This design comes from an exercise in tuning for small area, a short achievable clock period and few clock cycles per item on the open sky130 flow, not from production work.
Where RTL was checked, it was by simulation tests only, not by an equivalence proof against the original.
The series may have gaps, and a smaller design here may also do less where the tests do not look.
The RTL of runs 6 to 9 was laid out without a check of its function.
Power is estimated from default activity; no workload was simulated.

--- flow/design.v: outline only ---
// module fa: 4 lines
// module aoi222: 3 lines
// module pgcell: 4 lines
// module gcell: 3 lines
// module mmult: 6054 lines
module mmult(
  input  clk,                  
  input  reset_n,              
  input  enable,               
  input  [0:9*8-1] A_mat,      
  input  [0:9*8-1] B_mat,      
  output reg valid,            
  output reg [0:9*17-1] C_mat  
);
  // ...
==> flow/flow/run.sh <==
#!/bin/bash
# Layout flow: the standard ORFS flow (standard.sh, unchanged synthesis),
# except that the port buffers are plain buffers (buf_4) instead of the
# delay-cell buffers buffer_ports picks by default. Every input and output
# port still gets its own buffer. Each step's full output goes to a log here.
set -euo pipefail
export BUFFER_PORTS_ARGS="-buffer_cell sky130_fd_sc_hd__buf_4"
bash standard.sh finish > standard_finish.log 2>&1
==> flow/standard.sh <==
#!/bin/bash
# synth_recipe.tcl (not shown) runs the flow's synth.tcl, then flattens the netlist and writes it again
# the make line also repeats each setting of config.mk as NAME=value (left out here)
make -C /OpenROAD-flow-scripts/flow DESIGN_CONFIG=/design/flow/config.mk WORK_HOME=/design/flow/orfs CLKGATE_MAP_FILE= SYNTH_SCRIPT=/design/flow/synth_recipe.tcl "${@:-finish}"
==> flow/config.mk <==
export PLATFORM = sky130hd
export DESIGN_NAME = mmult
export DESIGN_NICKNAME = mmult
export VERILOG_FILES = /design/flow/design.v
export SDC_FILE = /design/flow/constraint.sdc
export NUM_CORES = 4
export LEC_CHECK = 0
export CAP_MARGIN = 20
export CORE_MARGIN = 2
export CORE_UTILIZATION = 55
export GPL_ROUTABILITY_DRIVEN = 0
export SETUP_SLACK_MARGIN = 4.2
export SLEW_MARGIN = 70
export SYNTH_HIERARCHICAL = 1
==> flow/constraint.sdc <==
create_clock -name core_clock -period 9.0 [get_ports {clk}]
set_input_delay 1.8000 -clock core_clock [delete_from_list [all_inputs] [get_ports {clk}]]
set_output_delay 1.8000 -clock core_clock [all_outputs]
set_load 0.01 [all_outputs]
==> run_1/pdn.png <==
Bar = 100 µm. Pins as bars on the die edge. Tap cells in grey.
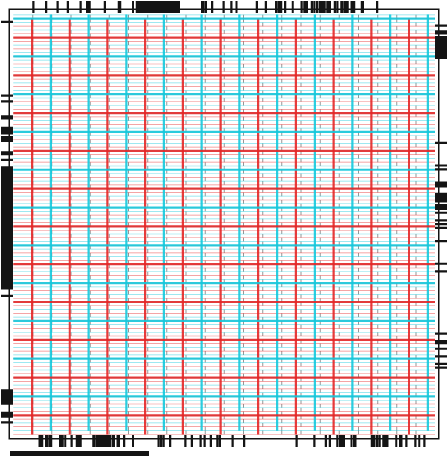
Key: cyan = VDD; red = VSS
The core has 111 rows. 22 straps on met5. 112 met1 rails follow the rows.
Die Height: 308 µm
die width: 308 µm
Core Area: 91,700 µm²
VDD IR max: 0.701 mV

==> run_1/cell_classes.png <==
Fill, decap, tap and diode cells in grey.
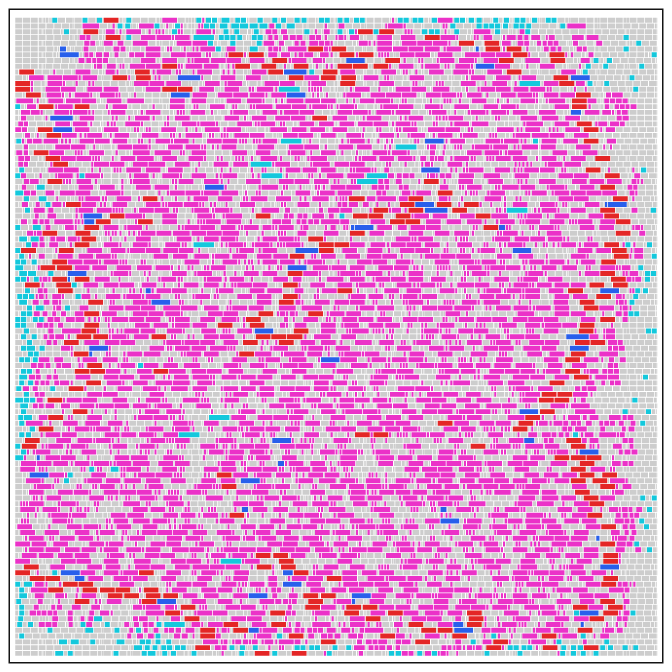
Key: magenta = all other logic [cells 4,033, share of their area 81%]; blue = clock drivers and dummy loads [cells 65, share of their area 2.5%]; cyan = other buffers and delay cells [cells 319, share of their area 5.4%]; red = flops [cells 280, share of their area 11%]
design area: 54,000 µm²
final core utilization: 0.590
FP Rows: 111
sequential share of cell area: 0.104

==> run_1/clock_map.png <==
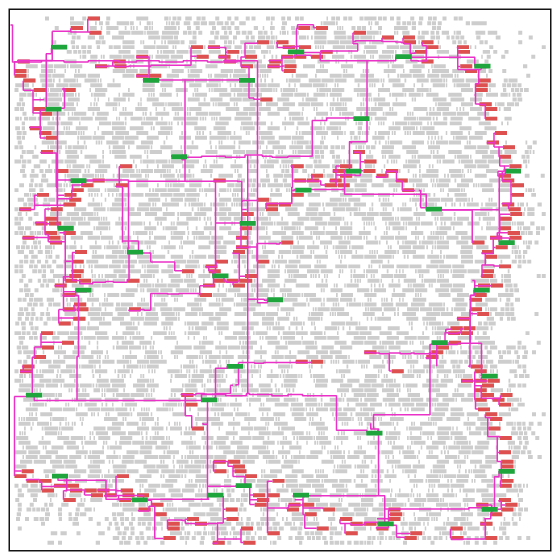
Key: red = flip-flops [count 280]; green = cells driving clock nets [count 36]; magenta = clock wires [length 5,150 µm]
There are 37 routed clock nets. Position of the flops: spread over the die.
Clk pwr share: 0.088
Clock group: 1.62 mW

==> results.json, run 1 <==
{
  "crit_path_frequent_cell": "fa_1",
  "first_iter_violations": 2935,
  "grt_antenna_before_repair": 3,
  "crit_cells": 8,
  "synth_seq_area_share": 0.110,
  "fill_cells": 7794,
  "finalPower_mw": 18.4,
  "seq_power_share": 0.123,
  "slowest_delay_ns": 0.57,
  "rsz0062_at_grt": "true",
  "synth_area_leader_cell": "fa_1",
  "grt_pass1_wl_um": 240000,
  "final_cells": 5883,
  "cp-end-kind": "register",
  "internal_power_mw": 9.92,
  "hold_violations": 0,
  "cts_htree_levels": 2,
  "layout_common_cells": "1,728 x nand2_1, 1,351 x fa_1, 278 x dfxtp_1",
  "sw_frac_of_total": 0.462,
  "dpl.cell_count": 5806,
  "cts.path.max_buffers": 3,
  "dieArea_um2": 95000,
  "multi_input_area_um2": 41900,
  "final_common_cell": "nand2_1",
  "critical_path_buf_inv_count": 1,
  "nets": 6437,
  "p_switching_mw": 8.51,
  "postSynthCellCount": 4575,
  "synth_cell_types": 13,
  "cts_tree": "done",
  "ys_warn_count": 7,
  "power_density_nw_per_um2": 341,
  "period_minus_slack_ns": 4.75,
  "synthTopCellsByArea": "fa_1 58%, nand2_1 13%, dfxtp_1 11%",
  "grt_use_total": 0.343,
  "ys_ff_latch": 280,
  "numCtsBuffers": 36,
  "worstHoldPathType": "input port to register",
  "area_growth_pct": 6.23,
  "finalSetupViolCount": 0,
  "overflow": 0,
  "critPathMaxFanout": 24,
  "drc": 0,
  "cts.sinks": 280,
  "hold-worst-slack_ns": 1.41,
  "ant_nets": 0,
  "crit_slowest_cell": "fa_1",
  "dpl.hpwl_um": 110000,
  "tns_ns": 0,
  "antenna_cells": 0,
  "combPwrFrac": 0.789,
  "p_leak_nw": 21.6,
  "yosys.area.top_type_share": 0.584,
  "crit_arrival_ns": 5.22,
  "wirelength_um": 156000,
  "syn_avg_cell_area_um2": 11.1,
  "fin_crit_sh": 0.528,
  "firstDrtPassIters": 6,
  "wl_per_cell_um": 26.5,
  "place.port_buffers": 300,
  "critPathLaunchType": "input port",
  "via_per_inst": 5.92,
  "crit_type": "input port to register",
  "worst_path_dominant_cell_family": "adder cells",
  "cp.required_ns": 9.47,
  "worstPathCellList": "buf_4 -> nand2_1 -> fa_1 -> fa_1 -> fa_1 -> fa_1 -> fa_1 -> fa_1",
  "drive_above_1_share": 0.119,
  "syn_area_um2": 50900,
  "vias": 34900,
  "drv_cap": 0,
  "grt_max_degree": 25,
  "initial_core_util": 0.555,
  "ctsHoldBuffers": 0,
  "whs_path_depth": 2,
  "ff_latch_area_um2": 5610,
  "status": "no timing/DRC/antenna violations",
  "grt_pass1_vias": 39500,
  "io_pins": 301,
  "clock.fmax_ghz": 0.210,
  "root_buffer": "clkbuf_16",
  "drv_slew": 0,
  "path_clk_slew_ns": 0.06
}
Testbench counts for the RTL of run 1, summed over its fixed seeds: cycles 1,600, products 1,600.
==> run 1: layer usage <==
layer  track usage  up-vias  share of wire  wire [µm]
met5             0        -        0.00024         38
met4         0.130        6          0.041       6390
met3        0.0879      483           0.11      16900
met2         0.551     2211           0.48      74100
met1         0.452    18400           0.37      58400
li1              -    13700              -          -
==> run 1: cells in the mapped netlist <==
master,n
nand2_1,1728
fa_1,1485
dfxtp_1,280
buf_6,262
inv_1,234
a21o_1,198
ha_1,135
and2_1,91
xor2_1,81
buf_4,44
xnor2_1,27
xnor3_1,9
conb_1,1
==> run 1: kinds of logic (layout without fill, tap and decap cells) <==
family | after synthesis | count (layout) | synth area share
AOI/OAI and AO/OA | 198 | 198 | 0.0292
xor gates and xnor gates | 117 | 117 | 0.0226
adders and majority gates | 1620 | 1620 | 0.618
buffers and inverters | 540 | 618 | 0.0817
DFF | 280 | 280 | 0.110
other | 1 | 45 | 0.0000737
and+or+nand+nor | 1819 | 1819 | 0.139
==> run 1: power by group through the flow <==
stage	sequential (mW)	clock (mW)	combinational, mW
finish	2.26	1.62	14.6
global route	2.32	1.70	16.2
CTS	2.26	1.66	14.4
detailed placement	2.28	0	14.2
global placement	2.28	0	14.0
floorplan	2.21	0	8.86
==> run 1: area by class of cell <==
cell class | count | area share
inverter | 234 | 0.0163
clock buffer | 46 | 0.0191
clock inverter | 19 | 0.00493
multi-input combinational | 3799 | 0.776
timing repair buffer | 319 | 0.0524
sequential | 280 | 0.104
tap | 1186 | 0.0275
==> run 1: what timing repair did <==
action                     CTS  global route
pin swaps                    5             7
setup endpoints to repair   14            29
resized for setup           20            23
buffers inserted             0             4
==> run 1: metrics by stage <==
step                 util  setup WS [ns]  area, µm²
global route        0.590           4.20      54000
finish              0.590           4.25      54000
floorplan               -           4.19      51400
CTS                 0.584           4.20      53600
global placement    0.565           3.72      51800
detailed placement  0.569           3.68      52100
==> run 2: changes to the inputs <==
--- a/flow/config.mk
+++ b/flow/config.mk
@@ -8,7 +8,6 @@
 export CAP_MARGIN = 20
 export CORE_MARGIN = 2
 export CORE_UTILIZATION = 55
-export GPL_ROUTABILITY_DRIVEN = 0
 export SETUP_SLACK_MARGIN = 4.2
 export SLEW_MARGIN = 70
 export SYNTH_HIERARCHICAL = 1
==> run_2/final_placement.png <==
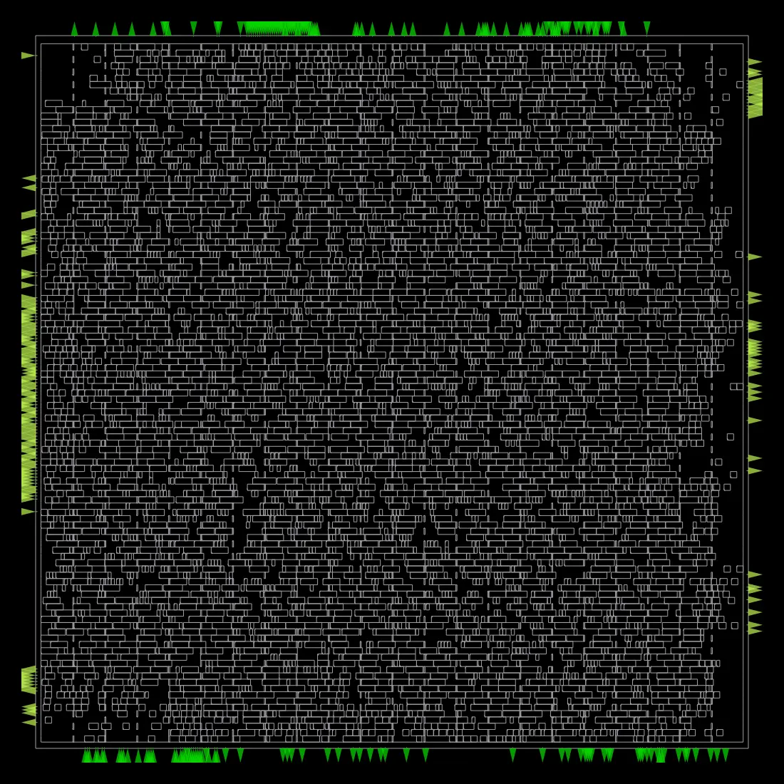
Layout fillers: 7,794
FF+latch count: 280
Final Non-Filler Cells: 5,883
TAP cells: 1,186

==> run_2/cts_layout.png <==
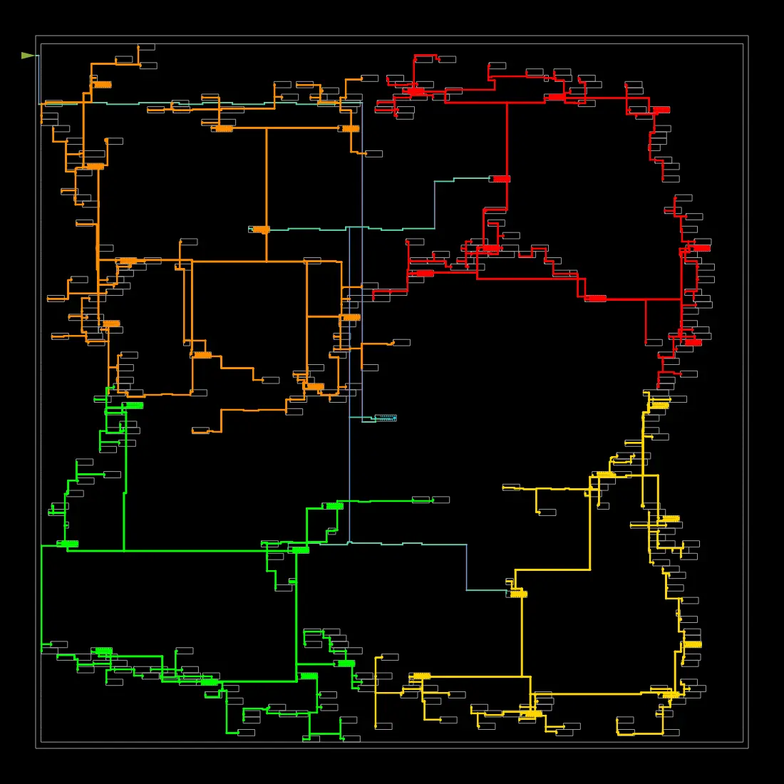
clock sink count: 280
# H-tree levels: 2
cts bufs inserted: 36
CTS root buf: clkbuf_16

==> run 2 against run 1 <==
Net effect: still clean; via count unchanged; critical path depth unchanged; combinational power about the same; synthesized area unchanged; global-route usage unchanged; fmax unchanged; clock power about the same; critical path type unchanged; largest cell class unchanged; largest power group unchanged.
==> results.json, run 2 <==
{
  "dieArea_um2": 95000,
  "die_w_um": 308,
  "io_pins": 301,
  "overflow": 0,
  "nets": 6437,
  "drc": 0,
  "wirelength_um": 156000,
  "first_iter_violations": 2935,
  "cp.required_ns": 9.47,
  "hold-worst-slack_ns": 1.41,
  "peakVddDrop_mv": 0.701,
  "synthTopCellsByArea": "fa_1 58%, nand2_1 13%, dfxtp_1 11%",
  "coreArea_um2": 91700,
  "tns_ns": 0,
  "synth_cell_types": 13,
  "clock.fmax_ghz": 0.210,
  "cts.path.max_buffers": 3,
  "place.port_buffers": 300,
  "status": "no timing/DRC/antenna violations",
  "ys_ff_latch": 280,
  "yosys_most_used_dff": "dfxtp_1",
  "synth_seq_area_share": 0.110,
  "dpl.hpwl_um": 110000,
  "cts_tree": "done",
  "hold_violations": 0,
  "period_minus_slack_ns": 4.75,
  "critPathLaunchType": "input port",
  "critPathMaxFanout": 24,
  "p_leak_nw": 21.6,
  "ctsHoldBuffers": 0,
  "worst_path_dominant_cell_family": "adder cells",
  "path_clk_slew_ns": 0.06,
  "worstHoldPathType": "input port to register",
  "synth.most_common_cell": "nand2_1",
  "grt_max_degree": 25,
  "whs_path_depth": 2,
  "crit_cells": 8,
  "power_density_nw_per_um2": 341,
  "rsz0062_at_grt": "true",
  "crit_path_frequent_cell": "fa_1",
  "fin_crit_sh": 0.528,
  "cp-end-kind": "register",
  "rows": 111,
  "grt_antenna_before_repair": 3,
  "ys_warn_count": 7,
  "via_per_inst": 5.92,
  "syn_avg_cell_area_um2": 11.1,
  "synth-edff-count": 0,
  "drive_above_1_share": 0.119,
  "slowest_delay_ns": 0.57,
  "syn_area_um2": 50900,
  "finalSetupViolCount": 0,
  "area_growth_pct": 6.23,
  "grt_pass1_vias": 39500,
  "synth.top_cells.by_count": "1,728 x nand2_1, 1,485 x fa_1, 280 x dfxtp_1, 262 x buf_6, 234 x inv_1",
  "grt_pass1_wl_um": 240000,
  "firstDrtPassIters": 6,
  "crit_slowest_cell": "fa_1",
  "critical_path_buf_inv_count": 1,
  "worstPathCellList": "buf_4 -> nand2_1 -> fa_1 -> fa_1 -> fa_1 -> fa_1 -> fa_1 -> fa_1",
  "drv_slew": 0,
  "antenna_cells": 0
}
==> run_2/metal_stack.png <==
Bar = 100 µm. Two of the layers only.
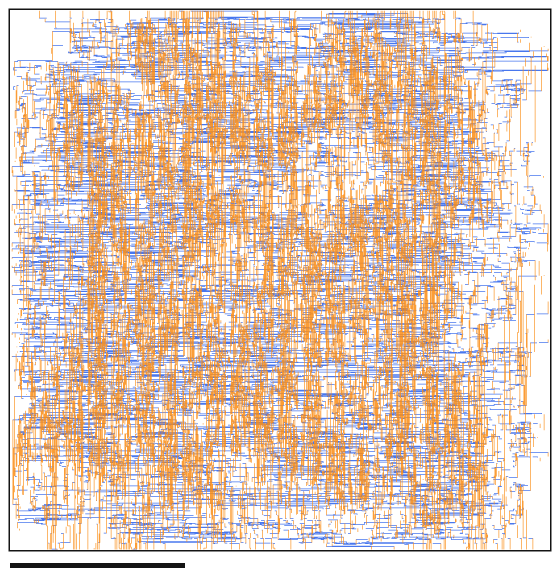
Key: orange = met2 [wire length 74.1 mm]; blue = met1 [wire length 58.4 mm]
via count: 34,900
GR Util All Layers: 0.343
post-DR wirelength/cell: 26.5 µm

run 2: cell counts after synthesis:
No cell type changed its count.
run 2: repair_timing:
action	CTS	global route
setup buffers	0	4
endpoints found under the setup margin	14	29
gates resized for setup	20	23
pin swaps	5	7
gates cloned	0	0
run 2: metrics by stage:
stage | instance area (µm²) | util | setup WS (ns) | std cells
2_1_floorplan | 51400 | - | 4.19 | 4619
3_3_place_gp | 51800 | 0.565 | 3.72 | 5799
3_5_place_dp | 52100 | 0.569 | 3.68 | 5806
4_1_cts | 53600 | 0.584 | 4.20 | 5871
5_1_grt | 54000 | 0.590 | 4.20 | 5883
6_report | 54000 | 0.590 | 4.25 | 5883
run 2: cells by family after synthesis:
logic type / synth area share
compound gates: 0.0292
simple gates: 0.139
fa+ha+maj: 0.618
buf+inv: 0.0817
xor+xnor: 0.0226
flops: 0.110
other cells: 0.0000737
run 2: area by class of cell:
cell class / instances / area, µm²
flip-flops and latches: 280 / 5610
repair buffers: 319 / 2830
clock inverters: 19 / 267
clock buffers: 46 / 1030
fillers: 7794 / 37600
inverters: 234 / 878
multi-input cells: 3799 / 41900
well taps: 1186 / 1480
run 2: power breakdown:
group / internal (mW) / leakage [nW] / switching (mW)
registers: 2.01 / 2.36 / 0.252
clock network: 0.983 / 0.643 / 0.638
logic: 6.93 / 18.6 / 7.62
total: 9.92 / 21.6 / 8.51
run 2: routing by layer:
metal  routed length (µm)  vias up  track usage
li1                     -    13700            -
met1                58400    18400        0.452
met2                74100     2211        0.551
met3                16900      483       0.0879
met4                 6390        6        0.130
met5                   38        -            0
==> run 3: changes to the inputs <==
--- a/flow/config.mk
+++ b/flow/config.mk
@@ -8,6 +8,7 @@
 export CAP_MARGIN = 20
 export CORE_MARGIN = 2
 export CORE_UTILIZATION = 55
+export CTS_BUF_LIST = sky130_fd_sc_hd__clkbuf_4 sky130_fd_sc_hd__clkbuf_8
 export SETUP_SLACK_MARGIN = 4.2
 export SLEW_MARGIN = 70
 export SYNTH_HIERARCHICAL = 1
==> run_3/cell_classes.png <==
Fill, decap, tap and diode cells in grey.
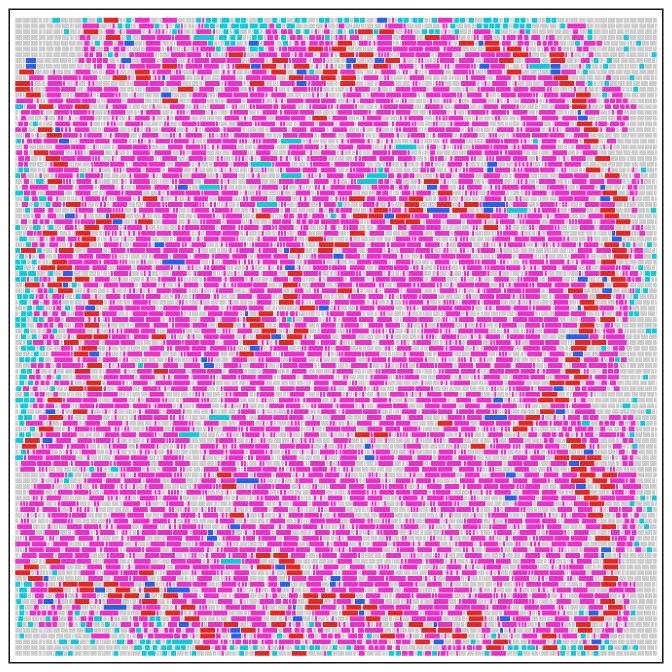
Key: blue = clock drivers and dummy loads [cells 101, share of their area 2.5%]; cyan = other buffers and delay cells [cells 348, share of their area 5.8%]; red = flops [cells 280, share of their area 11%]; magenta = all other logic [cells 4,033, share of their area 81%]
final core utilization: 0.597
design area: 54,800 µm²

==> run_3/metal_stack.png <==
Bar = 100 µm. Two of the layers only.
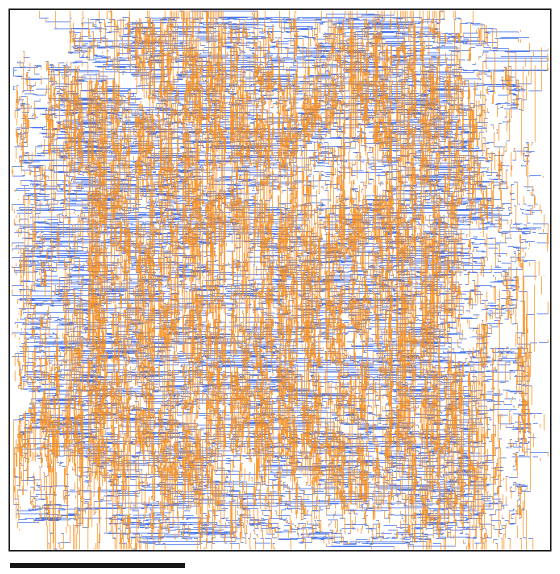
Key: orange = met2 [wire length 74.9 mm]; blue = met1 [wire length 58.2 mm]
GR Util All Layers: 0.345
via count: 35,000
Post-Route WL: 156,000 µm
post-DR wirelength/cell: 26.3 µm

==> run_3/final_placement.png <==
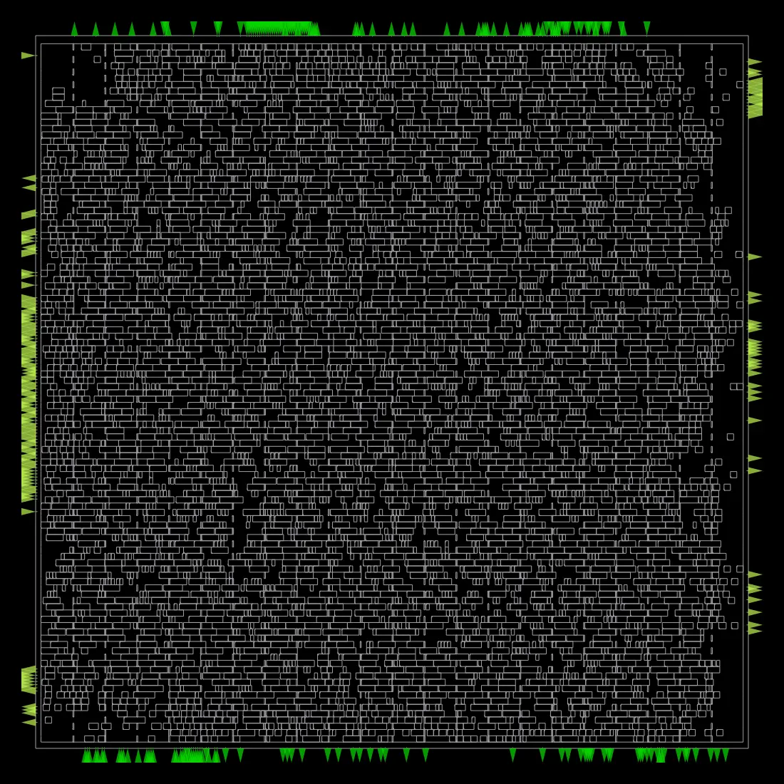
Layout fillers: 7,757
sequential share of cell area: 0.103
Final Non-Filler Cells: 5,951

==> run 3 against run 2 <==
Net effect: still clean; critical path depth increased by 1; fmax down 2.6%; core utilization up 0.78 points; final cell count is 1.2% higher; power is 4.6% higher; hold slack got worse by 0.14 ns; first-iteration DRC count increased by 4.9%; non-clock buffer count increased by 29; design area up 1.3%; routed wire length grew 0.39%; largest cell class unchanged.
==> results.json, run 3 <==
{
  "synth-edff-count": 0,
  "cp.required_ns": 7.20,
  "initial_core_util": 0.555,
  "worstHoldPathType": "input port to register",
  "setup_ws_ns": 4.12,
  "ys_ff_latch": 280,
  "cts.sinks": 280,
  "clock.fmax_ghz": 0.205,
  "critPathMaxFanout": 3,
  "overflow": 0,
  "coreArea_um2": 91700,
  "synth_seq_area_share": 0.110,
  "die_y_um": 308,
  "ys_async_sr_fraction": 0,
  "cts.path.max_buffers": 3,
  "critical_path_buf_inv_count": 3,
  "tns_ns": 0,
  "postSynthCellCount": 4575,
  "p_leak_nw": 21.9,
  "rows": 111,
  "crit_path_frequent_cell": "a21o_1",
  "die_w_um": 308,
  "peakVddDrop_mv": 0.712,
  "via_per_inst": 5.88,
  "synth_cell_types": 13,
  "yosys_most_used_dff": "dfxtp_1",
  "syn_area_um2": 50900,
  "place.gp.congestion": 0.883,
  "root_buffer": "clkbuf_8",
  "synth.top_cells.by_count": "1,728 x nand2_1, 1,485 x fa_1, 280 x dfxtp_1, 262 x buf_6, 234 x inv_1",
  "finalSetupViolCount": 0,
  "ys_warn_count": 7,
  "first_iter_violations": 3078,
  "grt_pass1_vias": 40000,
  "hold_violations": 0,
  "fin_crit_sh": 0.542,
  "nets": 6485,
  "grt_pass1_wl_um": 241000,
  "numCtsBuffers": 55,
  "crit_cells": 9,
  "grt_max_degree": 25,
  "io_pins": 301,
  "cts_htree_levels": 2,
  "worst_path_dominant_cell_family": "adder cells",
  "dieArea_um2": 95000,
  "drv_slew": 0,
  "final_common_cell": "nand2_1",
  "dpl.cell_count": 5806,
  "area_growth_pct": 7.63,
  "dpl.hpwl_um": 110000,
  "hold-worst-slack_ns": 1.27,
  "drive_above_1_share": 0.151,
  "synthTopCellsByArea": "fa_1 58%, nand2_1 13%, dfxtp_1 11%",
  "path_clk_slew_ns": 0.06,
  "firstDrtPassIters": 6,
  "status": "no timing/DRC/antenna violations",
  "ctsHoldBuffers": 0,
  "critPathLaunchType": "register",
  "syn_avg_cell_area_um2": 11.1,
  "pre_cts_ws_ns": 3.68,
  "grt_antenna_before_repair": 4,
  "drc": 0,
  "synth_area_leader_cell": "fa_1",
  "cp-end-kind": "output pin",
  "whs_path_depth": 2,
  "crit_slowest_cell": "fa_1",
  "synth.most_common_cell": "nand2_1",
  "slowest_delay_ns": 0.59,
  "period_minus_slack_ns": 4.88,
  "cts_tree": "done",
  "rsz0062_at_grt": "true",
  "post_dp_cell_area_um2": 52100,
  "yosys.area.top_type_share": 0.584,
  "worstPathCellList": "fa_1 -> inv_2 -> ha_4 -> a21o_1 -> buf_4 -> a21o_1 -> a21o_1 -> xor2_2 -> buf_4",
  "power_density_nw_per_um2": 352,
  "place.port_buffers": 300
}
run 3: where the power goes:
group	leakage (nW)	switching (mW)	internal [mW]
combinational	18.8	7.87	7.54
clock	0.704	0.656	0.950
sequential	2.35	0.252	2.02
run 3: layout make-up:
class	instances	area, µm²
multi-input cells	3799	42300
fillers	7757	36900
repair buffers	348	3080
well taps	1186	1480
flip-flops and latches	280	5640
inverters	234	878
diodes	3	7.51
clock inverters	24	349
clock buffers	77	997
run 3: repair_timing:
action,CTS,global route
endpoints found under the setup margin,47,36
pin swaps,54,50
setup buffers,23,10
gates resized for setup,102,44
run 3: routing by layer:
| metal | vias to the layer above | track usage | share of wire |
|---|---|---|---|
| met2 | 2245 | 0.555 | 0.48 |
| li1 | 13800 | - | - |
| met1 | 18500 | 0.453 | 0.37 |
| met3 | 453 | 0.0899 | 0.11 |
| met4 | 4 | 0.133 | 0.039 |
| met5 | - | 0 | 0.00015 |
run 3: cell families (layout without fill, tap and decap cells):
| family | after synthesis | in the layout | share of synthesized area |
|---|---|---|---|
| xor+xnor | 117 | 117 | 0.0226 |
| compound gates | 198 | 198 | 0.0292 |
| flops | 280 | 280 | 0.110 |
| fa+ha+maj | 1620 | 1620 | 0.618 |
| buf+inv | 540 | 683 | 0.0817 |
| other cells | 1 | 48 | 0.0000737 |
| simple gates | 1819 | 1819 | 0.139 |
==> run_3/clock_map.png <==
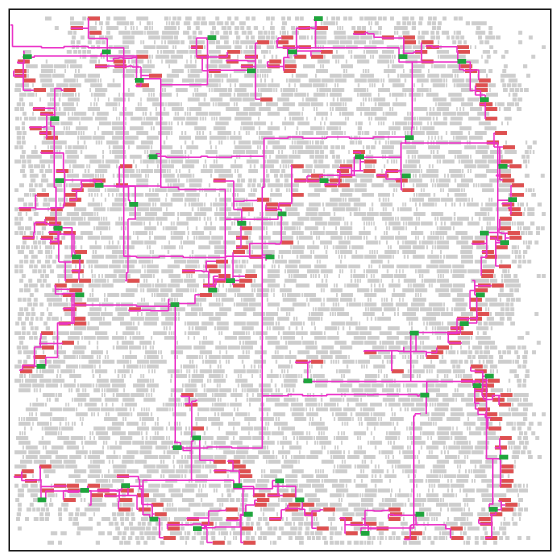

==> run 4: changes to the inputs <==
--- a/flow/config.mk
+++ b/flow/config.mk
@@ -8,7 +8,6 @@
 export CAP_MARGIN = 20
 export CORE_MARGIN = 2
 export CORE_UTILIZATION = 55
-export CTS_BUF_LIST = sky130_fd_sc_hd__clkbuf_4 sky130_fd_sc_hd__clkbuf_8
 export SETUP_SLACK_MARGIN = 4.2
-export SLEW_MARGIN = 70
+export SLEW_MARGIN = 20
 export SYNTH_HIERARCHICAL = 1
==> run_4/clock_map.png <==
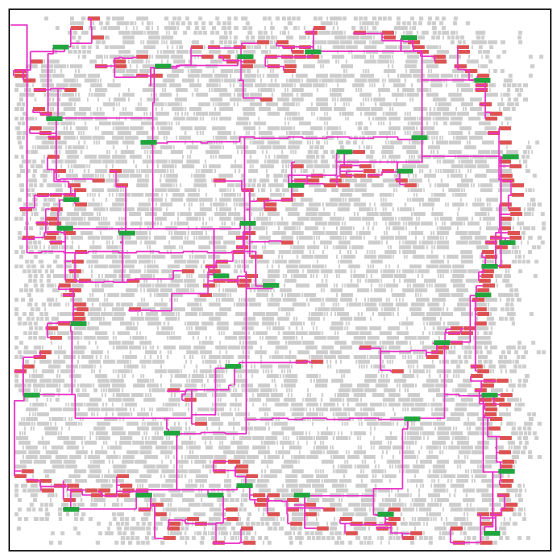
Key: magenta = clock wires [length 5,110 µm]; red = flip-flops [count 280]; green = cells driving clock nets [count 37]
There are 38 routed clock nets.
Clk pwr share: 0.087
Clock group: 1.60 mW

==> run_4/metal_stack.png <==
Bar = 100 µm. Two of the layers only.
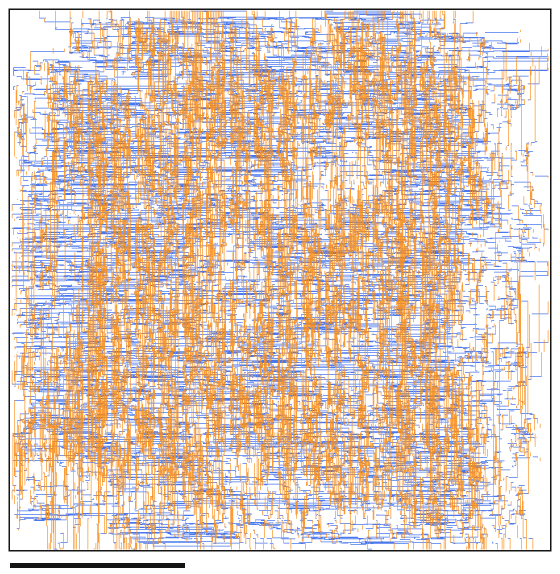
Key: orange = met2 [wire length 73.5 mm]; blue = met1 [wire length 58.7 mm]
Post-Route WL: 155,000 µm
via count: 34,700
post-DR wirelength/cell: 26.5 µm
GR Util All Layers: 0.343

==> run 4 against run 3 <==
Net effect: hold slack gained 0.14 ns; synthesized area unchanged; setup slack improved by 0.11 ns; combinational power shrank 6%; clock power barely moved; power fell by 4.9%; routed wire length decreased by 0.68%; die area is the same; non-clock buffer count is 44 lower; critical path type unchanged.
==> results.json, run 4 <==
{
  "status": "no timing/DRC/antenna violations",
  "critical_path_buf_inv_count": 2,
  "clock.fmax_ghz": 0.210,
  "fin_crit_sh": 0.530,
  "maxSlewHeadroom": 0.498,
  "slowest_delay_ns": 0.60,
  "grt_busiest_layer": "met2",
  "grt_pass1_vias": 39400,
  "synth_seq_area_share": 0.110,
  "synth_xor_area_frac": 0.0226,
  "critPathLaunchType": "register",
  "use_met3": 0.0801,
  "cp.required_ns": 7.20,
  "whs_path_depth": 2,
  "finalPower_mw": 18.3,
  "finalSetupViolCount": 0,
  "die_y_um": 308,
  "path_clk_slew_ns": 0.07,
  "drv_cap": 0,
  "multi_input_area_um2": 41900,
  "crit_slowest_cell": "fa_1",
  "synth_compound_gate_area_share": 0.0292,
  "hold-worst-slack_ns": 1.41,
  "ys_ff_latch": 280,
  "yosys.area.top_type_share": 0.584,
  "ys_warn_count": 7,
  "pre_cts_ws_ns": 3.68,
  "grt_pass1_wl_um": 240000,
  "postSynthCellCount": 4575,
  "tightestPinTransition_ns": 0.748,
  "ff_latch_area_um2": 5610,
  "crit_arrival_ns": 2.97,
  "overflow": 0,
  "root_buffer": "clkbuf_16",
  "grtUsageMet1": 0.460,
  "worstHoldPathType": "input port to register",
  "grt_use_met2": 0.545,
  "yosys.area_share.adder": 0.618,
  "worstPathCellList": "fa_1 -> inv_2 -> ha_4 -> a21o_1 -> a21o_1 -> a21o_1 -> a21o_1 -> xnor3_2 -> buf_6",
  "synth_area_leader_cell": "fa_1",
  "tns_ns": 0,
  "layout_common_cells": "1,728 x nand2_1, 1,352 x fa_1, 302 x buf_4",
  "power_density_nw_per_um2": 343,
  "cts.sinks": 280,
  "drv_slew": 0,
  "drive_above_1_share": 0.115,
  "via_per_inst": 5.91,
  "dpl.hpwl_um": 110000,
  "period_minus_slack_ns": 4.77,
  "synth_cell_types": 13,
  "crit_cells": 9,
  "cts_tree": "done",
  "grt_antenna_before_repair": 2,
  "coreArea_um2": 91700,
  "synth.area.mux_share": 0,
  "worst_path_dominant_cell_family": "adder cells",
  "grt_max_degree": 25,
  "die_w_um": 308,
  "p_leak_nw": 21.4,
  "rsz0062_at_grt": "true",
  "numCtsBuffers": 37,
  "firstDrtPassIters": 6,
  "rows": 111,
  "synthTopCellsByArea": "fa_1 58%, nand2_1 13%, dfxtp_1 11%",
  "cp-end-kind": "output pin",
  "synth-edff-count": 0,
  "setup_ws_ns": 4.23,
  "area_growth_pct": 5.10,
  "post_dp_cell_area_um2": 51800,
  "drc": 0,
  "syn_area_um2": 50900,
  "fill_cells": 7831,
  "first_iter_violations": 2776,
  "peakVddDrop_mv": 0.507,
  "final_common_cell": "nand2_1",
  "critPathMaxFanout": 3,
  "ys_async_sr_fraction": 0,
  "initial_core_util": 0.555,
  "ctsHoldBuffers": 0,
  "place.gp.congestion": 0.883,
  "cts.path.max_buffers": 3,
  "dieArea_um2": 95000,
  "yosys_most_used_dff": "dfxtp_1",
  "nets": 6423,
  "ant_nets": 0,
  "crit_path_frequent_cell": "a21o_1",
  "synth_top_family_by_area": "adder cells",
  "cts_htree_levels": 2,
  "synth.most_common_cell": "nand2_1",
  "place.port_buffers": 300,
  "yosys.area_share.simple": 0.139,
  "syn_avg_cell_area_um2": 11.1,
  "io_pins": 301,
  "synth.top_cells.by_count": "1,728 x nand2_1, 1,485 x fa_1, 280 x dfxtp_1, 262 x buf_6, 234 x inv_1",
  "hold_violations": 0,
  "crit_type": "register to output pin"
}
==> run_4/cell_classes.png <==
Fill, decap, tap and diode cells in grey.
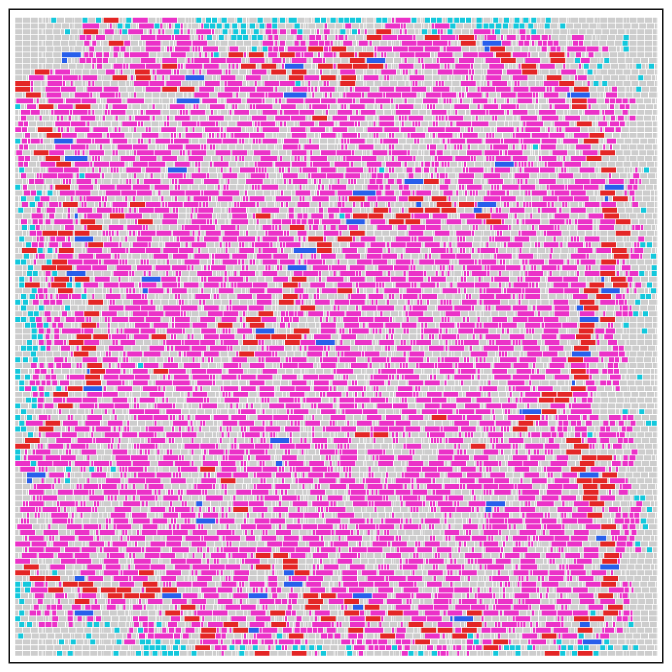
Key: blue = clock drivers and dummy loads [cells 67, share of their area 2.5%]; cyan = other buffers and delay cells [cells 304, share of their area 4.4%]; magenta = all other logic [cells 4,033, share of their area 82%]; red = flops [cells 280, share of their area 11%]
sequential share of cell area: 0.105
design area: 53,500 µm²
final core utilization: 0.583

[run 4: cell counts after synthesis]
No cell type changed its count.
[run 4: area by class of cell]
type                    count  area share
inverters                 234      0.0164
clock inverters            20     0.00484
diodes                      2   0.0000936
multi-input cells        3799       0.784
well taps                1186      0.0278
clock buffers              47      0.0191
repair buffers            304      0.0428
flip-flops and latches    280       0.105
[run 4: stage by stage]
stage | utilization | cells
after floorplan | - | 4619
after global placement | 0.565 | 5799
after CTS | 0.581 | 5867
after global routing | 0.583 | 5871
after detailed placement | 0.565 | 5799
final | 0.583 | 5872
[run 4: cell families after synthesis]
group | after synthesis
simple gates | 1819
fa+ha+maj | 1620
buf+inv | 540
flops | 280
compound gates | 198
xor+xnor | 117
other cells | 1
[run 4: where the power goes]
part / internal, mW / total, mW / leakage [nW] / switching (mW)
clock network: 0.954 / 1.60 / 0.619 / 0.647
registers: 2.01 / 2.25 / 2.36 / 0.247
logic: 6.89 / 14.5 / 18.4 / 7.60
[run 4: what timing repair did]
| item | CTS | global route |
|---|---|---|
| setup buffers | 1 | 3 |
| resized for setup | 24 | 23 |
| hold endpoints to repair | 0 | 0 |
| pin swaps | 6 | 8 |
| setup endpoints to repair | 14 | 29 |
[run 4: routing by layer]
metal  share of wire  wire length (µm)
met5        0.000071                11
met2            0.47             73500
met4           0.043              6710
met3            0.11             16400
met1            0.38             58700
==> run_4/final_placement.png <==
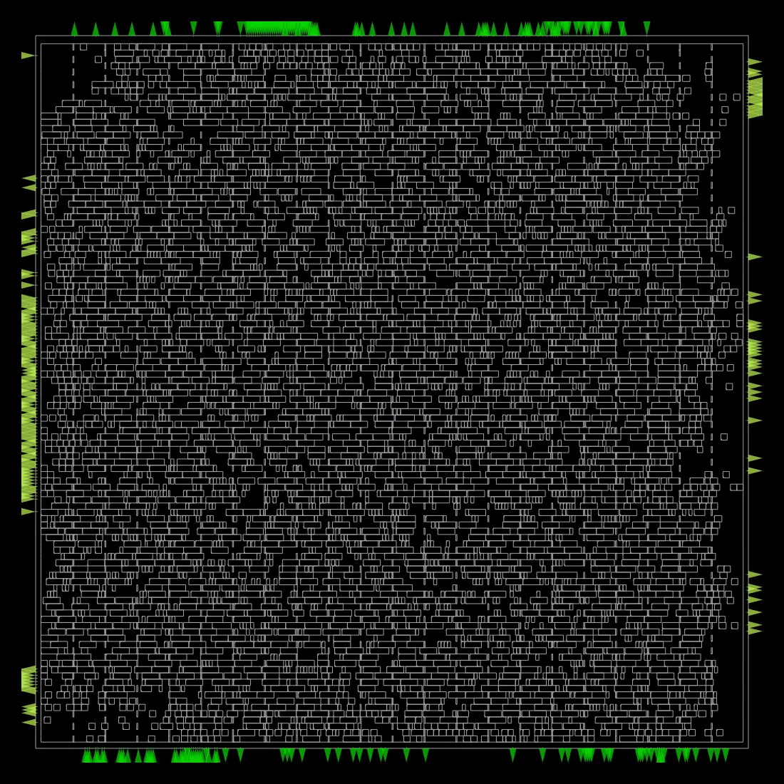

==> run 5: changes to the inputs <==
--- a/flow/config.mk
+++ b/flow/config.mk
@@ -8,6 +8,6 @@
 export CAP_MARGIN = 20
 export CORE_MARGIN = 2
 export CORE_UTILIZATION = 55
-export SETUP_SLACK_MARGIN = 4.2
+export SETUP_SLACK_MARGIN = 4.35
 export SLEW_MARGIN = 20
 export SYNTH_HIERARCHICAL = 1
==> run_5/final_placement.png <==
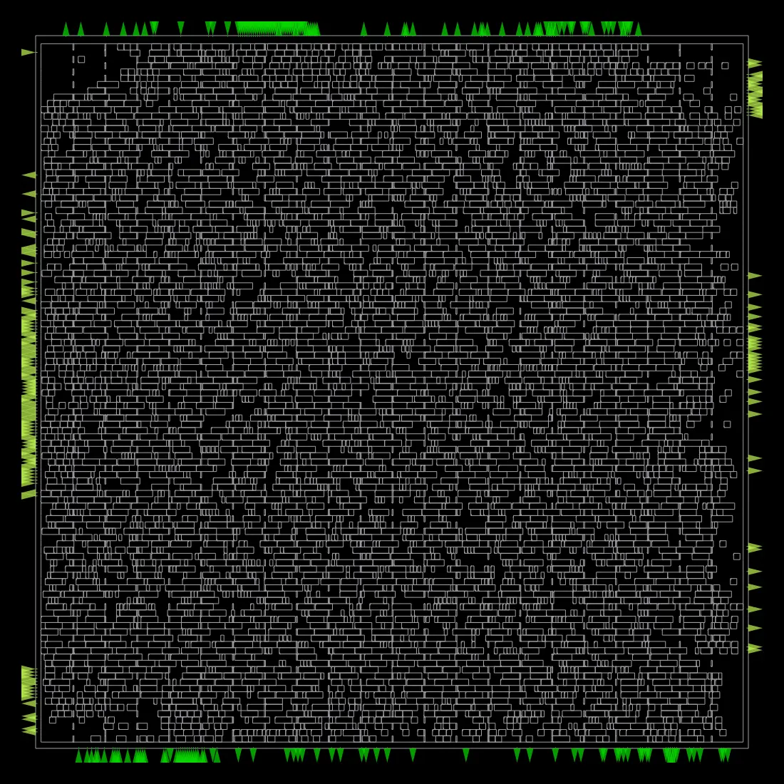
sequential share of cell area: 0.102
Layout fillers: 7,669
Final Non-Filler Cells: 5,897

==> run_5/cell_classes.png <==
Fill, decap, tap and diode cells in grey.
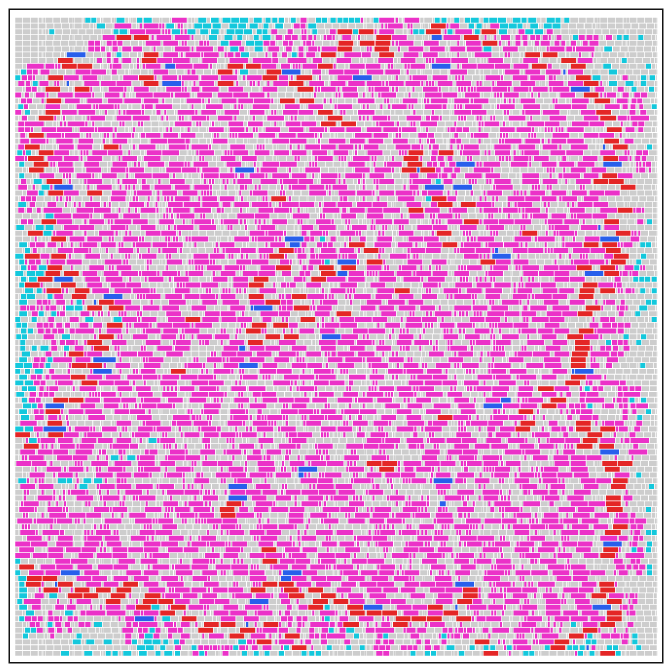
Key: red = flops [cells 280, share of their area 10%]; blue = clock drivers and dummy loads [cells 63, share of their area 2.2%]; cyan = other buffers and delay cells [cells 334, share of their area 5.6%]; magenta = all other logic [cells 4,033, share of their area 82%]
design area: 55,200 µm²
final core utilization: 0.603

==> run 5 against run 4 <==
Net effect: first-iteration DRC count is 0.50% higher; largest power group unchanged; sequential power hardly changed; critical path depth stayed put.
==> results.json, run 5 <==
{
  "status": "no timing/DRC/antenna violations",
  "yosys.area_share.simple": 0.139,
  "firstDrtPassIters": 6,
  "tns_ns": 0,
  "post_dp_cell_area_um2": 52700,
  "io_pins": 301,
  "ff_latch_area_um2": 5640,
  "area_growth_pct": 8.57,
  "syn_avg_cell_area_um2": 11.1,
  "ys_warn_count": 7,
  "synth_cell_types": 13,
  "synth.area.mux_share": 0,
  "syn_area_um2": 50900,
  "die_w_um": 308,
  "crit_arrival_ns": 2.96,
  "ant_nets": 0,
  "postSynthCellCount": 4575,
  "coreArea_um2": 91700,
  "yosys.area.top_type_share": 0.584,
  "cp.required_ns": 7.20,
  "ctsHoldBuffers": 0,
  "finalSetupViolCount": 0,
  "peakVddDrop_mv": 0.814,
  "die_y_um": 308,
  "p_leak_nw": 21.7,
  "crit_type": "register to output pin",
  "grt_max_degree": 25,
  "cp-end-kind": "output pin",
  "yosys_most_used_dff": "dfxtp_1",
  "critPathLaunchType": "register",
  "via_per_inst": 5.89,
  "synth.top_cells.by_count": "1,728 x nand2_1, 1,485 x fa_1, 280 x dfxtp_1, 262 x buf_6, 234 x inv_1",
  "yosys.area_share.adder": 0.618,
  "drc": 0,
  "rsz0062_at_grt": "true",
  "root_buffer": "clkbuf_16",
  "cts_tree": "done",
  "rows": 111,
  "cts.path.max_buffers": 3,
  "ys_async_sr_fraction": 0,
  "worst_path_dominant_cell_family": "adder cells",
  "place.port_buffers": 300,
  "first_iter_violations": 2790,
  "nets": 6453,
  "hold_violations": 0,
  "crit_cells": 9,
  "period_minus_slack_ns": 4.76,
  "worstPathCellList": "fa_2 -> inv_2 -> ha_4 -> and2_4 -> a21o_1 -> a21o_4 -> a21o_1 -> xnor3_2 -> buf_6",
  "tightestPinTransition_ns": 0.792,
  "ys_ff_latch": 280,
  "crit_path_frequent_cell": "a21o_1",
  "grt_pass1_vias": 39800,
  "wl_per_cell_um": 26.4,
  "synth_compound_gate_area_share": 0.0292,
  "wirelength_um": 156000,
  "overflow": 0,
  "multi_input_area_um2": 43000,
  "power_density_nw_per_um2": 347,
  "drv_slew": 0,
  "maxSlewHeadroom": 0.468,
  "cts_htree_levels": 2,
  "synth.most_common_cell": "nand2_1",
  "synth_xor_area_frac": 0.0226,
  "worstHoldPathType": "input port to register",
  "dieArea_um2": 95000,
  "fin_crit_sh": 0.529,
  "clock.fmax_ghz": 0.210,
  "slowest_delay_ns": 0.59,
  "synth_top_family_by_area": "adder cells",
  "critical_path_buf_inv_count": 2,
  "grt_use_total": 0.342,
  "vias": 34700,
  "final_common_cell": "nand2_1",
  "initial_core_util": 0.555,
  "grt_pass1_wl_um": 240000,
  "grt_antenna_before_repair": 3,
  "synth-edff-count": 0,
  "synth_area_leader_cell": "fa_1",
  "synth_seq_area_share": 0.110,
  "critPathMaxFanout": 6,
  "layout_common_cells": "1,659 x nand2_1, 1,102 x fa_1, 383 x fa_2",
  "drv_cap": 0,
  "crit_slowest_cell": "fa_2",
  "cts.sinks": 280,
  "path_clk_slew_ns": 0.05,
  "synthTopCellsByArea": "fa_1 58%, nand2_1 13%, dfxtp_1 11%",
  "dpl.hpwl_um": 111000,
  "place.gp.congestion": 0.872,
  "whs_path_depth": 2,
  "drive_above_1_share": 0.202
}
==> run_5/cts_layout.png <==
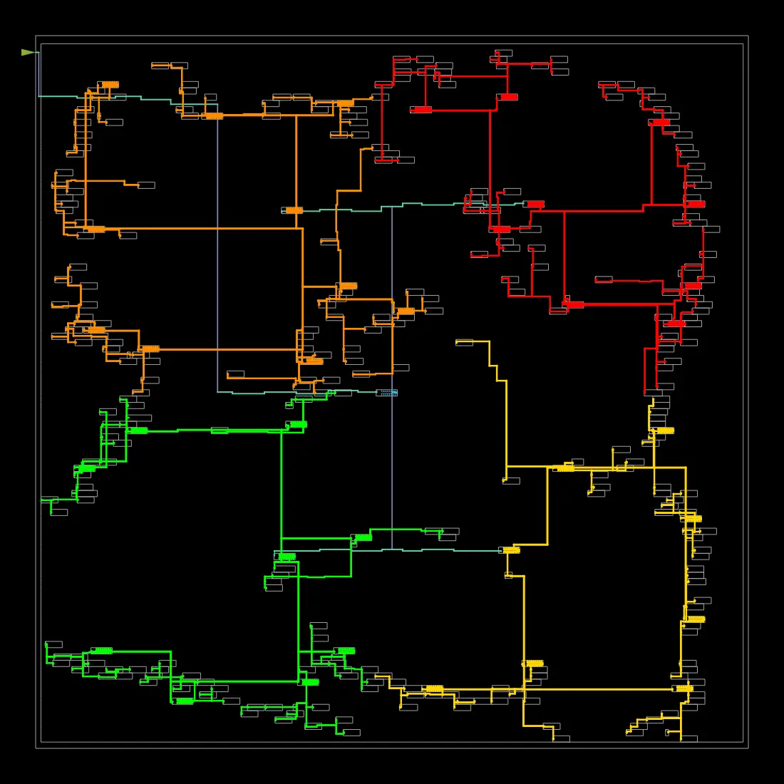
cts bufs inserted: 37

[run 5: cells by family (layout without fill, tap and decap cells)]
logic type,Yosys count,in the layout
AND/OR/NAND/NOR,1819,1819
adder cells (fa/ha/maj),1620,1620
buffers and inverters,540,631
flip-flops,280,280
AO/OA/AOI/OAI,198,198
XOR/XNOR,117,117
other,1,46
[run 5: area by class of cell]
cell class                      instances  share of cell area
Antenna cell                            1           0.0000453
Clock buffer                           57              0.0200
Clock inverter                          6             0.00163
Inverter                              234              0.0159
Multi-Input combinational cell       3799               0.779
Sequential cell                       280               0.102
Tap cell                             1186              0.0269
Timing Repair Buffer                  334              0.0544
[run 5: per-layer routing]
layer / up-vias / track usage / share of wire
met5: - / 0 / 0.000064
met2: 2090 / 0.554 / 0.48
met4: 2 / 0.133 / 0.042
li1: 13700 / - / -
met3: 429 / 0.0722 / 0.096
met1: 18400 / 0.456 / 0.38
[run 5: repair_timing]
action,CTS,global route
setup endpoints to repair,49,81
resized for setup,75,180
buffers inserted,16,18
pin swaps,44,60
[run 5: per-stage QoR]
step	setup slack [ns]	power, mW	hold slack [ns]	std cells
after detailed placement	3.71	16.6	2.01	5799
after CTS	4.22	18.8	1.40	5878
after global placement	3.76	16.4	2.00	5799
after global routing	4.22	21.1	1.41	5897
after floorplan	4.23	11.2	1.92	4619
final	4.24	19.2	1.43	5897
[run 5: where the power goes]
part / internal [mW] / total [mW] / leakage (nW) / switching [mW]
clock: 0.897 / 1.51 / 0.579 / 0.615
combinational: 7.53 / 15.4 / 18.8 / 7.85
sequential: 2.02 / 2.27 / 2.35 / 0.249
==> run_5/pdn.png <==
Bar = 100 µm. Pins as bars on the die edge. Tap cells in grey.
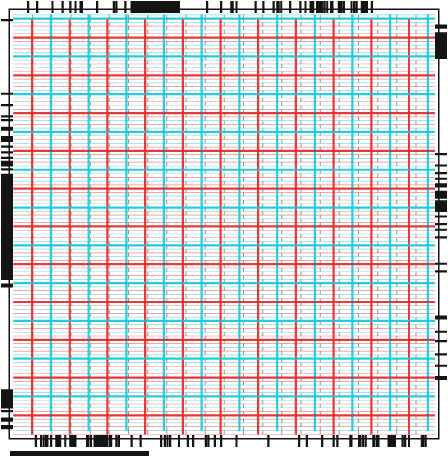

## Run 6: large edit since run 5, in outline
flow/design.v: 6068 -> 6203 lines; modules unchanged: 4
  nor2m: new, 3 lines
  and2m: new, 3 lines
  andn2m: new, 3 lines
  mmult: edited, 6054 -> 6180 lines
==> module andn2m as of run 6 <==
module andn2m(input a, input bn, output y);
  assign y = a & ~bn;
endmodule
==> module nor2m as of run 6 <==
module nor2m(input a, input b, output y);
  assign y = ~(a | b);
endmodule
==> module and2m as of run 6 <==
module and2m(input a, input b, output y);
  assign y = a & b;
endmodule
--- a/flow/config.mk
+++ b/flow/config.mk
@@ -8,6 +8,6 @@
 export CAP_MARGIN = 20
 export CORE_MARGIN = 2
-export CORE_UTILIZATION = 55
-export SETUP_SLACK_MARGIN = 4.35
-export SLEW_MARGIN = 20
+export CORE_UTILIZATION = 65
+export SETUP_SLACK_MARGIN = 4.3
+export SLEW_MARGIN = 70
 export SYNTH_HIERARCHICAL = 1
==> run_6/pdn.png <==
Bar = 100 µm. Pins as bars on the die edge. Tap cells in grey.
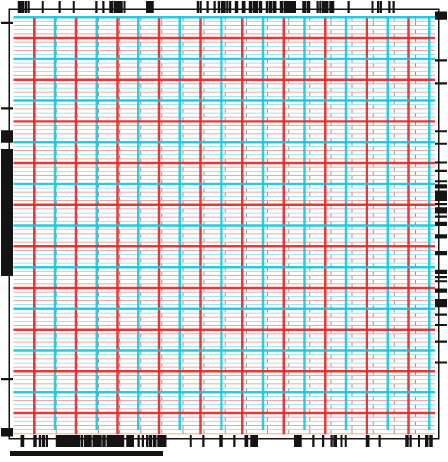
Key: red = VSS; cyan = VDD
101 met1 rails follow the rows. 969 tap cells. The core has 100 rows.
Die Height: 279 µm
VDD IR max: 0.763 mV

==> run_6/clock_map.png <==
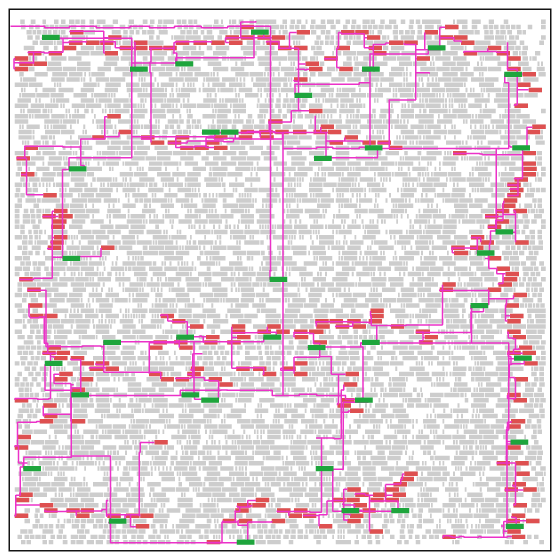
Key: green = cells driving clock nets [count 38]; magenta = clock wires [length 5,050 µm]; red = flip-flops [count 280]
There are 39 routed clock nets.
Clk pwr share: 0.075
Clock group: 1.53 mW

==> run 6 against run 5 <==
Net effect: sequential cell count unchanged; design area up 0.16%; highest routed layer unchanged; sequential power is 8% higher; via count up 3.8%; routed wire length increased by 2.8%; core utilization is 14 points higher; final cell count down 4.6%; die area fell by 18%; critical path type unchanged; still clean on timing, DRC and antenna; global-route usage increased by 8.4 points; power increased by 6.4%; hold slack worse by 0.0026 ns; non-clock buffer count is 12 higher.
==> results.json, run 6 <==
{
  "place.gp.congestion": 0.947,
  "synthTopCellsByArea": "fa_1 60%, nand2_1 13%, dfxtp_1 11%",
  "grt_pass1_vias": 40300,
  "die_w_um": 279,
  "grt_antenna_before_repair": 5,
  "cts_htree_levels": 2,
  "synth-edff-count": 0,
  "postSynthCellCount": 4539,
  "drv_slew": 0,
  "grt_max_degree": 25,
  "tns_ns": 0,
  "vias": 36000,
  "status": "no timing/DRC/antenna violations",
  "place.port_buffers": 300,
  "whs_path_depth": 2,
  "ff_latch_area_um2": 5620,
  "crit_slowest_cell": "fa_2",
  "yosys.area.top_type_share": 0.603,
  "slowest_delay_ns": 0.66,
  "syn_avg_cell_area_um2": 10.9,
  "ant_nets": 0,
  "synth.most_common_cell": "nand2_1",
  "fin_crit_sh": 0.538,
  "drc": 0,
  "crit_arrival_ns": 3.05,
  "drive_above_1_share": 0.229,
  "drv_cap": 0,
  "cp.required_ns": 7.20,
  "dpl.cell_count": 5515,
  "hold-worst-slack_ns": 1.43,
  "area_growth_pct": 12.2,
  "path_clk_slew_ns": 0.06,
  "dpl.hpwl_um": 113000,
  "io_pins": 301,
  "synth_area_leader_cell": "fa_1",
  "overflow": 0,
  "yosys_most_used_dff": "dfxtp_1",
  "firstDrtPassIters": 12,
  "cts.sinks": 280,
  "ys_warn_count": 7,
  "hold_violations": 0,
  "nets": 6277,
  "synth_seq_area_share": 0.114,
  "initial_core_util": 0.659,
  "post_dp_cell_area_um2": 52800,
  "root_buffer": "clkbuf_16",
  "syn_area_um2": 49300,
  "grt_pass1_wl_um": 242000,
  "layout_common_cells": "1,633 x nand2_1, 1,101 x fa_1, 384 x fa_2",
  "critPathLaunchType": "register",
  "clock.fmax_ghz": 0.206,
  "rows": 100,
  "ctsHoldBuffers": 0,
  "crit_type": "register to output pin",
  "fin_area_um2": 55300,
  "worstPathCellList": "fa_2 -> xnor2_4 -> and2_4 -> and2_4 -> a21o_4 -> a21o_1 -> xnor2_2 -> xnor2_2 -> buf_4",
  "grt_use_total": 0.426,
  "first_iter_violations": 4048,
  "period_minus_slack_ns": 4.85,
  "ys_ff_latch": 280,
  "cp-end-kind": "output pin",
  "synth_cell_types": 16,
  "dieArea_um2": 78100,
  "multi_input_area_um2": 44000,
  "wirelength_um": 160000,
  "via_per_inst": 6.41,
  "finalSetupViolCount": 0,
  "numCtsBuffers": 38
}
==> run_6/final_placement.png <==
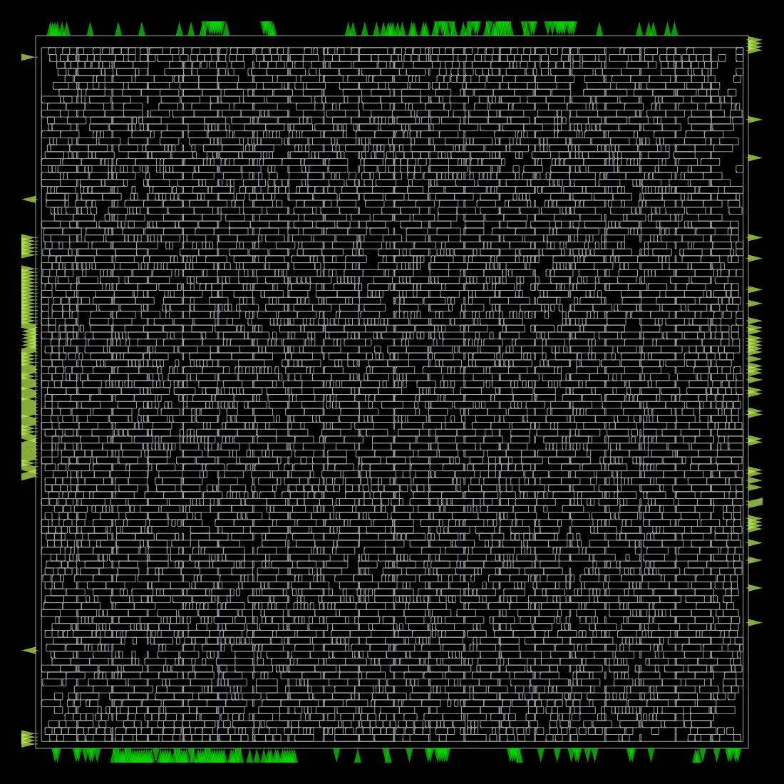
final core utilization: 0.739
Core Area: 74,800 µm²
Final Non-Filler Cells: 5,624
sequential share of cell area: 0.102

-- run 6: cell count changes after synthesis --
| cell | change |
|---|---|
| nor2b_4 | +45 |
| nor2b_1 | +9 |
| inv_1 | -189 |
| xor2_2 | +36 |
| xnor2_1 | +126 |
| xnor3_1 | -9 |
| buf_6 | -262 |
| a21o_1 | -36 |
| buf_2 | +288 |
| nor2_1 | +90 |
| buf_4 | -26 |
| xor2_1 | +9 |
| ha_1 | -117 |
-- run 6: cells by family (layout without fill, tap and decap cells) --
logic type | count (synthesis) | after routing | synth area share
fa+ha+maj | 1503 | 1503 | 0.607
simple gates | 1963 | 1963 | 0.164
other cells | 1 | 10 | 0.0000761
buf+inv | 351 | 458 | 0.0354
xor+xnor | 279 | 279 | 0.0550
flops | 280 | 280 | 0.114
compound gates | 162 | 162 | 0.0247
-- run 6: critical path, delay by kind of cell, from the launching register on --
kind                     cells  cell delay, ns
adder cells (fa/ha/maj)      1            0.66
XOR/XNOR                     3            0.58
AO/OA/AOI/OAI                2            0.40
flip-flops                   1            0.32
AND/OR/NAND/NOR              2            0.30
buffers and inverters        1            0.20
-- run 6: report_power, final --
group,internal (mW),switching (mW)
Combinational,7.91,8.50
Clock,0.895,0.631
Sequential,2.02,0.438
-- run 6: cell type report --
class | instances | area share
Clock buffer | 55 | 0.0204
Timing Repair Buffer | 346 | 0.0560
Antenna cell | 1 | 0.0000452
Multi-Input combinational cell | 3916 | 0.795
Clock inverter | 12 | 0.00179
Tap cell | 969 | 0.0219
Inverter | 45 | 0.00305
Sequential cell | 280 | 0.102
-- run 6: what timing repair did --
item                       in CTS  in global routing
setup endpoints to repair      32                 47
buffers inserted               17                 16
pin swaps                      42                 62
gates resized for setup        62                 80
cloned                          0                  0
-- run 6: layer usage --
metal / track usage / vias to the layer above / share of wire
met3: 0.144 / 811 / 0.13
met4: 0.250 / 8 / 0.071
met1: 0.528 / 18600 / 0.33
li1: - / 13600 / -
met2: 0.658 / 3017 / 0.46
met5: 0 / - / 0.00032
-- run 6: through the flow --
stage,utilization,total power [mW],setup WS (ns)
6_report,0.739,20.4,4.15
3_5_place_dp,0.706,17.5,3.69
3_3_place_gp,0.701,17.0,3.77
2_1_floorplan,-,12.0,4.23
5_1_grt,0.739,22.0,4.10
4_1_cts,0.728,19.8,4.08
==> run_6/cts_layout.png <==
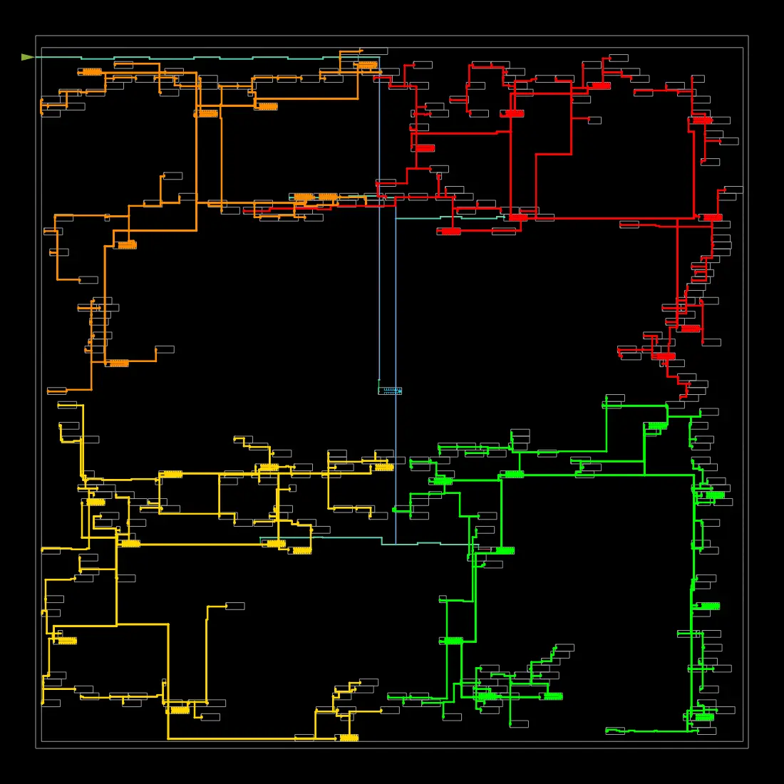

==> run 7: changes to the inputs <==
--- a/flow/config.mk
+++ b/flow/config.mk
@@ -7,7 +7,7 @@
 export LEC_CHECK = 0
 export CAP_MARGIN = 20
 export CORE_MARGIN = 2
-export CORE_UTILIZATION = 65
-export SETUP_SLACK_MARGIN = 4.3
+export CORE_UTILIZATION = 55
+export SETUP_SLACK_MARGIN = 4.15
 export SLEW_MARGIN = 70
 export SYNTH_HIERARCHICAL = 1
==> run_7/cts_layout.png <==
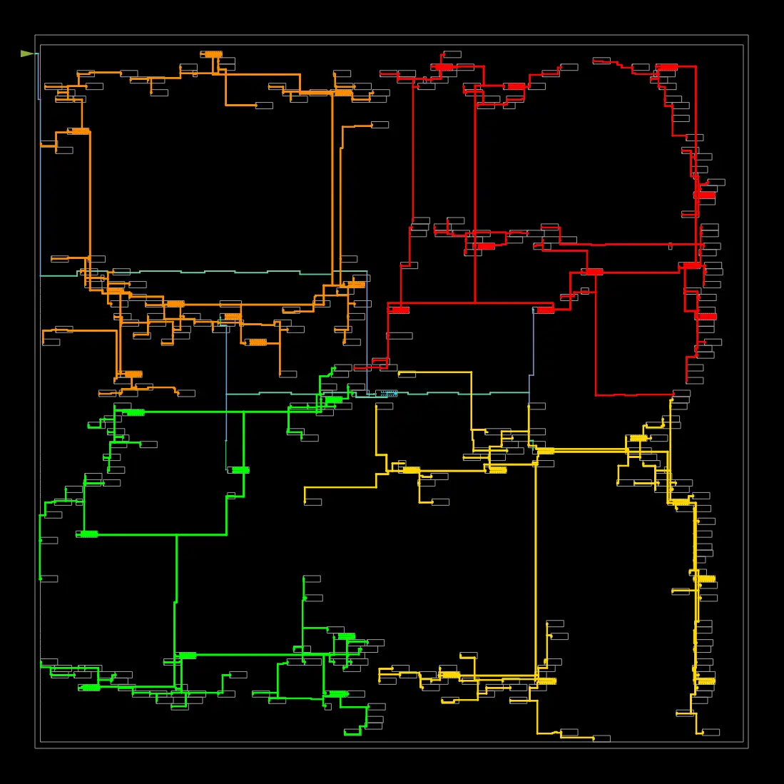

==> run_7/cell_classes.png <==
Fill, decap, tap and diode cells in grey.
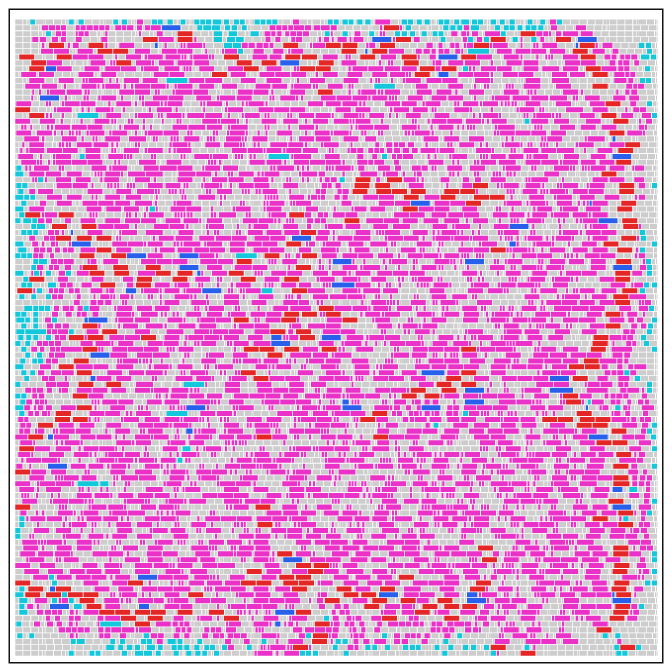
Key: blue = clock drivers and dummy loads [cells 66, share of their area 2.4%]; magenta = all other logic [cells 3,961, share of their area 82%]; cyan = other buffers and delay cells [cells 322, share of their area 5.3%]; red = flops [cells 280, share of their area 11%]
design area: 54,000 µm²
FP Rows: 109
final core utilization: 0.609
Core Area: 88,600 µm²
sequential share of cell area: 0.104

==> run 7 against run 6 <==
Net effect: still clean on timing, DRC and antenna; synthesized area unchanged; final cell count rose by 3.0%; synthesized cell count unchanged; routed wire length fell by 2.2%.
==> results.json, run 7 <==
{
  "status": "no timing/DRC/antenna violations",
  "path_clk_slew_ns": 0.06,
  "firstDrtPassIters": 6,
  "cts_tree": "done",
  "cp.required_ns": 7.20,
  "root_buffer": "clkbuf_16",
  "layout_common_cells": "1,728 x nand2_1, 1,357 x fa_1, 278 x dfxtp_1",
  "synth.most_common_cell": "nand2_1",
  "place.port_buffers": 300,
  "syn_area_um2": 49300,
  "rsz0062_at_grt": "true",
  "grt_max_degree": 25,
  "cts.sinks": 280,
  "crit_arrival_ns": 2.98,
  "cp-end-kind": "output pin",
  "synth_area_leader_cell": "fa_1",
  "yosys.area.top_type_share": 0.603,
  "yosys_most_used_dff": "dfxtp_1",
  "finalSetupViolCount": 0,
  "grt_antenna_before_repair": 3,
  "drive_above_1_share": 0.140,
  "ys_async_sr_fraction": 0,
  "drv_slew": 0,
  "synth.top_cells.by_count": "1,728 x nand2_1, 1,485 x fa_1, 288 x buf_2, 280 x dfxtp_1, 162 x a21o_1",
  "grt_pass1_wl_um": 240000,
  "ys_warn_count": 7,
  "clock.fmax_ghz": 0.209,
  "worstHoldPathType": "input port to register",
  "ant_nets": 0,
  "power_density_nw_per_um2": 356,
  "dpl.hpwl_um": 113000,
  "nets": 6252,
  "ys_ff_latch": 280,
  "cts_htree_levels": 2,
  "crit_type": "register to output pin",
  "critPathMaxFanout": 3,
  "numCtsBuffers": 37,
  "finalPower_mw": 19.2,
  "period_minus_slack_ns": 4.78,
  "combPwrFrac": 0.791,
  "synth_seq_area_share": 0.114,
  "critPathLaunchType": "register",
  "ctsHoldBuffers": 0,
  "synth-edff-count": 0,
  "postSynthCellCount": 4539,
  "grt_use_total": 0.356,
  "place.gp.congestion": 0.849,
  "die_w_um": 303,
  "seq_power_share": 0.126,
  "cts.path.max_buffers": 3,
  "internal_power_mw": 10.3,
  "io_pins": 301,
  "fill_cells": 7335,
  "initial_core_util": 0.556,
  "synth_cell_types": 16,
  "drv_cap": 0,
  "pre_cts_ws_ns": 3.62,
  "setup_ws_ns": 4.22,
  "first_iter_violations": 2789,
  "tns_ns": 0,
  "area_growth_pct": 9.55,
  "via_per_inst": 5.98,
  "fin_crit_sh": 0.532,
  "overflow": 0,
  "drc": 0,
  "pwr-share-clk": 0.082,
  "grt_pass1_vias": 39300,
  "die_y_um": 303,
  "hold_violations": 0,
  "peakVddDrop_mv": 0.583,
  "whs_path_depth": 2,
  "p_leak_nw": 20.2,
  "p_switching_mw": 8.96,
  "syn_avg_cell_area_um2": 10.9,
  "dieArea_um2": 92100,
  "sw_frac_of_total": 0.466,
  "synthTopCellsByArea": "fa_1 60%, nand2_1 13%, dfxtp_1 11%"
}
==> run_7/metal_stack.png <==
Bar = 100 µm. Two of the layers only.
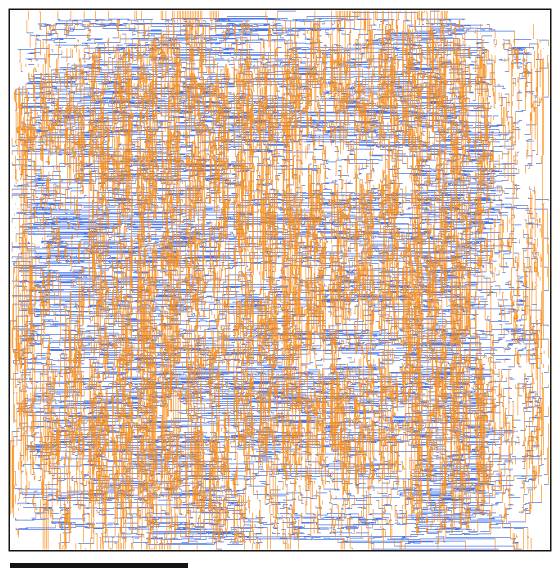
Key: blue = met1 [wire length 59.2 mm]; orange = met2 [wire length 75.8 mm]
post-DR wirelength/cell: 27.1 µm
via count: 34,700
Post-Route WL: 157,000 µm

run 7: cell counts after synthesis:
Identical to the previous run, type by type.
run 7: logic make-up (layout without fill, tap and decap cells):
group | after synthesis | after routing | synth area share
compound gates | 162 | 162 | 0.0247
xor+xnor | 279 | 279 | 0.0550
fa+ha+maj | 1503 | 1503 | 0.607
buf+inv | 351 | 433 | 0.0354
flops | 280 | 280 | 0.114
other cells | 1 | 10 | 0.0000761
simple gates | 1963 | 1963 | 0.164
run 7: what timing repair did:
action                     CTS  global route
setup endpoints to repair   13            20
setup buffers                4             5
gates resized for setup     20            38
pin swaps                    8            17
run 7: power groups by stage:
stage	clock network, mW	logic [mW]	registers [mW]
after floorplan	0	9.46	2.37
after global placement	0	14.5	2.44
after detailed placement	0	14.8	2.45
after CTS	1.62	15.0	2.43
after global routing	1.66	16.9	2.50
final	1.58	15.2	2.43
run 7: cell type report:
type / count / area, µm² / share of cell area
antenna: 1 / 2.50 / 0.0000463
clock buffer: 52 / 1090 / 0.0203
clock inverter: 14 / 166 / 0.00308
inverter: 45 / 169 / 0.00313
multi-input combinational: 3916 / 42700 / 0.791
sequential: 280 / 5610 / 0.104
tap: 1165 / 1460 / 0.0270
timing repair buffer: 322 / 2800 / 0.0518
run 7: metal layers:
metal | wire length [µm] | global-route usage
met5 | 26 | 0
met4 | 6730 | 0.136
met3 | 15100 | 0.0755
met2 | 75800 | 0.581
met1 | 59200 | 0.474
run 7: metrics by stage:
stage	hold slack (ns)	instances	area [µm²]	utilization
after global routing	1.44	5795	54000	0.609
final	1.44	5795	54000	0.609
after CTS	1.41	5784	53500	0.604
after global placement	2.00	5706	51800	0.584
after floorplan	1.92	4547	49900	-
after detailed placement	2.01	5714	52100	0.588
run 7: critical path, stage by stage, from the launching register on:
cell     delay [ns]
dfxtp_1        0.32
fa_1           0.54
xor2_2         0.20
a21o_1         0.21
a21o_1         0.19
a21o_1         0.18
a21o_1         0.18
xor2_2         0.16
xnor2_2        0.25
buf_4          0.19
==> run_7/pdn.png <==
Bar = 100 µm. Pins as bars on the die edge. Tap cells in grey.
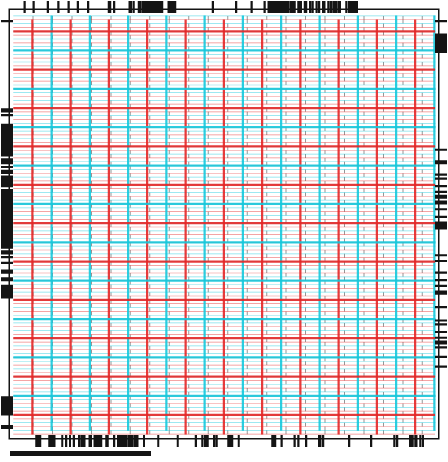

==> run 8: changes to the inputs <==
--- a/flow/config.mk
+++ b/flow/config.mk
@@ -8,6 +8,6 @@
 export CAP_MARGIN = 20
 export CORE_MARGIN = 2
 export CORE_UTILIZATION = 55
-export SETUP_SLACK_MARGIN = 4.15
+export SETUP_SLACK_MARGIN = 4.0
 export SLEW_MARGIN = 70
 export SYNTH_HIERARCHICAL = 1
==> run_8/pdn.png <==
Bar = 100 µm. Pins as bars on the die edge. Tap cells in grey.
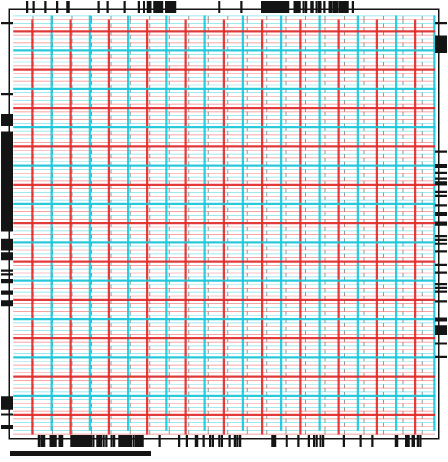
Key: red = VSS; cyan = VDD
1,165 tap cells. 110 met1 rails follow the rows. 301 signal pins sit on the boundary.
VDD IR max: 0.457 mV
die width: 303 µm

==> run_8/clock_map.png <==
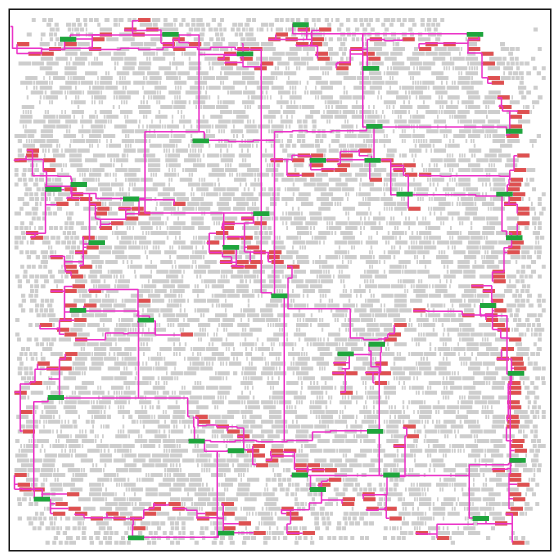
Key: magenta = clock wires [length 4,920 µm]; red = flip-flops [count 280]; green = cells driving clock nets [count 39]
There are 40 routed clock nets. Position of the flops: spread over the die.
Clock group: 1.73 mW
Clk pwr share: 0.092

==> run 8 against run 7 <==
Net effect: highest routed layer unchanged; routed wire length is 0.53% lower; via count shrank 0.34%; sequential share of layout area grew 0.087 points; global-route usage shrank 0.094 points; design area down 0.87%; synthesized area unchanged; hold slack got worse by 0.025 ns.
==> results.json, run 8 <==
{
  "rsz0062_at_grt": "true",
  "hold-worst-slack_ns": 1.42,
  "critPathMaxFanout": 3,
  "clock.fmax_ghz": 0.204,
  "wl_per_cell_um": 26.9,
  "cts.path.max_buffers": 3,
  "crit_arrival_ns": 3.11,
  "dieArea_um2": 92100,
  "grt_antenna_before_repair": 13,
  "period_minus_slack_ns": 4.91,
  "finalSetupViolCount": 0,
  "coreArea_um2": 88600,
  "synth-edff-count": 0,
  "syn_avg_cell_area_um2": 10.9,
  "power_density_nw_per_um2": 351,
  "drv_cap": 0,
  "area_growth_pct": 8.59,
  "critPathLaunchType": "register",
  "synth.area.mux_share": 0,
  "yosys.area_share.simple": 0.164,
  "root_buffer": "clkbuf_16",
  "wl_met2_um": 74600,
  "top_layer": "met5",
  "synth_xor_area_frac": 0.0550,
  "drive_above_1_share": 0.106,
  "ctsHoldBuffers": 0,
  "first_iter_violations": 2769,
  "synthTopCellsByArea": "fa_1 60%, nand2_1 13%, dfxtp_1 11%",
  "synth_compound_gate_area_share": 0.0247,
  "firstDrtPassIters": 6,
  "final_common_cell": "nand2_1",
  "ys_warn_count": 7,
  "yosys.area_share.adder": 0.607,
  "synth.most_common_cell": "nand2_1",
  "postSynthCellCount": 4539,
  "path_clk_slew_ns": 0.06,
  "dr_wl_met3_um": 16300,
  "io_pins": 301,
  "syn_area_um2": 49300,
  "cp-end-kind": "output pin",
  "drv_slew": 0,
  "yosys_most_used_dff": "dfxtp_1",
  "overflow": 0,
  "place.port_buffers": 300,
  "nets": 6245,
  "place.gp.congestion": 0.894,
  "whs_path_depth": 2,
  "p_leak_nw": 20.2,
  "layout_common_cells": "1,728 x nand2_1, 1,483 x fa_1, 280 x dfxtp_1",
  "ys_ff_latch": 280,
  "ant_nets": 0,
  "synth_top_family_by_area": "adder cells",
  "initial_core_util": 0.556,
  "synth.top_cells.by_count": "1,728 x nand2_1, 1,485 x fa_1, 288 x buf_2, 280 x dfxtp_1, 162 x a21o_1",
  "cts_tree": "done",
  "dpl.hpwl_um": 113000,
  "fin_crit_sh": 0.545,
  "drc": 0,
  "worstHoldPathType": "input port to register",
  "yosys.area.top_type_share": 0.603,
  "rows": 109,
  "grt_pass1_wl_um": 238000,
  "synth_cell_types": 16,
  "via_per_inst": 5.96,
  "ys_async_sr_fraction": 0,
  "hold_violations": 0,
  "grt_max_degree": 25,
  "grt_pass1_vias": 39100,
  "synth_area_leader_cell": "fa_1",
  "status": "no timing/DRC/antenna violations",
  "cp.required_ns": 7.20,
  "cts.sinks": 280,
  "crit_type": "register to output pin",
  "tns_ns": 0,
  "numCtsBuffers": 39,
  "drt-met1-wl_um": 57800,
  "fill_cells": 7430,
  "cts_htree_levels": 2,
  "synth_seq_area_share": 0.114
}
==> run_8/metal_stack.png <==
Bar = 100 µm. Two of the layers only.
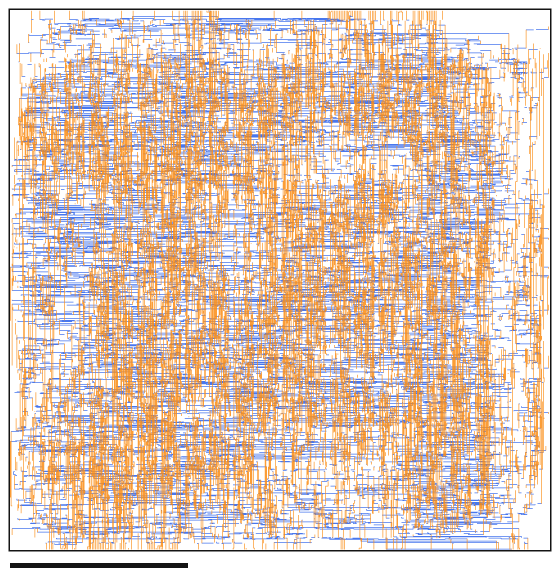
Key: orange = met2 [wire length 74.6 mm]; blue = met1 [wire length 57.8 mm]
via count: 34,600
GR Util All Layers: 0.355
Post-Route WL: 156,000 µm

==> run 8: cell counts after synthesis <==
Identical to the previous run, type by type.
==> run 8: kinds of logic after synthesis <==
logic type,count (synthesis)
flops,280
fa+ha+maj,1503
simple gates,1963
xor+xnor,279
buf+inv,351
other cells,1
compound gates,162
==> run 8: metal layers <==
metal,up-vias,GRT usage
li1,13600,-
met1,18300,0.470
met2,2212,0.570
met3,460,0.0808
met4,6,0.153
met5,-,0
==> run 8: area by class of cell <==
type	count	area (µm²)	area share
multi-input combinational	3916	42200	0.788
sequential	280	5610	0.105
timing repair buffer	313	2690	0.0503
tap	1165	1460	0.0272
clock buffer	49	1050	0.0197
clock inverter	20	354	0.00661
inverter	45	169	0.00315
antenna	10	25.0	0.000467
==> run 8: metrics by stage <==
step / cells / power (mW) / util / setup slack (ns) / cell area (µm²)
floorplan: 4547 / 11.8 / - / 4.06 / 49300
global placement: 5706 / 16.8 / 0.581 / 3.61 / 51500
detailed placement: 5710 / 17.0 / 0.583 / 3.63 / 51700
CTS: 5779 / 18.9 / 0.599 / 4.00 / 53100
global route: 5798 / 20.6 / 0.604 / 3.93 / 53500
finish: 5798 / 18.8 / 0.604 / 4.09 / 53500
==> run 8: repair_timing <==
item / in CTS / in global routing
pin swaps: 0 / 3
gates resized for setup: 2 / 13
setup buffers: 0 / 1
endpoints found under the setup margin: 4 / 13
==> run 8: worst max-delay path, stage by stage, from the launching register on <==
cell and delay, ns:
dfxtp_1 0.31, fa_1 0.58, xnor2_1 0.32, and2_1 0.23
and2_1 0.16, and2_1 0.12, a21o_1 0.13, xor2_1 0.23
xnor2_2 0.22, buf_4 0.20
==> run 8: power by group <==
group / switching (mW) / internal, mW / total, mW
clock network: 0.636 / 1.09 / 1.73
registers: 0.433 / 2.01 / 2.44
logic: 7.64 / 6.97 / 14.6
total: 8.71 / 10.1 / 18.8
==> run_8/cell_classes.png <==
Fill, decap, tap and diode cells in grey.
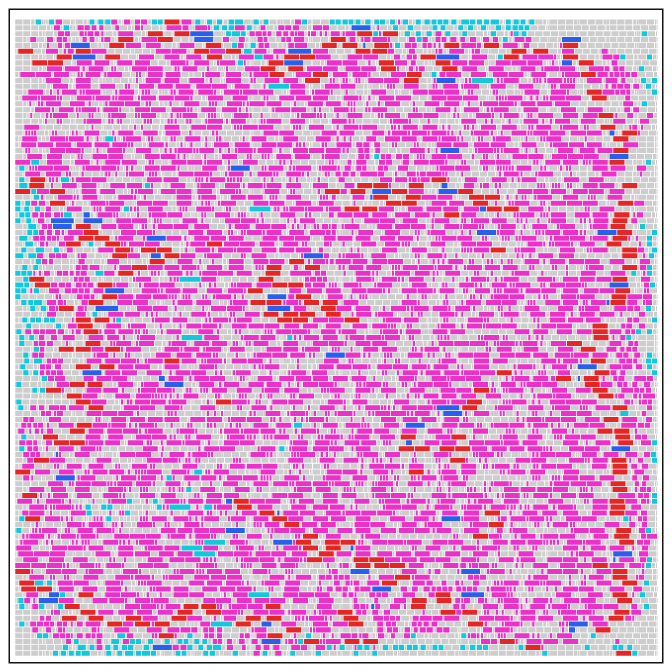

==> run 9: changes to the inputs <==
--- a/flow/config.mk
+++ b/flow/config.mk
@@ -8,6 +8,6 @@
 export CAP_MARGIN = 20
 export CORE_MARGIN = 2
 export CORE_UTILIZATION = 55
-export SETUP_SLACK_MARGIN = 4.0
-export SLEW_MARGIN = 70
+export SETUP_SLACK_MARGIN = 4.2
+export SLEW_MARGIN = 20
 export SYNTH_HIERARCHICAL = 1
==> run_9/cell_classes.png <==
Fill, decap, tap and diode cells in grey.
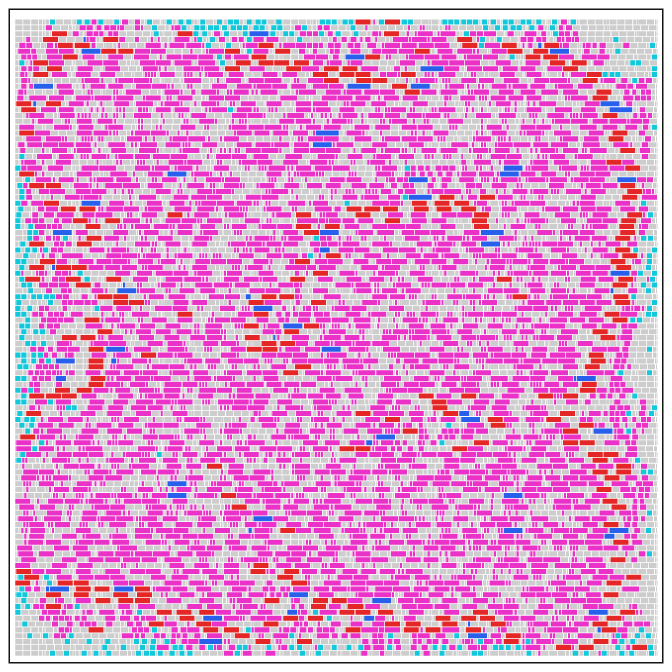
Key: cyan = other buffers and delay cells [cells 323, share of their area 4.6%]; red = flops [cells 280, share of their area 11%]; blue = clock drivers and dummy loads [cells 69, share of their area 2.7%]; magenta = all other logic [cells 3,961, share of their area 82%]
sequential share of cell area: 0.104
final core utilization: 0.610

==> run_9/metal_stack.png <==
Bar = 100 µm. Two of the layers only.
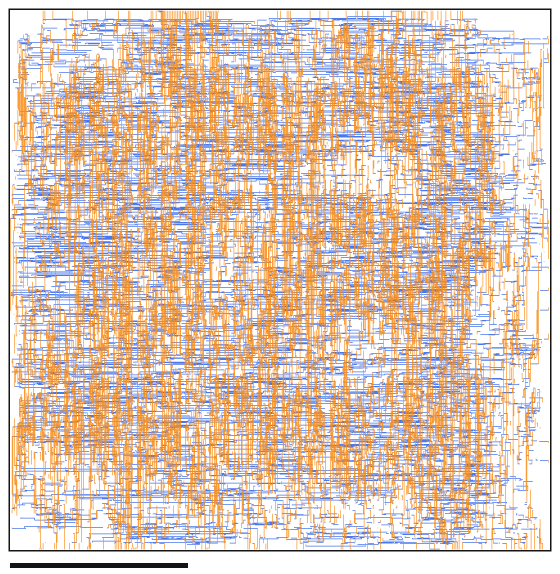
Key: orange = met2 [wire length 74.4 mm]; blue = met1 [wire length 59.1 mm]
post-DR wirelength/cell: 26.6 µm
Post-Route WL: 154,000 µm
GR Util All Layers: 0.353
via count: 34,400

==> run_9/cts_layout.png <==
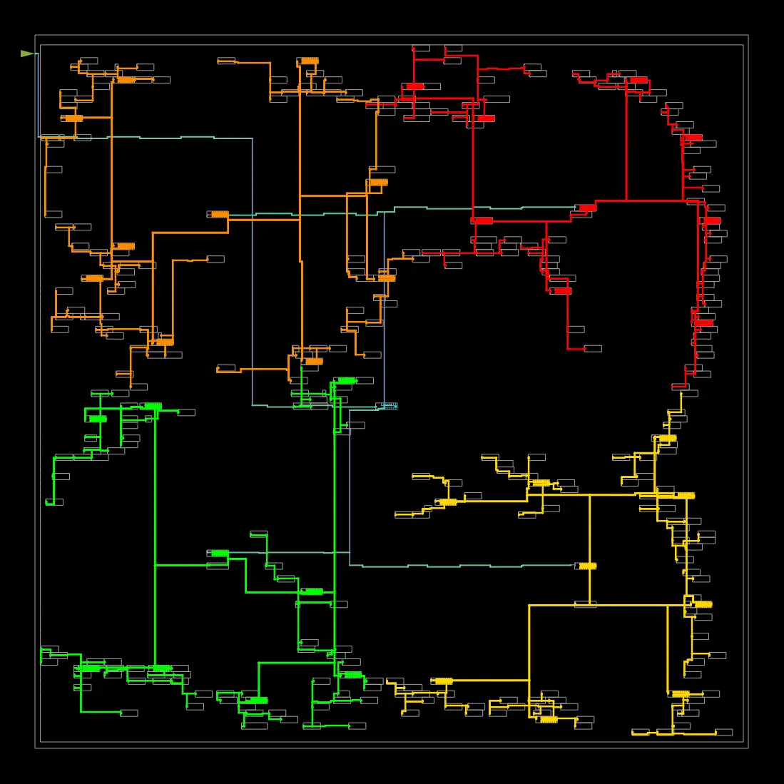
cts bufs inserted: 38

==> run 9 against run 8 <==
Net effect: design area increased by 1.1%; setup slack improved by 0.073 ns; critical path depth stayed put; first-iteration DRC count is 6.6% higher; non-clock buffer count is 10 higher; core utilization up 0.64 points; routed wire length is 1.1% lower; global-route usage decreased by 0.23 points; sequential power barely moved; highest routed layer unchanged.
==> results.json, run 9 <==
{
  "grt_pass1_wl_um": 238000,
  "final_cells": 5799,
  "synth_top_family_by_area": "adder cells",
  "p_switching_mw": 8.94,
  "synth_cell_types": 16,
  "die_y_um": 303,
  "hold_violations": 0,
  "fin_area_um2": 54100,
  "internal_power_mw": 10.6,
  "firstDrtPassIters": 5,
  "syn_area_um2": 49300,
  "dpl.cell_count": 5706,
  "dieArea_um2": 92100,
  "drc": 0,
  "rows": 109,
  "via_per_inst": 5.93,
  "cts.path.max_buffers": 3,
  "pwr-share-clk": 0.088,
  "yosys.area.top_type_share": 0.603,
  "area_growth_pct": 9.75,
  "synth.most_common_cell": "nand2_1",
  "synth_area_leader_cell": "fa_1",
  "final_common_cell": "nand2_1",
  "crit_slowest_cell": "fa_2",
  "tns_ns": 0,
  "root_buffer": "clkbuf_16",
  "worstHoldPathType": "input port to register",
  "peakVddDrop_mv": 0.533,
  "ys_warn_count": 7,
  "coreArea_um2": 88600,
  "worstPathCellList": "fa_2 -> xnor2_2 -> and2_4 -> and2_1 -> a21o_4 -> a21o_1 -> xnor2_2 -> xnor2_2 -> buf_4",
  "syn_avg_cell_area_um2": 10.9,
  "nets": 6254,
  "place.port_buffers": 300,
  "critPathLaunchType": "register",
  "first_iter_violations": 2951,
  "synth_compound_gate_area_share": 0.0247,
  "io_pins": 301,
  "crit_cells": 9,
  "synth-edff-count": 0,
  "clock.fmax_ghz": 0.207,
  "power_density_nw_per_um2": 361,
  "initial_core_util": 0.556,
  "finalSetupViolCount": 0,
  "die_w_um": 303,
  "synthTopCellsByArea": "fa_1 60%, nand2_1 13%, dfxtp_1 11%",
  "fin_crit_sh": 0.537,
  "ys_ff_latch": 280,
  "critical_path_buf_inv_count": 1,
  "layout_common_cells": "1,712 x nand2_1, 1,242 x fa_1, 323 x buf_4",
  "cp.required_ns": 7.20,
  "ys_async_sr_fraction": 0,
  "tightestPinTransition_ns": 0.740,
  "yosys.area_share.adder": 0.607,
  "synth_xor_area_frac": 0.0550,
  "maxSlewHeadroom": 0.503,
  "overflow": 0,
  "ant_nets": 0,
  "rsz0062_at_grt": "true",
  "critPathMaxFanout": 5,
  "cts_tree": "done",
  "place.gp.congestion": 0.846,
  "seq_power_share": 0.124,
  "worst_path_dominant_cell_family": "adder cells",
  "post_dp_cell_area_um2": 52100,
  "sw_frac_of_total": 0.457,
  "whs_path_depth": 2,
  "period_minus_slack_ns": 4.83,
  "cp-end-kind": "output pin",
  "synth_seq_area_share": 0.114,
  "crit_arrival_ns": 3.03,
  "grt_pass1_vias": 39400,
  "synth.area.mux_share": 0,
  "path_clk_slew_ns": 0.05,
  "dpl.hpwl_um": 110000,
  "cts.sinks": 280,
  "crit_type": "register to output pin",
  "yosys.area_share.simple": 0.164,
  "ctsHoldBuffers": 0,
  "grt_antenna_before_repair": 2,
  "combPwrFrac": 0.788,
  "synth.top_cells.by_count": "1,728 x nand2_1, 1,485 x fa_1, 288 x buf_2, 280 x dfxtp_1, 162 x a21o_1",
  "drive_above_1_share": 0.171,
  "crit_path_frequent_cell": "xnor2_2",
  "yosys_most_used_dff": "dfxtp_1",
  "cts_htree_levels": 2,
  "status": "no timing/DRC/antenna violations",
  "postSynthCellCount": 4539,
  "slowest_delay_ns": 0.62,
  "grt_max_degree": 25,
  "drv_slew": 0,
  "hold-worst-slack_ns": 1.39,
  "drv_cap": 0,
  "p_leak_nw": 20.1
}
-- run 9: per-layer routing --
metal | vias to the layer above | share of wire | track usage
met2 | 1918 | 0.48 | 0.569
met4 | 2 | 0.041 | 0.129
met1 | 18500 | 0.38 | 0.478
li1 | 13600 | - | -
met5 | - | 0.000084 | 0
met3 | 390 | 0.094 | 0.0757
-- run 9: layout make-up --
| type | instances | area (µm²) |
|---|---|---|
| multi-input cells | 3916 | 43100 |
| clock buffers | 52 | 1130 |
| well taps | 1165 | 1460 |
| fillers | 7396 | 34500 |
| repair buffers | 323 | 2420 |
| inverters | 45 | 169 |
| diodes | 1 | 2.50 |
| flip-flops and latches | 280 | 5610 |
| clock inverters | 17 | 269 |
-- run 9: stage by stage --
| stage | power, mW | setup slack [ns] |
|---|---|---|
| finish | 19.6 | 4.17 |
| global route | 21.4 | 4.09 |
| CTS | 19.4 | 4.09 |
| detailed placement | 17.1 | 3.69 |
| global placement | 16.9 | 3.72 |
| floorplan | 11.9 | 4.19 |
-- run 9: power groups by stage --
stage               Clock, mW  Combinational [mW]  Sequential, mW
CTS                      1.76                15.2            2.43
detailed placement          0                14.7            2.44
global route             1.80                17.1            2.50
floorplan                   0                9.53            2.37
finish                   1.72                15.4            2.43
global placement            0                14.5            2.43
-- run 9: cell families (layout without fill, tap and decap cells) --
logic type	count (synthesis)	count (layout)
other cells	1	10
simple gates	1963	1963
flops	280	280
fa+ha+maj	1503	1503
compound gates	162	162
buf+inv	351	437
xor+xnor	279	279
-- run 9: timing repair --
action	CTS	global route
pin swaps	31	44
setup endpoints to repair	27	26
gates resized for setup	48	45
buffers inserted	12	11

[separate check: timing with driven ports]
The flow's constraints put no driver on any port. The routed layouts listed below were extracted and timed again, unchanged, in two steps.
Step 1: set_driving_cell puts a clkbuf_16 on clk and a buf_2 on each other input, an assumption about the parent block.
Step 2 times the ports against the registers' clock, not the clock port: input delays grow and output delays shrink by t, the midpoint of the rising clock arrivals with the driver on.
Slacks: ideal ports / drivers / drivers and shift; pairs: ideal ports / drivers.
run | t, ns | setup WS [ns] | slew at the worst register clock pin (ns)
run 1 | 0.677 | 4.248 / 4.177 / 3.585 | 0.07 / 0.07
run 2 | 0.677 | 4.248 / 4.177 / 3.585 | 0.07 / 0.07
run 3 | 0.822 | 4.118 / 4.052 / 3.551 | 0.07 / 0.07
run 4 | 0.684 | 4.231 / 4.159 / 3.574 | 0.07 / 0.07
run 5 | 0.666 | 4.238 / 4.168 / 3.713 | 0.07 / 0.07
run 6 | 0.634 | 4.154 / 4.086 / 3.673 | 0.06 / 0.06
run 7 | 0.644 | 4.216 / 4.142 / 3.577 | 0.07 / 0.07
run 8 | 0.661 | 4.092 / 4.018 / 3.524 | 0.07 / 0.07
run 9 | 0.685 | 4.165 / 4.092 / 3.634 | 0.06 / 0.06
After both steps every run listed still meets setup and hold.
